This is an optimization exercise on Yosys and OpenROAD, whose aim is small area, a short achievable clock period and few clock cycles, not a production implementation.
Function was checked by simulation only, so behaviour that the tests miss may differ from the original.
Some runs may be left out. An edit can pass the tests and still lose a function that they never use.
Power is estimated from default activity; no workload was simulated.

===== design/flow/run.sh =====
#!/bin/bash
# synth_recipe.tcl (not shown) runs the flow's synth.tcl, then flattens the netlist and writes it again
# the make line also repeats each setting of config.mk as NAME=value (left out here)
make -C /OpenROAD-flow-scripts/flow DESIGN_CONFIG=/design/flow/config.mk WORK_HOME=/design/flow/orfs CLKGATE_MAP_FILE= SYNTH_SCRIPT=/design/flow/synth_recipe.tcl finish

===== design/flow/config.mk =====
export PLATFORM = sky130hd
export DESIGN_NAME = KANADE32
export DESIGN_NICKNAME = KANADE32
export VERILOG_FILES = /design/flow/design.v
export SDC_FILE = /design/flow/constraint.sdc
export NUM_CORES = 4
export LEC_CHECK = 0
export CAP_MARGIN = 20
export CORE_MARGIN = 2
export CORE_UTILIZATION = 40
export SLEW_MARGIN = 20

===== design/flow/design.v =====
module REGFILE(
    input clk,
    input reset_n,
    input we,
    input [4:0] waddr,
    input [31:0] wdata,
    input [4:0] raddr0,
    input [4:0] raddr1,
    output [31:0] rdata0,
    output [31:0] rdata1
);
reg [31:1] valid;
wire [31:0] rword [0:31];
wire [31:0] vbits = {valid, 1'b0};
assign rword[0] = 32'h0;
genvar i;
generate
    for (i = 1; i < 32; i = i + 1) begin : g_r
        reg [31:0] q;
        always @(posedge clk) begin
            if (we && waddr == i)
                q <= wdata;
        end
        assign rword[i] = q;
    end
endgenerate
always @(posedge clk) begin
    if (!reset_n)
        valid <= 31'h0;
    else if (we && waddr != 5'd0)
        valid[waddr] <= 1'b1;
end
assign rdata0 = rword[raddr0] & {32{vbits[raddr0]}};
assign rdata1 = rword[raddr1] & {32{vbits[raddr1]}};
endmodule
module KANADE32(
    input reset_n,
    input clk,
    output [29:0] mem_addr,
    output [31:0] mem_wdata,
    output mem_we,
    input [31:0] mem_rdata
);
reg [31:0] fpc;         
reg        d_valid;     
reg        e_valid;
reg [31:0] e_a, e_b;    
reg        e_fa, e_fb;  
reg        e_la, e_lb;  
reg [15:0] e_imm;
reg [31:0] e_tgt;       
reg [4:0]  e_dst;
reg        e_we;        
reg        e_use_imm;
reg        e_sub;
reg [2:0]  e_rsel;      
reg        e_load, e_store;
reg        e_br, e_jmp, e_jr;
reg [1:0]  e_cond;      
reg [31:0] w_res;
reg [4:0]  w_dst;
reg        w_we;
reg        w_load;
localparam R_SUM = 3'd0, R_AND = 3'd1, R_OR = 3'd2, R_XOR = 3'd3,
           R_NOR = 3'd4, R_SLT = 3'd5, R_SLTU = 3'd6;
wire [31:0] ins = mem_rdata;
wire [5:0] op = ins[31:26];
wire [4:0] rs = ins[25:21];
wire [4:0] rt = ins[20:16];
wire [4:0] rd = ins[15:11];
wire [5:0] fn = ins[5:0];
reg        d_we, d_use_imm, d_sub, d_load, d_store, d_br, d_jmp, d_jr, d_jal;
reg        d_use_rs, d_use_rt;
reg [2:0]  d_rsel;
reg [4:0]  d_dst;
always @* begin
    d_we = 1'b0; d_use_imm = 1'b0; d_sub = 1'b0; d_load = 1'b0; d_store = 1'b0;
    d_br = 1'b0; d_jmp = 1'b0; d_jr = 1'b0; d_jal = 1'b0;
    d_use_rs = 1'b1; d_use_rt = 1'b0;
    d_rsel = R_SUM; d_dst = rt;
    case (op)
        6'h00: begin
            d_dst = rd;
            d_use_rt = 1'b1;
            case (fn)
                6'h20, 6'h21: begin d_we = 1'b1; end
                6'h22, 6'h23: begin d_we = 1'b1; d_sub = 1'b1; end
                6'h24: begin d_we = 1'b1; d_rsel = R_AND; end
                6'h25: begin d_we = 1'b1; d_rsel = R_OR; end
                6'h26: begin d_we = 1'b1; d_rsel = R_XOR; end
                6'h27: begin d_we = 1'b1; d_rsel = R_NOR; end
                6'h2A: begin d_we = 1'b1; d_sub = 1'b1; d_rsel = R_SLT; end
                6'h2B: begin d_we = 1'b1; d_sub = 1'b1; d_rsel = R_SLTU; end
                6'h08: begin d_jr = 1'b1; d_use_rt = 1'b0; end
                default: ;
            endcase
        end
        6'h01: begin d_br = 1'b1; d_sub = 1'b1; d_use_rt = 1'b1; end
        6'h02: begin d_jmp = 1'b1; d_use_rs = 1'b0; end
        6'h03: begin d_jmp = 1'b1; d_jal = 1'b1; d_use_rs = 1'b0; d_we = 1'b1;
                     d_dst = 5'd31; d_rsel = R_OR; end
        6'h04, 6'h05: begin d_br = 1'b1; d_use_rt = 1'b1; end
        6'h06: begin d_br = 1'b1; d_sub = 1'b1; d_use_rt = 1'b1; end
        6'h08, 6'h09: begin d_we = 1'b1; d_use_imm = 1'b1; end
        6'h0A: begin d_we = 1'b1; d_use_imm = 1'b1; d_sub = 1'b1; d_rsel = R_SLT; end
        6'h0B: begin d_we = 1'b1; d_use_imm = 1'b1; d_sub = 1'b1; d_rsel = R_SLTU; end
        6'h0C: begin d_we = 1'b1; d_use_imm = 1'b1; d_rsel = R_AND; end
        6'h0D: begin d_we = 1'b1; d_use_imm = 1'b1; d_rsel = R_OR; end
        6'h0E: begin d_we = 1'b1; d_use_imm = 1'b1; d_rsel = R_XOR; end
        6'h23: begin d_we = 1'b1; d_use_imm = 1'b1; d_load = 1'b1; end
        6'h2B: begin d_use_imm = 1'b1; d_store = 1'b1; d_use_rt = 1'b1; end
        default: ;
    endcase
end
wire [31:0] rf_a, rf_b;
wire [31:0] rdata_w = w_load ? mem_rdata : w_res;
REGFILE rf(
    .clk(clk),
    .reset_n(reset_n),
    .we(w_we),
    .waddr(w_dst),
    .wdata(rdata_w),
    .raddr0(rs),
    .raddr1(rt),
    .rdata0(rf_a),
    .rdata1(rf_b)
);
wire byp_a = w_we && (w_dst == rs);
wire byp_b = w_we && (w_dst == rt);
wire [31:0] d_a = d_jal ? fpc : (byp_a ? w_res : rf_a);
wire [31:0] d_b = d_jal ? 32'h0 : (byp_b ? w_res : rf_b);
wire hit_a = e_valid && e_we && (e_dst == rs) && d_use_rs;
wire hit_b = e_valid && e_we && (e_dst == rt) && d_use_rt;
wire [31:0] d_boff = {{14{ins[15]}}, ins[15:0], 2'b00};
wire [31:0] d_tgt = d_br ? (fpc + d_boff)
                  : {(d_jal ? 4'b0000 : fpc[31:28]), ins[25:0], 2'b00};
wire e_stall = e_la | e_lb;
wire e_go = e_valid & ~e_stall;
wire [31:0] A = e_fa ? w_res : e_a;
wire [31:0] B = e_fb ? w_res : e_b;
wire [31:0] imm32 = {{16{e_imm[15]}}, e_imm};
wire [31:0] B2 = e_use_imm ? imm32 : B;
wire [31:0] B2x = e_sub ? ~B2 : B2;
wire [32:0] sum33 = {1'b0, A} + {1'b0, B2x} + {32'h0, e_sub};
wire [31:0] sum = sum33[31:0];
wire ltu = ~sum33[32];
wire lts = (A[31] ^ B2[31]) ? A[31] : sum[31];
wire eq = (A == B);
reg [31:0] result;
always @* begin
    case (e_rsel)
        R_AND: result = A & B2;
        R_OR: result = A | B2;
        R_XOR: result = A ^ B2;
        R_NOR: result = ~(A | B2);
        R_SLT: result = {31'h0, lts};
        R_SLTU: result = {31'h0, ltu};
        default: result = sum;
    endcase
end
reg cond;
always @* begin
    case (e_cond)
        2'd0: cond = eq;
        2'd1: cond = ~eq;
        2'd2: cond = lts;
        default: cond = lts | eq;
    endcase
end
wire e_mem = e_go & (e_load | e_store);
wire redirect = e_go & (e_jmp | e_jr | (e_br & cond));
wire [31:0] tgt = e_jr ? A : e_tgt;
wire [31:0] nfa = redirect ? tgt : fpc;
assign mem_addr = e_mem ? sum[31:2] : nfa[31:2];
assign mem_we = e_go & e_store;
assign mem_wdata = B;
always @(posedge clk) begin
    if (!reset_n) begin
        fpc <= 32'h0;
        d_valid <= 1'b0;
        e_valid <= 1'b0;
        e_la <= 1'b0;
        e_lb <= 1'b0;
        w_we <= 1'b0;
        w_load <= 1'b0;
    end else begin
        if (!e_mem) fpc <= nfa + 32'd4;
        d_valid <= ~e_mem;
        if (e_stall) begin
            if (e_la) e_a <= mem_rdata;
            if (e_lb) e_b <= mem_rdata;
            e_la <= 1'b0;
            e_lb <= 1'b0;
        end else begin
            e_valid <= d_valid & ~redirect;
            e_a <= d_a;
            e_b <= d_b;
            e_fa <= hit_a & ~e_load;
            e_fb <= hit_b & ~e_load;
            e_la <= d_valid & ~redirect & hit_a & e_load;
            e_lb <= d_valid & ~redirect & hit_b & e_load;
            e_imm <= ins[15:0];
            e_tgt <= d_tgt;
            e_dst <= d_dst;
            e_we <= d_we & (d_dst != 5'd0);
            e_use_imm <= d_use_imm;
            e_sub <= d_sub;
            e_rsel <= d_rsel;
            e_load <= d_load;
            e_store <= d_store;
            e_br <= d_br;
            e_jmp <= d_jmp;
            e_jr <= d_jr;
            e_cond <= (op == 6'h04) ? 2'd0 : (op == 6'h05) ? 2'd1 :
                      (op == 6'h01) ? 2'd2 : 2'd3;
        end
        w_res <= result;
        w_dst <= e_dst;
        w_we <= e_go & e_we;
        w_load <= e_go & e_load;
    end
end
endmodule

===== design/flow/constraint.sdc =====
create_clock -name core_clock -period 8.0 [get_ports {clk}]
set_input_delay 1.6000 -clock core_clock [delete_from_list [all_inputs] [get_ports {clk}]]
set_output_delay 1.6000 -clock core_clock [all_outputs]
set_load 0.01 [all_outputs]

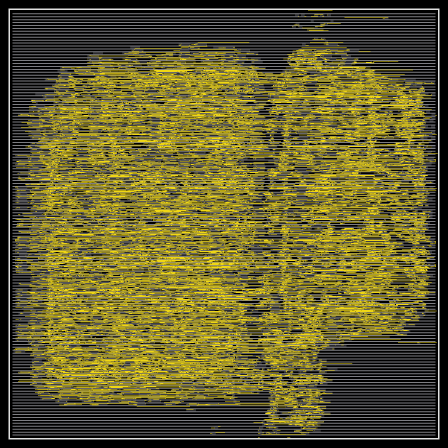
(run_1/met1.png)
Supply wires on this layer in gray.
nets with wire on the layer: 5,103
longest straight run: 157 um
met1 layer usage reported by global route: 0.455
WL final: 299 mm
vias: 54,000

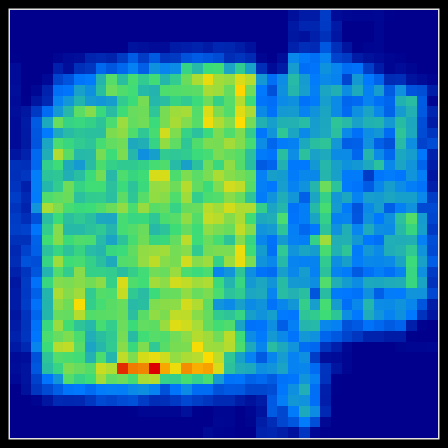
(run_1/wire_density.png)
The die is cut into 40 by 40 equal tiles; dark blue is low, red is high, scaled to the fullest tile. Values are wire area over tile area, all layers added.
mean over tiles: 0.35
emptiest ninth of the die: bottom right
fullest tile: 1.2
densest ninth of the die: middle
nearly empty tiles: 20%
tiles over half the peak: 22%
per-cell routed wire length: 40.7 um
aggregate global-route resource usage: 0.366

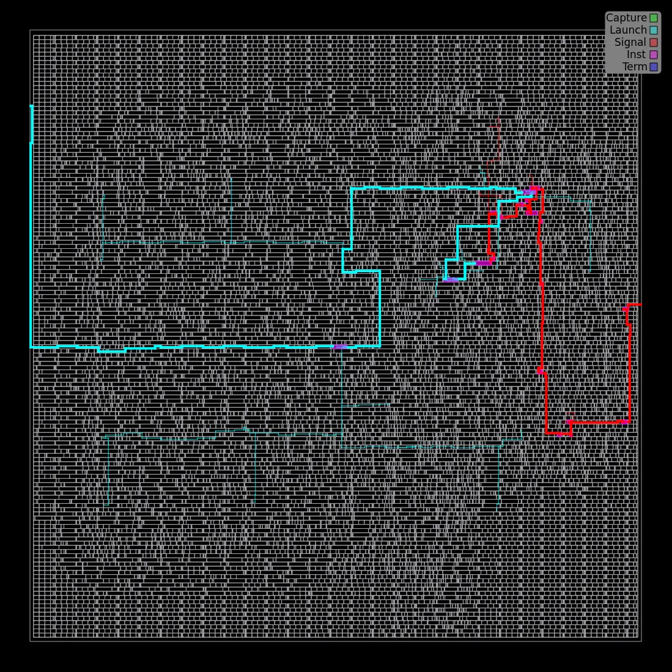
(run_1/final_worst_path.png)
share of the core filled with cells in the final layout: 0.464
final critical path time including I/O delays and setup: 7.84 ns
Fin Setup TNS: 0 ns

==> notes.md, run 1 <==
STA:
- Setup repair after global routing left no endpoint under its margin.
- For this run, the top clock speed supported by timing is 128 MHz.
- The post-route clock skew is 0.0451 ns.
- The number of max-slew violations in the final report is 0.
- The transition time at the pin with the least slew margin is 1.30 ns.
- In this run the tightest slew margin relative to its limit is 0.130.
- The final hold violation count is 0.
- Dividing the final minimum period by the clock period gives 0.980.

Clock network:
- The TritonCTS sink count is 1,230.
- The clock slew seen by the registers of the worst setup and hold paths is 0.06 ns.
- The buffer type at the clock tree root is sky130_fd_sc_hd__clkbuf_16.
- The number of H-tree levels is 4.

Detailed routing:
- For this run, the detailed router's first-pass iteration total came to 11.
- In the routed layout, each cell is associated on average with a via count of 7.35.
- For this run, design rule violations remaining after detail routing come to 0.

Critical path:
- In this run the worst path has a maximum fanout of 8.
- The element type at the critical path end is an output port.
- The beginning of the worst register-to-register path is e_fb$_DFFE_PP_.
- For the worst setup path, the data required time is 6.40 ns.
- The sort of element at the start of the critical path is a flop.
- The setup path with the least slack is of type reg2out.

Outcome:
- The run finished with no timing, DRC or antenna violations.

Power:
- The leakage power is 24.1 nW.
- Summed over all nets, the switching power comes to 4.57 mW.
- In this run the power density over the cells is 229 nW/um2.
- Of the total power, the clock network draws 0.396.
- The total power draw is 16.4 mW.

Final layout:
- The most frequent standard cell in the layout excluding fill and tap cells is sky130_fd_sc_hd__edfxtp_1.
- Of the cells placed in the final design, the portion with a size suffix greater than 1 is 0.128.
- The top cell types in the final layout, fill and taps aside, are sky130_fd_sc_hd__edfxtp_1, sky130_fd_sc_hd__a221oi_1, sky130_fd_sc_hd__a22o_1.
- The number of non-filler instances in the completed layout is 7,348.

Floorplanning:
- After floorplanning, the core was divided into 144 placement rows.
- The area of the die is 158,000 um2.
- The placeable core region is 154,000 um2.
- For this configuration, the core starts out at a cell density of 0.403.

Synthesis:
- The share of synthesized area in the top cell type comes to 0.562.
- Of all cell types, the one taking the most synthesized area is sky130_fd_sc_hd__edfxtp_1.
- The simple-gate portion of the synthesized area is 0.0919.
- By area, the combinational part of the netlist is dominated by compound AO/OA/AOI/OAI gates.
- The synthesized netlist net count is 5,262.
- Yosys attributes the largest share of cell area to sky130_fd_sc_hd__edfxtp_1, sky130_fd_sc_hd__a221oi_1, sky130_fd_sc_hd__a22o_1.
- The cell area after synthesis is 62,100 um2.
- The total number of yosys warnings is 2.

GRT:
- The number of antenna violations at the first check in global routing is 21.
- The number of global-route vias before repair is 50,000.

Placement:
- The number of input and output port buffers inserted is 96.
- The sum of net half-perimeters after detailed placement is 181 mm.
- The last weighted congestion value of the routability-driven placer is 0.972.

Job:
- Across the run, the number of max-cap violations was 0.
Testbench counts for the RTL of run 1, summed over its fixed seeds: cycles 124,364.
run 1: flip-flops by register name (all words and copies together) (netlist names), 2 cells and up:
register,count
rf.g_r.q,992
w_res,32
e_a,32
e_dst,5
fpc,32
e_imm,16
e_cond,2
rf.valid,31
e_rsel,3
w_dst,5
e_b,32
e_tgt,32
run 1: cell type report:
cell class / count / area, um2 / area share
inverters: 116 / 435 / 0.00609
clock buffers: 161 / 3520 / 0.0492
well taps: 2044 / 2560 / 0.0358
multi-input cells: 3378 / 24800 / 0.347
repair buffers: 333 / 2980 / 0.0416
diodes: 12 / 30.0 / 0.000420
clock inverters: 74 / 922 / 0.0129
flip-flops and latches: 1230 / 36200 / 0.507
run 1: critical path: stages, from the launching register on:
cell,delay (ns)
sky130_fd_sc_hd__edfxtp_1,0.35
sky130_fd_sc_hd__buf_4,0.19
sky130_fd_sc_hd__mux2_2,0.38
sky130_fd_sc_hd__mux2i_1,0.29
sky130_fd_sc_hd__xnor2_1,0.17
sky130_fd_sc_hd__fa_1,0.47
sky130_fd_sc_hd__a21o_1,0.23
sky130_fd_sc_hd__a211o_1,0.29
sky130_fd_sc_hd__a211oi_1,0.36
sky130_fd_sc_hd__o21ai_0,0.25
sky130_fd_sc_hd__a21oi_1,0.36
sky130_fd_sc_hd__o311ai_0,0.33
sky130_fd_sc_hd__o31ai_1,0.38
sky130_fd_sc_hd__o21ai_0,0.21
sky130_fd_sc_hd__xnor2_1,0.22
sky130_fd_sc_hd__mux2i_1,0.33
sky130_fd_sc_hd__clkdlybuf4s50_1,0.61
run 1: kinds of logic (layout without fill, tap and decap cells):
logic type | after synthesis | after routing
buffers and inverters | 481 | 684
muxes | 207 | 207
xor gates and xnor gates | 181 | 181
other | 0 | 12
adders and majority gates | 139 | 139
DFF | 1230 | 1230
AOI/OAI and AO/OA | 1662 | 1662
and+or+nand+nor | 1189 | 1189
run 1: power groups by stage:
| stage | Sequential [mW] | Combinational (mW) | Clock, mW |
|---|---|---|---|
| 2_1_floorplan | 7.50 | 1.34 | 0 |
| 3_5_place_dp | 7.60 | 2.28 | 0 |
| 6_report | 7.47 | 2.41 | 6.48 |
| 4_1_cts | 7.46 | 2.29 | 6.46 |
| 5_1_grt | 7.48 | 2.50 | 6.71 |
| 3_3_place_gp | 7.60 | 2.27 | 0 |
run 1: metrics by stage:
| step | area [um2] | hold slack, ns |
|---|---|---|
| CTS | 71400 | 0.475 |
| global route | 71400 | 0.505 |
| global placement | 66900 | 0.458 |
| finish | 71500 | 0.477 |
| detailed placement | 66900 | 0.461 |
| floorplan | 62100 | 0.437 |
run 1: metal layers:
metal | GRT usage | routed length [um]
met5 | 0.000908 | 286
met4 | 0.217 | 23000
met3 | 0.163 | 50200
met2 | 0.524 | 123000
met1 | 0.455 | 103000
run 1: cell usage after synthesis (all sizes together), types with 17 or more instances:
library cell  instances
edfxtp             1161
a22o                313
a31oi                32
nand4                89
mux2i               110
o21a                 40
a211o                26
ha                  137
xor2                 68
dfxtp                69
o211ai               30
a21oi               175
xnor2               113
buf                  67
clkbuf              298
a221oi              324
o21ai               232
nor2b                48
nand2               255
a222oi               64
a21o                 28
nor4                 26
nor3                 96
nor2                338
mux2                 80
nand2b               27
o22ai                28
and3                 30
a22oi               275
nand3               196
mux4                 17
inv                 116
run 1: worst max-delay path by stage:
stage                         startpoint              endpoint  slack (ns)  depth (start not counted)
after floorplan           e_fb$_DFFE_PP_  fpc[18]$_SDFFE_PN0N_        1.25                         30
after global placement    e_fb$_DFFE_PP_          mem_addr[28]        0.64                         16
after detailed placement  e_fb$_DFFE_PP_          mem_addr[28]        0.68                         16
after CTS                 e_fb$_DFFE_PP_          mem_addr[28]        0.22                         16
after global routing      e_fb$_DFFE_PP_          mem_addr[28]        0.01                         16
final                     e_fb$_DFFE_PP_          mem_addr[28]        0.16                         16
run 1: timing repair:
action,4_1_cts,5_1_grt
endpoints found under the setup margin,3,0
hold buffers,0,0
buffers inserted,7,0
==> run 2: a larger rewrite; changed files in full <==
==> design/flow/design.v <==
module ADD32(
    input [31:0] a,
    input [31:0] b,
    input cin,
    output [31:0] s,
    output cout
);
wire [31:0] p0 = a ^ b;
wire [31:0] g0 = (a & b) | {31'h0, p0[0] & cin};
wire [31:0] g [0:5];
wire [31:0] p [0:5];
assign g[0] = g0;
assign p[0] = {p0[31:1], 1'b0};
genvar l, i;
generate
    for (l = 0; l < 5; l = l + 1) begin : g_lvl
        for (i = 0; i < 32; i = i + 1) begin : g_bit
            if (i & (1 << l)) begin : g_op
                localparam integer J = ((i >> l) << l) - 1;
                assign g[l+1][i] = g[l][i] | (p[l][i] & g[l][J]);
                assign p[l+1][i] = p[l][i] & p[l][J];
            end else begin : g_pass
                assign g[l+1][i] = g[l][i];
                assign p[l+1][i] = p[l][i];
            end
        end
    end
endgenerate
wire [32:0] c = {g[5], cin};
assign s = p0 ^ c[31:0];
assign cout = c[32];
endmodule
module INC30(
    input [29:0] x,
    output [29:0] y
);
wire [29:0] a [0:5];
assign a[0] = x;
genvar l, i;
generate
    for (l = 0; l < 5; l = l + 1) begin : g_lvl
        for (i = 0; i < 30; i = i + 1) begin : g_bit
            if (i & (1 << l)) begin : g_op
                localparam integer J = ((i >> l) << l) - 1;
                assign a[l+1][i] = a[l][i] & a[l][J];
            end else begin : g_pass
                assign a[l+1][i] = a[l][i];
            end
        end
    end
endgenerate
assign y = x ^ {a[5][28:0], 1'b1};
endmodule
module CMP32(
    input [31:0] a,
    input [31:0] b,
    output lt,
    output eq
);
wire [31:0] nb = ~b;
wire [31:0] p0 = a ^ nb;
wire [31:0] g0 = (a & nb) | {31'h0, p0[0]};
wire [31:0] g [0:5];
wire [31:0] p [0:5];
assign g[0] = g0;
assign p[0] = {p0[31:1], 1'b0};
genvar l, i;
generate
    for (l = 0; l < 5; l = l + 1) begin : g_lvl
        for (i = 0; i < 32; i = i + 1) begin : g_bit
            if (i & (1 << l)) begin : g_op
                localparam integer J = ((i >> l) << l) - 1;
                assign g[l+1][i] = g[l][i] | (p[l][i] & g[l][J]);
                assign p[l+1][i] = p[l][i] & p[l][J];
            end else begin : g_pass
                assign g[l+1][i] = g[l][i];
                assign p[l+1][i] = p[l][i];
            end
        end
    end
endgenerate
assign lt = (a[31] ^ b[31]) ? a[31] : ~g[5][30];
assign eq = &p0;
endmodule
module REGFILE(
    input clk,
    input reset_n,
    input we,
    input [4:0] waddr,
    input [31:0] wdata,
    input [4:0] raddr0,
    input [4:0] raddr1,
    output [31:0] rdata0,
    output [31:0] rdata1
);
reg [31:1] valid;
wire [31:0] rword [0:31];
wire [31:0] vbits = {valid, 1'b0};
assign rword[0] = 32'h0;
genvar i;
generate
    for (i = 1; i < 32; i = i + 1) begin : g_r
        reg [31:0] q;
        always @(posedge clk) begin
            if (we && waddr == i)
                q <= wdata;
        end
        assign rword[i] = q;
    end
endgenerate
always @(posedge clk) begin
    if (!reset_n)
        valid <= 31'h0;
    else if (we && waddr != 5'd0)
        valid[waddr] <= 1'b1;
end
assign rdata0 = rword[raddr0] & {32{vbits[raddr0]}};
assign rdata1 = rword[raddr1] & {32{vbits[raddr1]}};
endmodule
module KANADE32(
    input reset_n,
    input clk,
    output [29:0] mem_addr,
    output [31:0] mem_wdata,
    output mem_we,
    input [31:0] mem_rdata
);
reg [29:0] ar;
reg        we;
reg        m_fetch;     
reg [1:0]  flo;         
assign mem_addr = ar;
assign mem_we = we;
assign mem_wdata = w1_res;    
reg        d_valid;     
reg [31:0] dpc4;        
reg        e_valid;
reg [31:0] e_a, e_b;
reg        e_a1, e_b1;   
reg [31:0] e_alt;       
reg [4:0]  e_dst;
reg        e_we;
reg        e_use_imm, e_sub;
reg [2:0]  e_rsel;
reg        e_load, e_store;
reg        e_br, e_pred, e_force, e_jr;
reg [1:0]  e_cond;      
reg [31:0] w1_res, w2_res;
reg [4:0]  w1_dst, w2_dst;
reg        w1_we, w2_we;
reg        w1_load, w2_load;
localparam R_SUM = 3'd0, R_AND = 3'd1, R_OR = 3'd2, R_XOR = 3'd3,
           R_NOR = 3'd4, R_SLT = 3'd5, R_SLTU = 3'd6, R_B = 3'd7;
wire [31:0] ins = mem_rdata;
wire [5:0] op = ins[31:26];
wire [4:0] rs = ins[25:21];
wire [4:0] rt = ins[20:16];
wire [4:0] rd = ins[15:11];
wire [5:0] fn = ins[5:0];
reg        d_we, d_use_imm, d_sub, d_load, d_store, d_br, d_jmp, d_jr, d_jal;
reg        d_use_rs, d_use_rt;
reg [2:0]  d_rsel;
reg [4:0]  d_dst;
always @* begin
    d_we = 1'b0; d_use_imm = 1'b0; d_sub = 1'b0; d_load = 1'b0; d_store = 1'b0;
    d_br = 1'b0; d_jmp = 1'b0; d_jr = 1'b0; d_jal = 1'b0;
    d_use_rs = 1'b1; d_use_rt = 1'b0;
    d_rsel = R_SUM; d_dst = rt;
    case (op)
        6'h00: begin
            d_dst = rd;
            d_use_rt = 1'b1;
            case (fn)
                6'h20, 6'h21: begin d_we = 1'b1; end
                6'h22, 6'h23: begin d_we = 1'b1; d_sub = 1'b1; end
                6'h24: begin d_we = 1'b1; d_rsel = R_AND; end
                6'h25: begin d_we = 1'b1; d_rsel = R_OR; end
                6'h26: begin d_we = 1'b1; d_rsel = R_XOR; end
                6'h27: begin d_we = 1'b1; d_rsel = R_NOR; end
                6'h2A: begin d_we = 1'b1; d_sub = 1'b1; d_rsel = R_SLT; end
                6'h2B: begin d_we = 1'b1; d_sub = 1'b1; d_rsel = R_SLTU; end
                6'h08: begin d_jr = 1'b1; d_use_rt = 1'b0; end
                default: ;
            endcase
        end
        6'h01: begin d_br = 1'b1; d_sub = 1'b1; d_use_rt = 1'b1; end
        6'h02: begin d_jmp = 1'b1; d_use_rs = 1'b0; end
        6'h03: begin d_jmp = 1'b1; d_jal = 1'b1; d_use_rs = 1'b0; d_we = 1'b1;
                     d_dst = 5'd31; d_rsel = R_OR; end
        6'h04, 6'h05: begin d_br = 1'b1; d_use_rt = 1'b1; end
        6'h06: begin d_br = 1'b1; d_sub = 1'b1; d_use_rt = 1'b1; end
        6'h08, 6'h09: begin d_we = 1'b1; d_use_imm = 1'b1; end
        6'h0A: begin d_we = 1'b1; d_use_imm = 1'b1; d_sub = 1'b1; d_rsel = R_SLT; end
        6'h0B: begin d_we = 1'b1; d_use_imm = 1'b1; d_sub = 1'b1; d_rsel = R_SLTU; end
        6'h0C: begin d_we = 1'b1; d_use_imm = 1'b1; d_rsel = R_AND; end
        6'h0D: begin d_we = 1'b1; d_use_imm = 1'b1; d_rsel = R_OR; end
        6'h0E: begin d_we = 1'b1; d_use_imm = 1'b1; d_rsel = R_XOR; end
        6'h23: begin d_we = 1'b1; d_use_imm = 1'b1; d_load = 1'b1; end
        6'h2B: begin d_use_imm = 1'b1; d_store = 1'b1; d_use_rt = 1'b1; d_rsel = R_B; end
        default: ;
    endcase
end
wire [31:0] w2_data = w2_load ? mem_rdata : w2_res;
wire [31:0] rf_a, rf_b;
REGFILE rf(
    .clk(clk),
    .reset_n(reset_n),
    .we(w2_we),
    .waddr(w2_dst),
    .wdata(w2_data),
    .raddr0(rs),
    .raddr1(rt),
    .rdata0(rf_a),
    .rdata1(rf_b)
);
wire [29:0] dpc_w;
INC30 dec_d(.x(~dpc4[31:2]), .y(dpc_w));
wire [31:0] dpc = {~dpc_w, dpc4[1:0]};
wire m1_a = w1_we && (w1_dst == rs);
wire m1_b = w1_we && (w1_dst == rt);
wire m2_a = w2_we && (w2_dst == rs);
wire m2_b = w2_we && (w2_dst == rt);
wire [31:0] d_a = d_jal ? dpc4 : m1_a ? w1_res : m2_a ? w2_res : rf_a;
wire [31:0] d_b = d_jal ? 32'h0 : m1_b ? w1_res : m2_b ? w2_res : rf_b;
wire a1 = d_use_rs && e_valid && e_we && (e_dst == rs);
wire b1 = d_use_rt && e_valid && e_we && (e_dst == rt);
wire hz = (a1 | b1) & e_load |
          (d_use_rs && m1_a && w1_load) | (d_use_rt && m1_b && w1_load);
wire [31:0] d_boff = {{14{ins[15]}}, ins[15:0], 2'b00};
wire [31:0] d_btgt;
ADD32 add_d(.a(dpc4), .b(d_boff), .cin(1'b0), .s(d_btgt), .cout());
wire [31:0] d_jtgt = {(d_jal ? 4'b0000 : dpc4[31:28]), ins[25:0], 2'b00};
wire d_back = d_br & ins[15];           
wire d_redir_want = d_jmp | d_back;
wire [31:0] d_tgt = d_jmp ? d_jtgt : d_btgt;
wire e_go = e_valid;
wire [31:0] A = e_a1 ? w1_res : e_a;
wire [31:0] B = e_b1 ? w1_res : e_b;
wire [31:0] imm32 = {{16{e_alt[15]}}, e_alt[15:0]};
wire [31:0] B2 = e_use_imm ? imm32 : B;
wire [31:0] B2x = e_sub ? ~B2 : B2;
wire [31:0] sum;
wire cout;
ADD32 add_e(.a(A), .b(B2x), .cin(e_sub), .s(sum), .cout(cout));
wire ltu = ~cout;
wire lts = (A[31] ^ B2[31]) ? A[31] : sum[31];
wire blt, eq;
CMP32 cmp_e(.a(A), .b(B), .lt(blt), .eq(eq));
reg [31:0] result;
always @* begin
    case (e_rsel)
        R_AND: result = A & B2;
        R_OR: result = A | B2;
        R_XOR: result = A ^ B2;
        R_NOR: result = ~(A | B2);
        R_SLT: result = {31'h0, lts};
        R_SLTU: result = {31'h0, ltu};
        R_B: result = B;                  
        default: result = sum;
    endcase
end
reg cond;
always @* begin
    case (e_cond)
        2'd0: cond = eq;
        2'd1: cond = ~eq;
        2'd2: cond = blt;
        default: cond = blt | eq;
    endcase
end
wire e_mem = e_go & (e_load | e_store);
wire e_redir = e_go & (e_force | e_jr | (e_br & (cond ^ e_pred)));
wire [31:0] e_tgt = e_jr ? A : e_alt;
wire drop = d_valid & hz & ~e_redir;
wire [29:0] ar4;
INC30 inc_f(.x(ar), .y(ar4));
wire [29:0] seq = m_fetch ? ar4 : dpc4[31:2];
reg rpend;
wire d_redir_ok = d_valid & d_redir_want & ~e_mem & ~hz;
wire d_redir = d_redir_ok & ~e_redir;
wire d_taken = d_back & d_redir_ok;     
always @(posedge clk) begin
    if (!reset_n) begin
        ar <= 30'h0;
        flo <= 2'h0;
        m_fetch <= 1'b1;
        we <= 1'b0;
        d_valid <= 1'b0;
        e_valid <= 1'b0;
        rpend <= 1'b0;
        w1_we <= 1'b0; w1_load <= 1'b0;
        w2_we <= 1'b0; w2_load <= 1'b0;
    end else begin
        we <= 1'b0;
        if (e_redir) begin
            ar <= e_tgt[31:2]; flo <= e_tgt[1:0];
            m_fetch <= 1'b1;
        end else if (e_mem) begin
            ar <= sum[31:2];
            we <= e_store;
            m_fetch <= 1'b0;
        end else begin
            m_fetch <= 1'b1;
            if (drop | rpend) begin
                ar <= dpc[31:2]; flo <= dpc[1:0];
            end else if (d_redir) begin
                ar <= d_tgt[31:2]; flo <= d_tgt[1:0];
            end else begin
                ar <= seq;
            end
        end
        d_valid <= m_fetch & ~e_redir & ~drop & ~d_redir;
        rpend <= (drop | rpend) & e_mem;
        e_valid <= d_valid & ~e_redir & ~drop;
        w1_we <= e_go & e_we;
        w1_load <= e_go & e_load;
        w2_we <= w1_we;
        w2_load <= w1_load;
    end
end
always @(posedge clk) begin
    if (m_fetch & ~drop) dpc4 <= {ar4, flo};
    e_a <= d_a;
    e_b <= d_b;
    e_a1 <= a1;
    e_b1 <= b1;
    e_alt <= d_use_imm ? {16'h0, ins[15:0]} : d_taken ? dpc4 : d_tgt;
    e_dst <= d_dst;
    e_we <= d_we & (d_dst != 5'd0);
    e_use_imm <= d_use_imm;
    e_sub <= d_sub;
    e_rsel <= d_rsel;
    e_load <= d_load;
    e_store <= d_store;
    e_br <= d_br;
    e_pred <= d_taken;
    e_force <= d_jmp & ~d_redir_ok;
    e_jr <= d_jr;
    e_cond <= (op == 6'h04) ? 2'd0 : (op == 6'h05) ? 2'd1 :
              (op == 6'h01) ? 2'd2 : 2'd3;
    w1_res <= result;
    w1_dst <= e_dst;
    w2_res <= w1_res;
    w2_dst <= w1_dst;
end
endmodule
==> design/flow/config.mk <==
export PLATFORM = sky130hd
export DESIGN_NAME = KANADE32
export DESIGN_NICKNAME = KANADE32
export VERILOG_FILES = /design/flow/design.v
export SDC_FILE = /design/flow/constraint.sdc
export NUM_CORES = 4
export LEC_CHECK = 0
export CAP_MARGIN = 20
export CORE_MARGIN = 2
export CORE_UTILIZATION = 40
export SETUP_SLACK_MARGIN = 4.0
export SLEW_MARGIN = 20
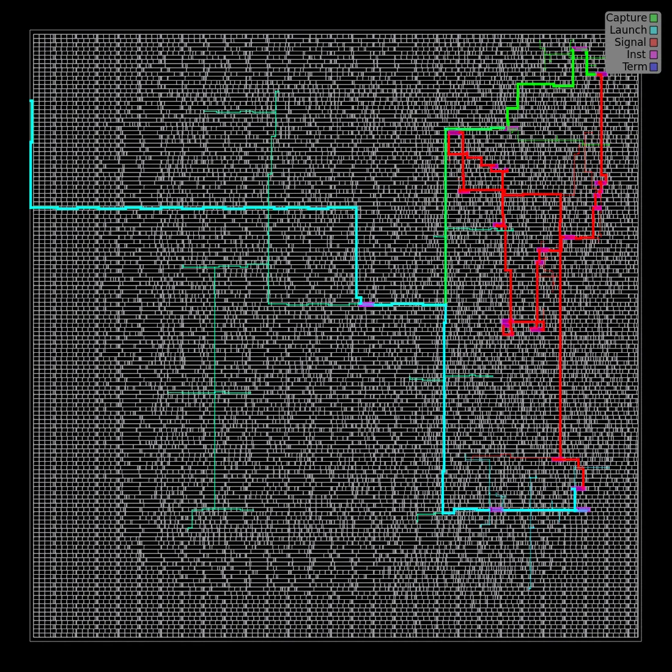
(run_2/final_worst_path.png)
final critical path time including I/O delays and setup: 4.23 ns
Cell Count, Final, Fillers Out: 7,585
PnR worst setup slack: 3.77 ns

==> run 2 against run 1 <==
Still clean. Non-clock buffer count increased by 218. Register-to-register slack improved by 2.7 ns. Critical path depth increased by 2. Area after synthesis decreased by 0.36%. Cell count increased by 3.2%. Maximum frequency increased by 85%. Cell area increased by 6.0%. Critical path type is now reg2reg. Largest power group unchanged. Highest routed layer unchanged.
==> notes.md, run 2 <==
Outcome:
- The flow ran to the end and the layout has no timing, DRC or antenna violations.

Critical path:
- In this run the critical register-to-register path is captured at ar[12]$_SDFF_PN0_.
- The kind of cell with the highest combined delay along the critical path is simple AND/OR/NAND/NOR gates.
- The element type at the critical path end is a flop.
- For this design, the slowest cell found on the critical path is sky130_fd_sc_hd__dfxtp_4.
- The signal on the critical path passes through buf_12 > buf_12 > mux2i_4 > inv_2 > ha_1 > nand4_1 > nor4_4 > nand4_1 > mux2i_2 > o22ai_4 > mux2i_4 > nor2b_4 > buf_12 > buf_12 > buf_8 > and3_4 > buf_4 > a211oi_4.
- In this run the worst path has a maximum fanout of 7.
- The data required time at the worst endpoint is 8.69 ns.
- The startpoint of the worst setup timing path is e_a1$_DFF_P_.
- In this design, the critical path's most frequently occurring cell is sky130_fd_sc_hd__buf_12.
- The highest cell delay on the worst timing path is 0.43 ns.
- The worst register-to-register path begins at e_a1$_DFF_P_.
- The critical path crosses 18 cells after its start point.
- The critical path contains buffers and inverters numbering 7 combined.
- The destination of the critical timing path is ar[12]$_SDFF_PN0_.
- The sort of element at the start of the critical path is a flop.
- The critical path is of the reg2reg type.

Final layout:
- The layout cell share with drive strength beyond 1 is 0.217.
- The register with the most flip-flops in the layout has 992 of them.
- The final-layout fill cell count is 13,400.
- More flip-flops sit in one register than any other, and that register is rf.g_r.q.
- Leaving out fill and tap cells, the most frequent cell in the layout is sky130_fd_sc_hd__edfxtp_1.
- The number of nets in the final layout is 5,640.
- The library cells used most frequently in the layout, excluding fill and tap cells, are sky130_fd_sc_hd__edfxtp_1, sky130_fd_sc_hd__a221oi_1, sky130_fd_sc_hd__a22o_1.

Placement:
- The last weighted congestion value of the routability-driven placer is 0.974.
- Detailed placement ended at an HPWL of 178 mm.
- The number of input and output port buffers inserted is 96.

Clock network:
- The H-tree generated during clock tree synthesis spans 4 levels.
- The buffer type at the clock tree root is sky130_fd_sc_hd__clkbuf_16.
- TritonCTS built the clock tree.
- The clock drives 1,287 sinks.
- After clock tree synthesis, the clock-pin slew on the worst setup and hold paths is 0.06 ns.
- The source-to-sink clock delay at the later pin of the worst-skew pair is 0.81 ns.
- In this run, post-CTS hold repair placed 0 buffers.

Power:
- The internal power summed over all cells is 12.2 mW.
- The part of the total power dissipated in the clock network is 0.378.
- The analysis attributes to cell leakage a power of 26.5 nW.
- Overall power consumption after layout is estimated at 17.0 mW.
- Across the VDD grid, the largest voltage drop is 0.156 mV.
- Summed over all nets, the switching power comes to 4.81 mW.
- Of the total power, registers draw 0.479.
- Dividing total power by cell area gives a power density of 224 nW/um2.

Detailed routing:
- The average wire per standard cell is 41.1 um.
- The ratio of routed vias to standard cells is 7.38.
- The number of remaining DRC errors is 0.
- The detailed-routing iteration count for the pre-antenna-repair pass is 11.
- The vias after detailed routing is 56,000.
- The remaining antenna violation count is 0.

GRT:
- The number of antenna violations at the first check in global routing is 14.
- The combined global-route utilization of all metal layers is 0.381.
- The sum of overflow across all layers after global routing is 0.
- The number of global-route vias before repair came to 51,900.

Floorplanning:
- The total area inside the core boundary comes to 154,000 um2.
- Measured along the y axis, the die boundary spans 397 um.
- The row count is 144.
- The die width is 397 um.
- The number of primary I/O pins is 97.
- The area of the die is 158,000 um2.
- The starting density of the core is 0.402.

STA:
- The number of max-slew violations in the final report is 0.
- Derived from the worst setup path, the maximum achievable clock frequency is 237 MHz.
- The ratio of final minimum period to clock period is 0.528.
- Adding up every negative setup slack in the final design gives 0 ns.
- The worst slew slack as a fraction of its limit is 0.181.
- The final hold violation count is 0.
- Setup repair after global routing could not meet its margin everywhere.
- Between clock sinks in the finished design, the worst skew comes to 0.0247 ns.
- On the final layout, the worst hold slack is 0.388 ns.
- At the pin with the least slew margin, the transition time is 1.23 ns.

Synthesis:
- The dominant cell by count in the synthesized netlist is sky130_fd_sc_hd__edfxtp_1.
- For this run, the register share of the synthesized area comes to 0.582.
- The fraction of synthesized cell area taken by the top area cell type is 0.497.
- The Yosys step of the flow raised 5 warnings.
- In the synthesized netlist, the cells that appear most often are sky130_fd_sc_hd__edfxtp_1, sky130_fd_sc_hd__a221oi_1, sky130_fd_sc_hd__a22o_1.
- The number of synthesized flops with an enable pin is 1,024.
- Ranked by total cell area, the synthesized netlist is headed by sky130_fd_sc_hd__edfxtp_1, sky130_fd_sc_hd__dfxtp_1, sky130_fd_sc_hd__a221oi_1.
- In this run the cell area of the synthesized design comes to 61,900 um2.
- The library cell with the largest summed area after synthesis is sky130_fd_sc_hd__edfxtp_1.
- The cell count after synthesis came out at 5,098.
- The number of nets in the synthesized netlist is 5,316.

Job:
- The total of max-cap violations is 0.

Min path:
- The type of the most critical hold path is reg2reg.
Testbench counts for the RTL of run 2, summed over its fixed seeds: cycles 135,445.
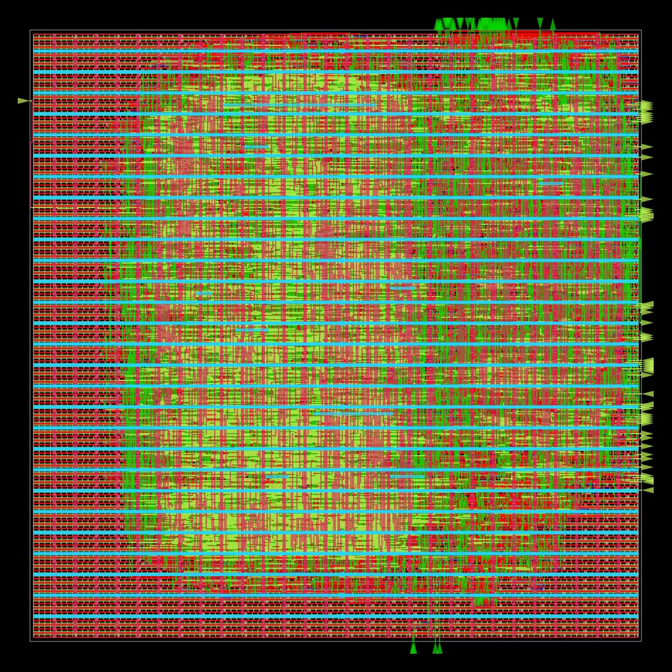
(run_2/final_all.png)
WL final: 312 mm
cell area after layout: 75,800 um2

run 2: cell count changes after synthesis, sizes merged, moves of 61 or more:
cell	delta
edfxtp	-137
a22oi	-118
nand3	-73
a21oi	+61
dfxtp	+194
a221oi	+73
a22o	+62
run 2: per-layer routing:
layer / track usage / wire length (um) / vias to the layer above
li1: - / - / 21200
met1: 0.454 / 103000 / 26900
met2: 0.546 / 127000 / 5979
met3: 0.158 / 50700 / 1872
met4: 0.288 / 31100 / 18
met5: 0.00575 / 249 / -
run 2: worst register-to-register path, stage by stage, from the launching register on:
cell	delay, ns
sky130_fd_sc_hd__dfxtp_4	0.43
sky130_fd_sc_hd__buf_12	0.21
sky130_fd_sc_hd__buf_12	0.15
sky130_fd_sc_hd__mux2i_4	0.25
sky130_fd_sc_hd__inv_2	0.08
sky130_fd_sc_hd__ha_1	0.28
sky130_fd_sc_hd__nand4_1	0.20
sky130_fd_sc_hd__nor4_4	0.43
sky130_fd_sc_hd__nand4_1	0.20
sky130_fd_sc_hd__mux2i_2	0.21
sky130_fd_sc_hd__o22ai_4	0.20
sky130_fd_sc_hd__mux2i_4	0.40
sky130_fd_sc_hd__nor2b_4	0.10
sky130_fd_sc_hd__buf_12	0.15
sky130_fd_sc_hd__buf_12	0.12
sky130_fd_sc_hd__buf_8	0.12
sky130_fd_sc_hd__and3_4	0.19
sky130_fd_sc_hd__buf_4	0.14
sky130_fd_sc_hd__a211oi_4	0.28
run 2: cell families after synthesis:
kind of cell             count (synthesis)  share of synthesized area
AO/OA/AOI/OAI                         1734                      0.211
flip-flops                            1287                      0.582
AND/OR/NAND/NOR                       1083                     0.0858
buffers and inverters                  495                     0.0306
adder cells (fa/ha/maj)                184                     0.0383
multiplexers                           163                     0.0305
XOR/XNOR                               152                     0.0215
run 2: layout make-up:
class	instances	area, um2	area share
antenna	6	15.0	0.000198
multi-input combinational	3320	26800	0.354
clock buffer	176	3740	0.0494
tap	2044	2560	0.0338
sequential	1287	36000	0.476
clock inverter	78	687	0.00907
inverter	123	473	0.00624
timing repair buffer	551	5410	0.0714
run 2: worst min-delay path by stage:
stage / start / endpoint / slack, ns / cells past startpoint
after floorplan: w1_dst[0]$_DFF_P_ / w2_dst[0]$_DFF_P_ / 0.37 / 0
after global placement: e_dst[0]$_DFF_P_ / w1_dst[0]$_DFF_P_ / 0.38 / 0
after detailed placement: e_dst[0]$_DFF_P_ / w1_dst[0]$_DFF_P_ / 0.38 / 0
after CTS: e_dst[0]$_DFF_P_ / w1_dst[0]$_DFF_P_ / 0.39 / 0
after global routing: e_dst[0]$_DFF_P_ / w1_dst[0]$_DFF_P_ / 0.40 / 0
final: e_dst[0]$_DFF_P_ / w1_dst[0]$_DFF_P_ / 0.39 / 0
run 2: power by group through the flow:
| stage | Combinational [mW] | Clock, mW | Sequential (mW) |
|---|---|---|---|
| floorplan | 1.16 | 0 | 8.06 |
| global placement | 2.00 | 0 | 8.20 |
| detailed placement | 2.02 | 0 | 8.19 |
| CTS | 2.22 | 6.39 | 8.09 |
| global route | 2.52 | 6.64 | 8.12 |
| finish | 2.44 | 6.41 | 8.12 |
run 2: what timing repair did:
| item | CTS | global route |
|---|---|---|
| cloned | 7 | 6 |
| setup endpoints to repair | 192 | 143 |
| resized for setup | 512 | 174 |
| setup buffers | 164 | 85 |
| pin swaps | 86 | 75 |
run 2: per-stage QoR:
| step | instance area, um2 | util |
|---|---|---|
| final | 75800 | 0.492 |
| after global routing | 75700 | 0.492 |
| after global placement | 66200 | 0.430 |
| after CTS | 74400 | 0.484 |
| after detailed placement | 66200 | 0.430 |
| after floorplan | 62000 | - |
==> run 2 -> run 3 <==
--- a/design/flow/design.v
+++ b/design/flow/design.v
@@ -146,2 +146,3 @@
 reg        e_br, e_pred, e_force, e_jr;
+reg        e_k1;        
 reg [1:0]  e_cond;      
@@ -201,2 +202,3 @@
     endcase
+    if (ins[15:0] == 16'h0) d_br = 1'b0;
 end
@@ -271,5 +273,9 @@
 wire e_mem = e_go & (e_load | e_store);
-wire e_redir = e_go & (e_force | e_jr | (e_br & (cond ^ e_pred)));
+wire k1ok = e_k1 & ~e_pred & (d_valid | m_fetch);
+wire e_skip = e_go & e_br & cond & k1ok;
+wire e_redir = e_go & (e_force | e_jr | (e_br & (cond ^ e_pred) & ~k1ok));
+wire sqd = e_redir | (e_skip & d_valid);       
+wire sqf = e_redir | (e_skip & ~d_valid);      
 wire [31:0] e_tgt = e_jr ? A : e_alt;
-wire drop = d_valid & hz & ~e_redir;
+wire drop = d_valid & hz & ~sqd;
 wire [29:0] ar4;
@@ -279,3 +285,3 @@
 wire d_redir_ok = d_valid & d_redir_want & ~e_mem & ~hz;
-wire d_redir = d_redir_ok & ~e_redir;
+wire d_redir = d_redir_ok & ~sqd;
 wire d_taken = d_back & d_redir_ok;     
@@ -311,5 +317,5 @@
         end
-        d_valid <= m_fetch & ~e_redir & ~drop & ~d_redir;
+        d_valid <= m_fetch & ~sqf & ~drop & ~d_redir;
         rpend <= (drop | rpend) & e_mem;
-        e_valid <= d_valid & ~e_redir & ~drop;
+        e_valid <= d_valid & ~sqd & ~drop;
         w1_we <= e_go & e_we;
@@ -338,2 +344,3 @@
     e_jr <= d_jr;
+    e_k1 <= (ins[15:0] == 16'h1);
     e_cond <= (op == 6'h04) ? 2'd0 : (op == 6'h05) ? 2'd1 :
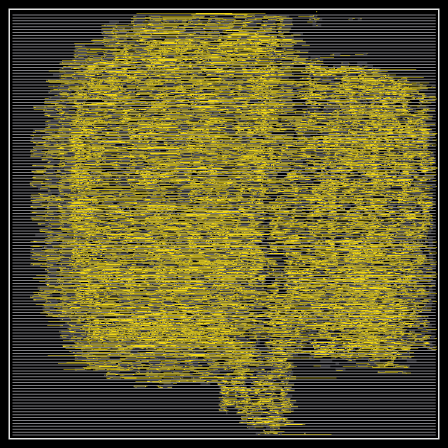
(run_3/met1.png)
Supply wires on this layer in gray.
share of all routed wire: 33%
longest straight run: 120 um
WL final: 319 mm
met1 layer usage reported by global route: 0.455
vias: 57,800

==> run 3 against run 2 <==
Clock skew is 0.049 ns higher. Register-to-register slack worse by 0.17 ns. Setup slack got worse by 0.17 ns. Non-clock buffer count increased by 62. First-iteration DRC count rose by 10%. Critical path type unchanged. Power up 0.46%. Still clean on timing, DRC and antenna. Wire length increased by 2.3%.
==> notes.md, run 3 <==
Power:
- The total power draw is 17.0 mW.
- The worst IR drop on VDD is 0.224 mV.
- The total power density per cell area is 220 nW/um2.
- For this design the static power due to leakage is 27.2 nW.

Synthesis:
- Of the total synthesized cell area, the portion taken by XOR and XNOR cells is 0.0201.
- The fraction of synthesized cell area taken by the top area cell type is 0.493.
- By count the netlist is led by sky130_fd_sc_hd__edfxtp_1, sky130_fd_sc_hd__a22oi_1, sky130_fd_sc_hd__nor2_1.
- After technology mapping, the gate count stands at 5,305.
- The portion of netlist area occupied by mux cells is 0.0354.
- The synthesized-area fraction occupied by adder cells is 0.0380.
- The dominant cell by count in the synthesized netlist is sky130_fd_sc_hd__edfxtp_1.
- The synthesized netlist net count is 5,523.
- The main combinational cell family by area after synthesis is compound AO/OA/AOI/OAI gates.
- For this run, the number of Yosys warnings is 5.
- The share of the yosys chip area belonging to registers is 0.577.
- The mapped netlist covers 62,400 um2.
- The complex-gate fraction of the synthesized area was 0.201.
- The library cell with the largest summed area after synthesis is sky130_fd_sc_hd__edfxtp_1.
- After synthesis, the netlist uses 92 different library cells.
- The simple-gate portion of the synthesized area is 0.0965.
- The post-synthesis average cell area is 11.8 um2.
- Ranked by total cell area, the synthesized netlist is headed by sky130_fd_sc_hd__edfxtp_1, sky130_fd_sc_hd__dfxtp_1, sky130_fd_sc_hd__a22oi_1.
- The fraction of registers with async set or reset after synthesis is 0.
- Yosys mapped a number of flops with a built-in enable equal to 1,024.
- The primary flip-flop cell chosen by synthesis mapping is sky130_fd_sc_hd__edfxtp_1.
- Synthesis inferred 1,288 register bits.

STA:
- The number of max-slew violations in the final report is 0.
- Setup repair after global routing could not meet its margin everywhere.
- The worst slew slack as a fraction of its limit is 0.225.
- The final hold violation count is 0.
- The ratio of final minimum period to clock period is 0.549.
- The final-layout setup total negative slack is 0 ns.
- The post-route clock skew is 0.0741 ns.
- The shortest period the worst path allows is 4.39 ns.
- Setup violations remaining at the end of the flow were counted as 0.
- Timing would allow up to 228 MHz.
- The transition time at the pin with the least slew margin is 1.16 ns.

Placement:
- Once detailed placement completed, the half-perimeter wirelength came to 183 mm.
- The number of input and output port buffers inserted is 96.
- The placed instances occupy a cell area of 66,900 um2.
- At the end of routability-driven placement, the weighted congestion stood at 1.01.

GRT:
- The number of antenna violations at the first check in global routing is 20.
- The sum of overflow across all layers after global routing is 0.
- The pin count of the biggest net entering global routing is 63.
- The first global-routing pass estimated 427 mm of wire.
- The number of global-route vias before repair was 53,100.
- The combined global-route utilization of all metal layers is 0.385.

Detailed routing:
- In the routed design, unresolved DRC markers number 0.
- Dividing the detail-routed wire length by the instance count gives 40.7 um.
- The detailed-routing iteration count for the pre-antenna-repair pass is 14.
- The remaining antenna violation count is 0.
- The count of routing violations after the opening detailed-route iteration is 13,500.
- Using the TritonRoute via totals, the vias-per-cell ratio works out to 7.36.

Min path:
- Counting instances, the worst hold path has a depth of 0.
- The worst hold path belongs to the class reg2reg.

Clock network:
- The source-to-sink clock delay at the later pin of the worst-skew pair is 0.84 ns.
- The number of hold buffers added after cts is 0.
- The deepest clock path buffer count is 3.
- In this run the number of H-tree levels came out at 4.
- After clock tree synthesis, the clock-pin slew on the worst setup and hold paths is 0.06 ns.
- The buffer type at the clock tree root is sky130_fd_sc_hd__clkbuf_16.
- Clock tree synthesis found a total of 1,288 sinks.
- Counting the buffers created by CTS gives 141.
- TritonCTS built the clock tree.

Critical path:
- For the worst setup path, the data required time is 8.73 ns.
- The number of cells on the worst reg-to-reg path is 18.
- The class of the most critical setup path is reg2reg.
- The worst setup path is captured at a flop.
- Of all nets on the critical path, the largest fanout is 8.
- STA classifies the critical path startpoint as a flop.
- The arrival time at the worst endpoint is 5.12 ns.

Outcome:
- The run finished with no timing, DRC or antenna violations.

Final layout:
- Once layout is complete, the utilization of the core stands at 0.501.
- The most frequent standard cell in the layout excluding fill and tap cells is sky130_fd_sc_hd__edfxtp_1.
- Counting flops per register, the top entry is rf.g_r.q.
- The library cells used most frequently in the layout, excluding fill and tap cells, are sky130_fd_sc_hd__edfxtp_1, sky130_fd_sc_hd__a22oi_1, sky130_fd_sc_hd__buf_4.
- The final cell area excluding filler cells is 77,400 um2.
- Fill cells in the final layout number 13,300.
- The register with the most flip-flops in the layout has 992 of them.
- From synthesis to final layout, the design area changed by 24.0%.
- In the final layout, the share of cells above drive strength 1 is 0.221.
- The final layout contains 5,901 nets.

Floorplanning:
- In this run the horizontal extent of the chip is 399 um.
- The area of the die is 159,000 um2.
- Row generation in the floorplan step produced 144 rows.
- 97 I/O pins were placed.
- The placeable core region is 155,000 um2.
- The starting density of the core is 0.404.
- The overall die height is 399 um.

Job:
- The total of max-cap violations is 0.
Testbench counts for the RTL of run 3, summed over its fixed seeds: cycles 132,491.
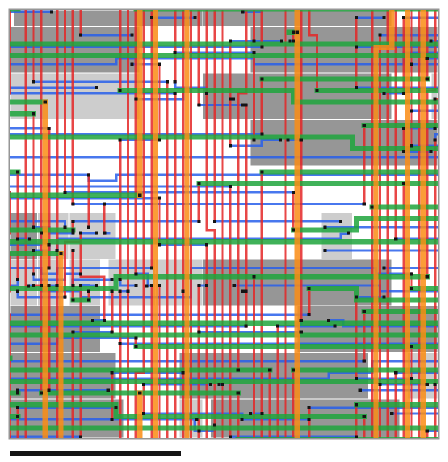
(run_3/zoom.png)
Bar = 10 um. Window x 187 to 212, y 267 to 292 um. Cells in gray, sequential cells in the stronger gray; small squares are vias.
| color | layer |
|---|---|
| orange | met4 |
| green | met3 |
| red | met2 |
| blue | met1 |
most frequent: edfxtp_1 (10), a22oi_1 (3)
cells with their middle in the window: 21
netlist names of flops here include: `rf.g_r.q` (10)
sequential cells in the window: 10

==> run 3: changes by cell type in the layout (fill, tap and decap cells not counted), sizes merged, moves of 34 or more <==
cell	delta
nor2	+62
buf	+57
nand3	+34
a22o	-228
a221oi	-224
a22oi	+411
nand2	+38
==> run 3: critical path, stage by stage (launching register included) <==
cell	delay (ns)
sky130_fd_sc_hd__dfxtp_4	0.45
sky130_fd_sc_hd__buf_12	0.18
sky130_fd_sc_hd__buf_16	0.18
sky130_fd_sc_hd__mux2i_4	0.33
sky130_fd_sc_hd__inv_2	0.10
sky130_fd_sc_hd__ha_4	0.28
sky130_fd_sc_hd__nand4_1	0.15
sky130_fd_sc_hd__nor4_4	0.29
sky130_fd_sc_hd__buf_4	0.18
sky130_fd_sc_hd__nand4_1	0.18
sky130_fd_sc_hd__mux2i_4	0.31
sky130_fd_sc_hd__buf_6	0.17
sky130_fd_sc_hd__a31oi_4	0.12
sky130_fd_sc_hd__a2111oi_4	0.23
sky130_fd_sc_hd__buf_6	0.20
sky130_fd_sc_hd__buf_12	0.16
sky130_fd_sc_hd__a211oi_2	0.09
sky130_fd_sc_hd__a311oi_2	0.34
sky130_fd_sc_hd__o221a_1	0.33
==> run 3: power breakdown <==
part           switching (mW)  internal [mW]  leakage, nW
sequential              0.333           7.76         11.6
combinational            1.67          0.821         13.4
clock                    2.95           3.51         2.15
total                    4.95           12.1         27.2
==> run 3: timing repair <==
action,in CTS,in global routing
setup endpoints to repair,222,199
setup buffers,229,71
cloned,14,4
gates resized for setup,476,244
pin swaps,103,103
==> run 3: kinds of logic (layout without fill, tap and decap cells) <==
| logic type | after synthesis | after routing |
|---|---|---|
| xor+xnor | 143 | 143 |
| other cells | 0 | 8 |
| fa+ha+maj | 184 | 184 |
| simple gates | 1253 | 1255 |
| compound gates | 1732 | 1734 |
| mux | 191 | 191 |
| flops | 1288 | 1288 |
| buf+inv | 514 | 1004 |
==> run 3: metal layers <==
layer,track usage,vias up,share of wire
li1,-,21900,-
met1,0.455,27500,0.33
met2,0.547,6441,0.40
met3,0.185,2018,0.17
met4,0.270,32,0.099
met5,0.0173,-,0.0023
==> run 3: final cells by class <==
type,instances,area [um2],area share
flip-flops and latches,1288,36100,0.466
multi-input cells,3507,27800,0.359
repair buffers,613,6000,0.0775
clock buffers,169,3700,0.0477
well taps,2044,2560,0.0330
clock inverters,90,803,0.0104
inverters,131,518,0.00669
diodes,8,20.0,0.000259
repair inverters,1,7.51,0.0000970
==> run 3: worst paths after layout <==
| kind | start | to | slack, ns |
|---|---|---|---|
| worst max-delay path | e_a1$_DFF_P_ | ar[11]$_SDFF_PN0_ | 3.61 |
| worst min-delay path | e_dst[1]$_DFF_P_ | w1_dst[1]$_DFF_P_ | 0.34 |
| worst max register to register | e_a1$_DFF_P_ | ar[11]$_SDFF_PN0_ | 3.61 |
| worst min register to register | e_dst[1]$_DFF_P_ | w1_dst[1]$_DFF_P_ | 0.34 |
==> run 3: stage by stage <==
| step | setup WS (ns) | instances | hold WS [ns] |
|---|---|---|---|
| after CTS | 3.76 | 7768 | 0.358 |
| final | 3.61 | 7851 | 0.345 |
| after detailed placement | 1.63 | 7266 | 0.390 |
| after floorplan | 3.89 | 5305 | 0.373 |
| after global routing | 3.63 | 7845 | 0.370 |
| after global placement | 1.65 | 7266 | 0.391 |
==> run 3 -> run 4 <==
--- a/design/flow/config.mk
+++ b/design/flow/config.mk
@@ -10,2 +10,3 @@
 export CORE_UTILIZATION = 40
+export CTS_BUF_LIST = sky130_fd_sc_hd__clkbuf_4 sky130_fd_sc_hd__clkbuf_8
 export SETUP_SLACK_MARGIN = 4.0
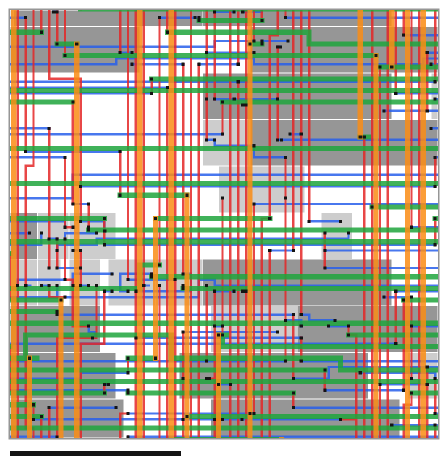
(run_4/zoom.png)
Bar = 10 um. Window x 187 to 212, y 267 to 292 um. Cells in gray, sequential cells in the stronger gray; small squares are vias.
| color | layer |
|---|---|
| red | met2 |
| blue | met1 |
| orange | met4 |
| green | met3 |
cells with their middle in the window: 22
netlist names of flops here include: `rf.g_r.q` (10)
most frequent: edfxtp_1 (10), a22oi_1 (3), clkbuf_8 (2)
sequential cells in the window: 10

==> run 4 against run 3 <==
Register-to-register slack gained 0.06 ns. Wire length is 0.89% lower. Utilization fell by 0.76 points. Maximum frequency grew 1.3%. Sequential power hardly changed. Setup slack improved by 0.057 ns. Cell area down 1.5%. Via count about the same. Cell count is 1.0% higher. Die area did not move. Power decreased by 1.1%. Highest routed layer unchanged.
==> notes.md, run 4 <==
Floorplanning:
- For this configuration, the core starts out at a cell density of 0.404.
- The placeable core region is 155,000 um2.
- The number of primary I/O pins is 97.
- The floorplan step set the die width to 399 um.
- The area of the die is 159,000 um2.
- The overall die height is 399 um.
- The row count is 144.

GRT:
- The pin count of the biggest net entering global routing is 63.
- The number of global-route vias before repair is 53,200.
- The global-route wire length before repair is 424 mm.
- The number of antenna violations at the first check in global routing is 19.
- After global routing the overflow that remains totals 0.

Critical path:
- Walking the worst path, the cells encountered are buf_12 > mux2i_4 > inv_2 > ha_1 > nand4_1 > buf_4 > nor4_4 > buf_4 > nand4_1 > mux2i_4 > and3_4 > a2111oi_4 > buf_6 > buf_12 > a211oi_4 > a311oi_2 > o221a_1.
- In this run the worst path has a maximum fanout of 7.
- The worst flop-to-flop path endpoint is ar[11]$_SDFF_PN0_.
- STA classifies the critical path endpoint as a flop.
- The beginning of the worst register-to-register path is e_a1$_DFF_P_.
- The data required time at the worst endpoint is 8.93 ns.
- On the worst path, the slowest cell contributes a delay of 0.40 ns.
- The reg-to-reg setup timing slack is 3.66 ns.
- The slowest cell on the critical path is sky130_fd_sc_hd__dfxtp_4.
- The startpoint of the worst setup timing path is e_a1$_DFF_P_.
- The arrival time at the worst endpoint is 5.27 ns.
- The class of the most critical setup path is reg2reg.
- For the worst flop-to-flop path, the logic depth is 17.
- STA classifies the critical path startpoint as a flop.

Clock network:
- The number of H-tree levels is 4.
- Hold repair after CTS inserted 0 buffers.
- After clock tree synthesis, the clock-pin slew on the worst setup and hold paths is 0.06 ns.
- The TritonCTS sink count is 1,288.
- The deepest clock path buffer count is 3.
- TritonCTS created 210 clock buffers.
- The TritonCTS clock tree is built.
- The clock reaches the later pin of the worst-skew pair after 1.01 ns.
- The buffer type at the clock tree root is sky130_fd_sc_hd__clkbuf_8.

Synthesis:
- By area the synthesized netlist is led by sky130_fd_sc_hd__edfxtp_1, sky130_fd_sc_hd__dfxtp_1, sky130_fd_sc_hd__a22oi_1.
- The share of synthesized area in the top cell type comes to 0.493.
- In the post-synthesis netlist, the cell with the most instances is sky130_fd_sc_hd__edfxtp_1.
- The total of flip-flops plus latches after synthesis is 1,288.
- Averaged over all synthesized cells, the footprint is 11.8 um2.
- The library cell with the largest summed area after synthesis is sky130_fd_sc_hd__edfxtp_1.
- The share of the yosys chip area belonging to registers is 0.577.
- After synthesis the cells add up to 62,400 um2.
- The most used flip-flop cell after synthesis is sky130_fd_sc_hd__edfxtp_1.
- The synthesized instance count is 5,305.
- For this run, asynchronously set or reset flops after synthesis account for 0.
- The number of synthesized flops with an enable pin is 1,024.
- Counting every net in the synthesized netlist gives 5,523.
- The synthesized netlist contains 92 unique library cells.
- In the synthesized netlist, the cells that appear most often are sky130_fd_sc_hd__edfxtp_1, sky130_fd_sc_hd__a22oi_1, sky130_fd_sc_hd__nor2_1.
- The Yosys step of the flow raised 5 warnings.

Final layout:
- The sequential cell area is 36,100 um2.
- Once layout is done, the placed cells without fillers occupy 76,300 um2.
- The register ranked first by flip-flop count is rf.g_r.q.
- After filler insertion, the fill cell instance count of the layout stands at 13,500.
- The register with the most flip-flops in the layout has 992 of them.
- At the end of the flow, the number of nets in the layout was 5,911.
- The library cell used most frequently in the layout, excluding fill and tap cells, is sky130_fd_sc_hd__edfxtp_1.
- In the final layout, the share of cells above drive strength 1 is 0.225.
- Relative to the synthesized area, the layout overhead comes to 22.1%.
- In the final layout, the multi-input gates occupy 27,200 um2.
- Leaving out fill and tap cells, the most frequent cells in the layout are sky130_fd_sc_hd__edfxtp_1, sky130_fd_sc_hd__a22oi_1, sky130_fd_sc_hd__buf_4.

STA:
- The final hold violation count is 0.
- In the finished design, the share of the clock period the worst path needs comes to 0.542.
- The number of max-slew violations in the final report is 0.
- Derived from the worst setup path, the maximum achievable clock frequency is 231 MHz.
- After layout, the minimum clock period comes to 4.34 ns.
- Between clock sinks in the finished design, the worst skew comes to 0.0644 ns.
- Setup violations remaining at the end of the flow were counted as 0.
- The final-layout setup total negative slack is 0 ns.
- Setup repair after global routing could not meet its margin everywhere.
- For the pin with the worst max-slew slack, the measured transition is 1.17 ns.
- The worst pin sits at a relative slew slack of 0.220.

Power:
- The worst-case IR drop observed on VDD is 0.195 mV.
- Of the total power, registers draw 0.480.
- Cell internal power was estimated by the tool at 12.0 mW.
- The leakage power is 26.9 nW.
- Of the total power, combinational logic draws 0.143.
- Of the total power, the share spent switching nets is 0.291.
- The part of the total power dissipated in the clock network is 0.377.
- In this run the power spent charging and discharging nets is 4.91 mW.
- The total power density per cell area is 221 nW/um2.

Job:
- The total of max-cap violations is 0.

Min path:
- The hold path depth is 0.
- In this run the worst hold path is classified as reg2reg.
- The endpoint of the worst hold-timing path is w1_dst[1]$_DFF_P_.
- The startpoint identified for the worst hold timing path is e_dst[1]$_DFF_P_.

Outcome:
- The run finished with no timing, DRC or antenna violations.

Placement:
- The number of input and output port buffers inserted is 96.
- The last weighted congestion value of the routability-driven placer is 1.01.
- Summing all placed instances gives a cell area of 66,900 um2.
- The wire-length estimate of the detail-placed layout is 183 mm.

Detailed routing:
- The vias after detailed routing is 57,800.
- In the routed design, unresolved DRC markers number 0.
- The count of routing violations after the opening detailed-route iteration is 13,900.
- The detailed-routing iteration count for the pre-antenna-repair pass is 12.
- The remaining antenna violation count is 0.
- After detailed routing, the average wire length per cell comes to 39.9 um.
- In the routed layout, each cell is associated on average with a via count of 7.29.
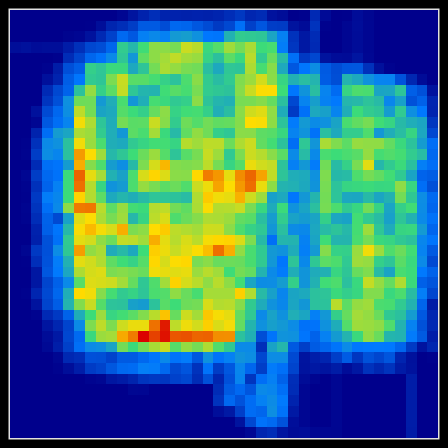
(run_4/wire_density.png)
The die is cut into 40 by 40 equal tiles; dark blue is low, red is high, scaled to the fullest tile. Values are wire area over tile area, all layers added.
fullest tile: 1.2
mean over tiles: 0.38
tiles over half the peak: 30%
densest ninth of the die: middle
nearly empty tiles: 22%
aggregate global-route resource usage: 0.382
WL final: 316 mm

## run 4: cell counts after synthesis
No cell type changed its count.
## run 4: final cells by class
cell class / instances / area share
sequential: 1288 / 0.473
multi-input combinational: 3506 / 0.357
timing repair buffer: 555 / 0.0689
clock buffer: 291 / 0.0469
tap: 2044 / 0.0335
clock inverter: 99 / 0.0128
inverter: 131 / 0.00681
antenna: 17 / 0.000558
timing repair inverter: 1 / 0.0000985
## run 4: how the worst max path moves through the flow
stage / to / slack [ns]
after floorplan: e_alt[31]$_SDFF_PP0_ / 3.89
after global placement: e_a[7]$_DFF_P_ / 1.65
after detailed placement: e_a[7]$_DFF_P_ / 1.63
after CTS: ar[11]$_SDFF_PN0_ / 3.78
after global routing: ar[11]$_SDFF_PN0_ / 3.66
final: ar[11]$_SDFF_PN0_ / 3.66
## run 4: kinds of logic after synthesis
kind of cell,synth area share
buf+inv,0.0322
flops,0.577
compound gates,0.201
fa+ha+maj,0.0380
mux,0.0354
xor+xnor,0.0201
simple gates,0.0965
## run 4: layer usage
layer,global-route usage,wire (um)
met2,0.544,128000
met1,0.453,104000
met4,0.266,29900
met3,0.184,54000
met5,0.00242,351
## run 4: timing repair
action                                  CTS  global route
cloned                                   10             3
gates resized for setup                 324           238
setup buffers                           181            65
endpoints found under the setup margin  222           197
pin swaps                                61            95
## run 4: critical path, delay by kind of cell, from the launching register on
kind,cells,cell delay [ns]
AO/OA/AOI/OAI,4,1.09
adder cells (fa/ha/maj),1,0.33
buffers and inverters,6,1.01
flip-flops,1,0.40
multiplexers,2,0.60
AND/OR/NAND/NOR,4,0.80
## run 4: metrics by stage
stage	setup slack (ns)	utilization	cells	hold WS (ns)	power [mW]
6_report	3.66	0.493	7932	0.363	16.9
5_1_grt	3.66	0.493	7916	0.384	17.2
4_1_cts	3.78	0.483	7847	0.380	16.5
3_5_place_dp	1.63	0.433	7266	0.390	10.1
3_3_place_gp	1.65	0.433	7266	0.391	10.1
2_1_floorplan	3.89	-	5305	0.373	9.13
## run 4: power by group through the flow
stage | clock (mW) | sequential, mW | combinational (mW)
after floorplan | 0 | 8.02 | 1.12
after global routing | 6.63 | 8.08 | 2.48
after global placement | 0 | 8.17 | 1.96
final | 6.36 | 8.09 | 2.41
after detailed placement | 0 | 8.16 | 1.98
after CTS | 6.34 | 8.06 | 2.15
==> run 4 -> run 5 <==
--- a/design/flow/config.mk
+++ b/design/flow/config.mk
@@ -11,2 +11,3 @@
 export CTS_BUF_LIST = sky130_fd_sc_hd__clkbuf_4 sky130_fd_sc_hd__clkbuf_8
+export PLACE_DENSITY = 0.72
 export SETUP_SLACK_MARGIN = 4.0
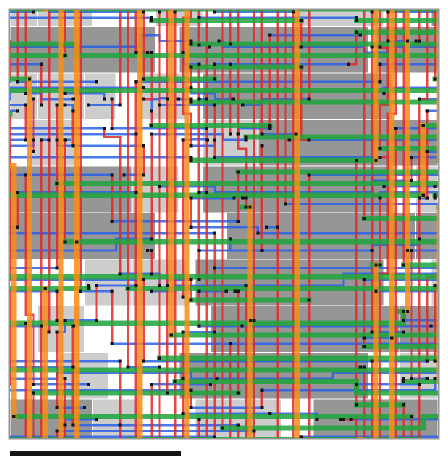
(run_5/zoom.png)
Bar = 10 um. Window x 187 to 212, y 267 to 292 um. Cells in gray, sequential cells in the stronger gray; small squares are vias.
| color | layer |
|---|---|
| green | met3 |
| blue | met1 |
| orange | met4 |
| red | met2 |
netlist names of flops here include: `rf.g_r.q` (12)
most frequent: edfxtp_1 (12), a22oi_1 (4), buf_4 (4)
cells with their middle in the window: 26
sequential cells in the window: 12

==> run 5 against run 4 <==
Sequential share of layout area increased by 0.42 points. Cell area decreased by 0.89%. Highest routed layer unchanged. Worst hold slack improved by 0.026 ns. Setup slack got worse by 0.027 ns. Critical endpoint is now ar[4]$_SDFF_PN0_.
==> notes.md, run 5 <==
GRT:
- The number of antenna violations at the first check in global routing is 19.
- Entering global routing, the biggest net connects 75 pins.
- In the global route stage, overall resource usage came out at 0.368.
- Summed over all layers, the global routing overflow is 0.

Final layout:
- Leaving out fill and tap cells, the most frequent cells in the layout are sky130_fd_sc_hd__edfxtp_1, sky130_fd_sc_hd__a22oi_1, sky130_fd_sc_hd__buf_4.
- Fill cells in the final layout number 13,300.
- The most frequent standard cell in the layout excluding fill and tap cells is sky130_fd_sc_hd__edfxtp_1.
- The flip-flop count of the largest register, all copies and words added is 992.
- The number of nets in the final layout is 5,907.
- The layout cell share with drive strength beyond 1 is 0.218.

Outcome:
- The run finished with no timing, DRC or antenna violations.

STA:
- Setup repair after global routing could not meet its margin everywhere.
- The final-layout setup total negative slack is 0 ns.
- The transition time at the pin with the least slew margin is 1.17 ns.
- Between clock sinks in the finished design, the worst skew comes to 0.0939 ns.
- Dividing the final minimum period by the clock period gives 0.545.
- The worst slew slack as a fraction of its limit is 0.220.
- The maximum frequency from static timing analysis is 229 MHz.
- The final hold violation count is 0.
- The number of max-slew violations in the final report came to 0.
- The final count of negative-setup-slack endpoints is 0.

Floorplanning:
- The overall die height is 399 um.
- The die covers 159,000 um2.
- The number of primary I/O pins is 97.
- The starting density of the core is 0.404.
- The placeable core region is 155,000 um2.

Critical path:
- The worst register-to-register path has a setup slack of 3.64 ns.
- The worst setup path is launched from a flop.
- The class of the most critical setup path is reg2reg.
- Data arrives at the worst endpoint at 5.22 ns.
- The maximum fanout along the worst path is 8.
- The worst setup path is captured at a flop.
- For the worst setup path, the data required time is 8.86 ns.

Synthesis:
- Averaged over all synthesized cells, the footprint is 11.8 um2.
- The cell area after synthesis is 62,400 um2.
- In this run, synthesis produced a sequential element count of 1,288.
- After synthesis, the most frequently instantiated cells are sky130_fd_sc_hd__edfxtp_1, sky130_fd_sc_hd__a22oi_1, sky130_fd_sc_hd__nor2_1.
- After synthesis, the share of flip-flops with an asynchronous set or reset is 0.
- Yosys instantiated no cell more often than sky130_fd_sc_hd__edfxtp_1.
- The share of the Yosys chip area taken by registers is 0.577.
- After synthesis, the netlist uses 92 different library cells.
- Counting every instance in the synthesized netlist gives 5,305.
- For this run, the leading register cell type out of synthesis is sky130_fd_sc_hd__edfxtp_1.
- The number of synthesized flops with an enable pin is 1,024.
- Summed over all instances, the cell type with the most area after synthesis is sky130_fd_sc_hd__edfxtp_1.

Clock network:
- The clock slew seen by the registers of the worst setup and hold paths is 0.07 ns.
- The TritonCTS sink count is 1,288.
- The buffer type at the clock tree root is sky130_fd_sc_hd__clkbuf_8.
- The deepest clock path buffer count is 3.
- The source-to-sink clock delay at the later pin of the worst-skew pair is 1.02 ns.
- The number of buffers added by the clock tree synthesis step is 201.
- The number of H-tree levels is 4.
- TritonCTS built the clock tree.

Detailed routing:
- The routed design has 306 mm of wire.
- The detailed-routing iteration count for the pre-antenna-repair pass is 14.
- The count of routing violations after the opening detailed-route iteration is 14,900.
- The average wire per standard cell is 38.6 um.
- The ratio of routed vias to standard cells is 7.37.
- The detail route stage leaves a number of antenna-violating nets equal to 0.
- The number of remaining DRC errors is 0.

Placement:
- Summed over all nets, the half-perimeter wirelength after detailed placement is 178 mm.
- The last weighted congestion value of the routability-driven placer is 1.04.

Power:
- Across the VDD grid, the largest voltage drop is 0.185 mV.

Job:
- The total of max-cap violations is 0.
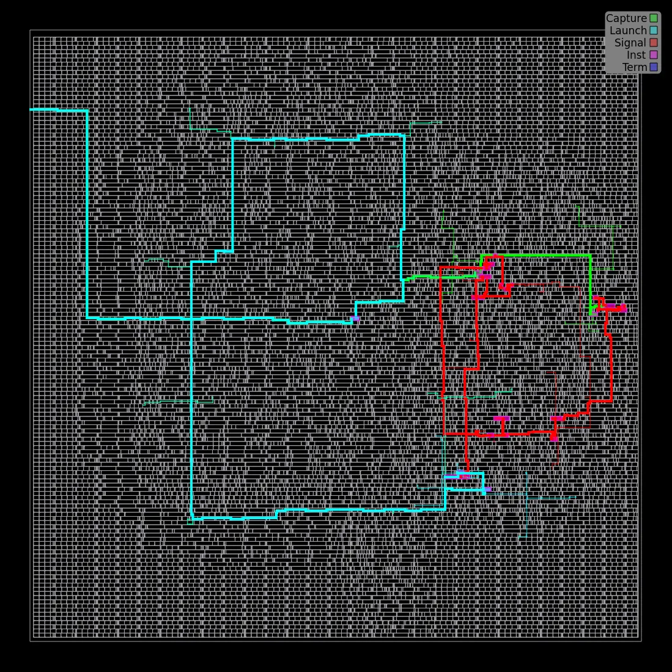
(run_5/final_worst_path.png)
share of the core filled with cells in the final layout: 0.489
final critical path time including I/O delays and setup: 4.36 ns
Cell Count, Final, Fillers Out: 7,928
PnR worst setup slack: 3.64 ns

-- run 5: cell count changes in the layout (fill, tap and decap cells not counted), sizes merged, moves of 2 or more --
cell           before  now
nor2              348  351
bufinv             15    6
buf               458  466
diode              17   20
clkdlybuf4s15       7    5
clkbuf            307  282
clkinv             69   85
dlygate4sd2         2    7
bufbuf              2    0
inv               139  136
-- run 5: what timing repair did --
item                                    CTS  global route
setup buffers                           145           116
pin swaps                                90            73
hold buffers                              0             0
endpoints found under the setup margin  224           198
cloned                                    9             1
resized for setup                       339           184
-- run 5: layout make-up --
class	count	area [um2]	area share
sequential	1288	36100	0.477
clock inverter	104	752	0.00995
antenna	20	50.0	0.000662
inverter	131	514	0.00680
timing repair inverter	1	7.51	0.0000993
clock buffer	274	3400	0.0449
multi-input combinational	3508	27100	0.358
timing repair buffer	558	5170	0.0684
tap	2044	2560	0.0338
-- run 5: path summary, 6_finish.rpt --
kind	cells past startpoint	start	to
max	18	e_a1$_DFF_P_	ar[4]$_SDFF_PN0_
max reg2reg	18	e_a1$_DFF_P_	ar[4]$_SDFF_PN0_
min reg2reg	0	e_dst[4]$_DFF_P_	w1_dst[4]$_DFF_P_
min	0	e_dst[4]$_DFF_P_	w1_dst[4]$_DFF_P_
-- run 5: cell families (layout without fill, tap and decap cells) --
logic type / after synthesis / after routing / share of synthesized area
other: 0 / 20 / 0
and+or+nand+nor: 1253 / 1257 / 0.0965
adders and majority gates: 184 / 184 / 0.0380
xor gates and xnor gates: 143 / 143 / 0.0201
DFF: 1288 / 1288 / 0.577
buffers and inverters: 514 / 1068 / 0.0322
AOI/OAI and AO/OA: 1732 / 1733 / 0.201
muxes: 191 / 191 / 0.0354
-- run 5: metrics by stage --
| stage | worst slack, ns | total power, mW | instances | hold slack (ns) | cell area, um2 |
|---|---|---|---|---|---|
| after CTS | 3.79 | 16.0 | 7791 | 0.395 | 73700 |
| after detailed placement | 1.62 | 10.2 | 7259 | 0.385 | 66800 |
| final | 3.64 | 16.4 | 7928 | 0.390 | 75600 |
| after global placement | 1.66 | 10.1 | 7259 | 0.389 | 66800 |
| after floorplan | 3.89 | 9.13 | 5305 | 0.373 | 62600 |
| after global routing | 3.56 | 16.6 | 7916 | 0.398 | 75500 |
-- run 5: critical path, cell delays in order (launching register included) --
cell                        delay (ns)
sky130_fd_sc_hd__dfxtp_4          0.37
sky130_fd_sc_hd__buf_12           0.15
sky130_fd_sc_hd__buf_12           0.11
sky130_fd_sc_hd__mux2i_4          0.44
sky130_fd_sc_hd__inv_1            0.18
sky130_fd_sc_hd__ha_1             0.31
sky130_fd_sc_hd__nand4_1          0.18
sky130_fd_sc_hd__a2111oi_0        0.60
sky130_fd_sc_hd__o31ai_2          0.13
sky130_fd_sc_hd__buf_6            0.17
sky130_fd_sc_hd__and3_4           0.21
sky130_fd_sc_hd__a2111oi_4        0.32
sky130_fd_sc_hd__buf_4            0.19
sky130_fd_sc_hd__buf_6            0.12
sky130_fd_sc_hd__buf_12           0.14
sky130_fd_sc_hd__a211oi_2         0.04
sky130_fd_sc_hd__a31oi_1          0.21
sky130_fd_sc_hd__a21oi_1          0.10
sky130_fd_sc_hd__o32ai_1          0.24
-- run 5: where the power goes --
| part | switching (mW) | internal [mW] | total (mW) |
|---|---|---|---|
| Sequential | 0.346 | 7.76 | 8.10 |
| Clock | 2.85 | 2.99 | 5.84 |
| Combinational | 1.64 | 0.783 | 2.43 |
-- run 5: metal layers --
metal | wire (um) | vias up | track usage
li1 | - | 21900 | -
met5 | 747 | - | 0.0118
met2 | 119000 | 6832 | 0.507
met4 | 33200 | 32 | 0.291
met1 | 96900 | 27400 | 0.428
met3 | 55800 | 2288 | 0.187
==> run 5 -> run 6 <==
--- a/design/flow/config.mk
+++ b/design/flow/config.mk
@@ -7,3 +7,3 @@
 export LEC_CHECK = 0
-export CAP_MARGIN = 20
+export CAP_MARGIN = 10
 export CORE_MARGIN = 2
@@ -11,4 +11,4 @@
 export CTS_BUF_LIST = sky130_fd_sc_hd__clkbuf_4 sky130_fd_sc_hd__clkbuf_8
-export PLACE_DENSITY = 0.72
+export PLACE_DENSITY = 0.66
 export SETUP_SLACK_MARGIN = 4.0
-export SLEW_MARGIN = 20
+export SLEW_MARGIN = 10
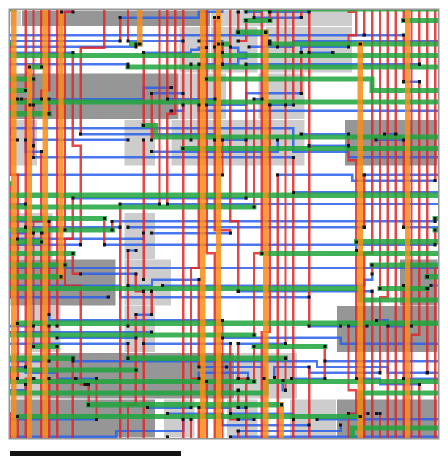
(run_6/zoom.png)
Bar = 10 um. Window x 187 to 212, y 267 to 292 um. Cells in gray, sequential cells in the stronger gray; small squares are vias.
| color | layer |
|---|---|
| red | met2 |
| blue | met1 |
| orange | met4 |
| green | met3 |
cells with their middle in the window: 23
sequential cells in the window: 6
netlist names of flops here include: `rf.g_r.q` (6)
most frequent: edfxtp_1 (6), a22oi_1 (5), nand3_1 (4)

==> run 6 against run 5 <==
Setup slack better by 0.16 ns. First-iteration DRC count down 7.3%. Power up 3.4%. Register-to-register slack better by 0.17 ns. Utilization up 0.58 points. Clock power up 8.4%. Critical path type is now in2reg.
==> notes.md, run 6 <==
GRT:
- The pin count of the biggest net entering global routing is 67.
- The number of global-route vias before repair is 54,100.
- Global routing finished with a remaining overflow of 0.
- The number of antenna violations at the first check in global routing was 17.

Critical path:
- Along the worst path, the maximum fanout reaches 11.
- STA classifies the critical path startpoint as an input port.
- Data arrives at the worst endpoint at 5.14 ns.
- STA classifies the critical path endpoint as a flop.
- The highest cell delay on the worst timing path is 0.61 ns.
- For this design, the slowest cell found on the critical path is sky130_fd_sc_hd__a21oi_1.
- Walking the worst path, the cells encountered are clkdlybuf4s50_1 > buf_12 > nand2b_4 > buf_12 > nor2_4 > buf_4 > a22oi_1 > nand2_1 > nor3_1 > a21oi_1 > a21oi_1 > a211oi_1 > a21o_1.
- The reg-to-reg setup timing slack is 3.81 ns.
- The class of the most critical setup path is in2reg.
- For the worst setup path, the data required time is 8.93 ns.
- The worst flop-to-flop path endpoint is ar[24]$_SDFF_PN0_.

Final layout:
- The layout overhead on the synthesized area is 22.5%.
- The final-layout fill cell count is 13,400.
- The core utilization of the finished layout is 0.495.
- The most frequent standard cell in the layout excluding fill and tap cells is sky130_fd_sc_hd__edfxtp_1.
- The sequential cells in the finished layout cover a total of 36,100 um2.
- For this run, the post-layout net count is 5,921.
- In the layout the commonest cells are sky130_fd_sc_hd__edfxtp_1, sky130_fd_sc_hd__a22oi_1, sky130_fd_sc_hd__buf_4.
- Summing all multi-input logic gate instances after layout gives 27,300 um2.

Clock network:
- In this run, CTS created clock tree buffers numbering 212.
- The TritonCTS clock tree is built.
- The source-to-sink clock delay at the later pin of the worst-skew pair is 1.03 ns.
- The number of H-tree levels is 4.
- The cell sitting at the root of the clock tree is a sky130_fd_sc_hd__clkbuf_8.

Min path:
- The startpoint identified for the worst hold timing path is e_dst[3]$_DFF_P_.
- The tightest min-delay check is of the reg2reg type.
- The path with the worst hold slack has its endpoint at w1_dst[3]$_DFF_P_.
- Along the worst hold path, the cell count comes to 0.

STA:
- The number of max-slew violations in the final report came to 0.
- Setup repair after global routing could not meet its margin everywhere.
- Of the available clock period, the critical path in the final layout requires 0.526.
- Hold timing on the final database bottoms out at a slack of 0.397 ns.
- Between clock sinks in the finished design, the worst skew comes to 0.0774 ns.
- For the finished layout, the period the worst path requires is 4.21 ns.
- The final count of negative-setup-slack endpoints is 0.
- At the pin with the least slew margin, the transition time is 1.28 ns.
- The final hold violation count came to 0.

Floorplanning:
- The row count is 144.
- Measured along the y axis, the die boundary spans 399 um.
- The area of the die is 159,000 um2.
- The region available for standard cell placement spans 155,000 um2.
- For this configuration, the core starts out at a cell density of 0.404.
- The die width is 399 um.

Synthesis:
- The synthesized instance count is 5,305.
- The fraction of registers with async set or reset after synthesis is 0.
- The cell area that synthesis handed to floorplanning was 62,400 um2.
- The dominant cell by count in the synthesized netlist is sky130_fd_sc_hd__edfxtp_1.
- Ranked by instance count, the synthesized netlist is headed by sky130_fd_sc_hd__edfxtp_1, sky130_fd_sc_hd__a22oi_1, sky130_fd_sc_hd__nor2_1.
- The count of distinct cell types in the synthesized netlist is 92.
- The primary flip-flop cell chosen by synthesis mapping is sky130_fd_sc_hd__edfxtp_1.
- The number of synthesized flops with an enable pin is 1,024.
- The post-synthesis average cell area is 11.8 um2.
- By area the synthesized netlist is led by sky130_fd_sc_hd__edfxtp_1, sky130_fd_sc_hd__dfxtp_1, sky130_fd_sc_hd__a22oi_1.
- The number of nets in the synthesized netlist is 5,523.
- The total of flip-flops plus latches after synthesis is 1,288.

Outcome:
- The flow ran to the end and the layout has no timing, DRC or antenna violations.

Detailed routing:
- The count of nets left with antenna violations once routing finished came out at 0.
- In the routed design, unresolved DRC markers number 0.
- The detailed-routing iteration count for the pre-antenna-repair pass is 17.
- The ratio of routed vias to standard cells is 7.37.
- Dividing the detail-routed wire length by the instance count gives 40.5 um.
- For this block, the initial DRC count from the detailed router was 13,800.

Job:
- The total of max-cap violations is 0.

Placement:
- The sum of net half-perimeters after detailed placement is 188 mm.
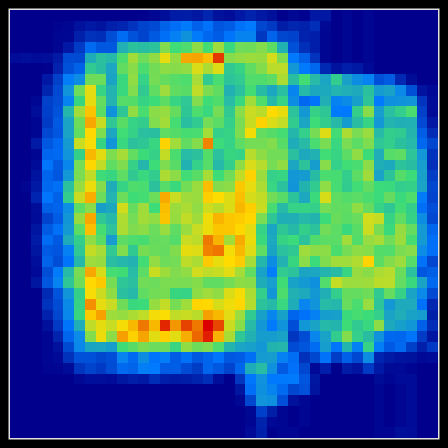
(run_6/wire_density.png)
The die is cut into 40 by 40 equal tiles; dark blue is low, red is high, scaled to the fullest tile. Values are wire area over tile area, all layers added.
densest ninth of the die: middle
fullest tile: 1.2
tiles over half the peak: 32%
aggregate global-route resource usage: 0.390
WL final: 322 mm

[run 6: cell counts after synthesis]
No cell type changed its count.
[run 6: cells by family (layout without fill, tap and decap cells)]
kind of cell    after synthesis  after routing  synth area share
buf+inv                     514           1092            0.0322
xor+xnor                    143            143            0.0201
simple gates               1253           1257            0.0965
compound gates             1732           1733             0.201
mux                         191            191            0.0354
flops                      1288           1288             0.577
other cells                   0             16                 0
fa+ha+maj                   184            184            0.0380
[run 6: what timing repair did]
action | 4_1_cts | 5_1_grt
gates cloned | 11 | 5
pin swaps | 88 | 88
buffers inserted | 174 | 70
resized for setup | 374 | 211
endpoints found under the setup margin | 223 | 189
[run 6: how the worst max path moves through the flow]
stage | end | slack [ns] | cells past startpoint
6_report | e_a[26]$_DFF_P_ | 3.79 | 13
5_1_grt | ar[17]$_SDFF_PN0_ | 3.73 | 18
4_1_cts | ar[17]$_SDFF_PN0_ | 3.86 | 13
3_5_place_dp | e_a[24]$_DFF_P_ | 1.84 | 12
3_3_place_gp | e_a[24]$_DFF_P_ | 1.82 | 12
2_1_floorplan | e_alt[31]$_SDFF_PP0_ | 3.89 | 13
[run 6: area by class of cell]
cell class / count / area share
repair buffers: 561 / 0.0704
flip-flops and latches: 1288 / 0.472
diodes: 16 / 0.000524
multi-input cells: 3508 / 0.357
repair inverters: 1 / 0.0000982
inverters: 131 / 0.00676
well taps: 2044 / 0.0334
clock buffers: 304 / 0.0495
clock inverters: 95 / 0.0107
[run 6: worst max-delay path: cells and delay by family]
kind            cells  cell delay [ns]
compound gates      5             1.27
buf+inv             4             1.26
simple gates        4             0.96
[run 6: layer usage]
| layer | vias to the layer above | routed length (um) | GRT usage |
|---|---|---|---|
| met5 | - | 233 | 0.00787 |
| met2 | 6644 | 127000 | 0.541 |
| met1 | 27800 | 105000 | 0.468 |
| li1 | 22000 | - | - |
| met4 | 20 | 35000 | 0.322 |
| met3 | 2104 | 55400 | 0.166 |
[run 6: where the power goes]
part	leakage, nW	internal (mW)	total (mW)	switching, mW
sequential	11.6	7.76	8.12	0.357
clock	2.42	3.42	6.33	2.91
combinational	13.0	0.795	2.48	1.69
total	27.0	12.0	16.9	4.95
[run 6: per-stage QoR]
stage,setup slack (ns),std cells
floorplan,3.89,5305
global placement,1.82,7272
detailed placement,1.84,7273
CTS,3.86,7857
global route,3.73,7936
finish,3.79,7948

==> notes/layouts.md <==
Pictures saved along the way, in no particular order.

Metal 1.
Supply wires on this layer in gray.
image #1
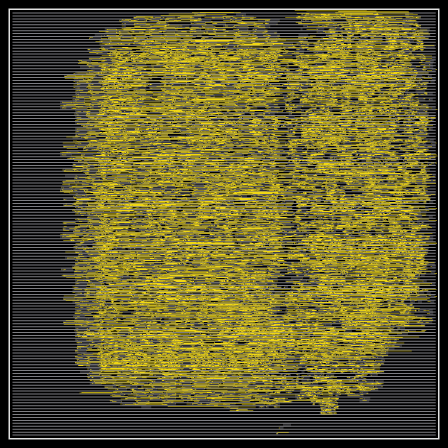
image #2
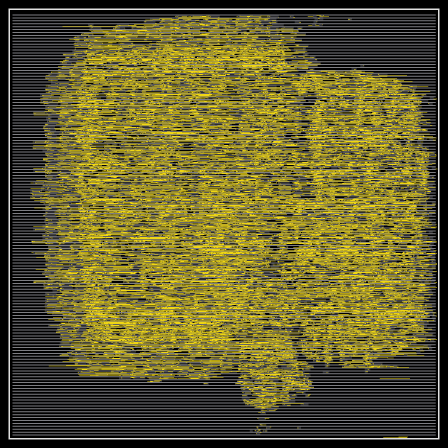
| from | picture |
|---|---|
| run 2 | image #1 |
| run 6 | image #2 |

Key to image #1:
main direction: horizontal
wire length on this layer: 103 mm
longest straight run: 86.9 um
share of all routed wire: 33%

[port drivers added, routing unchanged]
The flow's constraints put no driver on any port. The routed layouts listed below were extracted and timed again, unchanged, in two steps. Step 1, drivers: a clkbuf_16 drives clk and a buf_2 each remaining input, both assumed. Step 2, shift: input delay + t, output delay - t, t = (earliest + latest rising clock arrival at the registers) / 2. This alone moves slack from input paths to output paths. a / b / c = ideal ports / drivers / drivers and shift; a / b = the first two.
run | shift t [ns] | slack for setup (ns) | hold WS [ns] | slew at the worst register clock pin (ns) | worst data-port slew with drivers (ns)
run 1 | 0.861 | 0.162 / 0.084 / 0.946 | 0.477 / 0.477 / 0.477 | 0.07 / 0.07 | 0.10
run 2 | 0.873 | 3.774 / 3.774 / 3.026 | 0.388 / 0.388 / 0.388 | 0.07 / 0.07 | 0.09
run 3 | 0.889 | 3.606 / 3.606 / 2.812 | 0.345 / 0.345 / 0.345 | 0.07 / 0.07 | 0.15
run 4 | 1.071 | 3.663 / 3.663 / 2.882 | 0.363 / 0.363 / 0.363 | 0.08 / 0.08 | 0.16
run 5 | 1.060 | 3.636 / 3.592 / 2.531 | 0.390 / 0.390 / 0.390 | 0.07 / 0.07 | 0.16
run 6 | 1.062 | 3.793 / 3.809 / 2.796 | 0.397 / 0.397 / 0.397 | 0.07 / 0.07 | 0.16
After both steps every run listed still meets setup and hold. The setup slack of run 5, which loses most, moves by -0.044 ns with the drivers and by -1.105 ns with both steps.
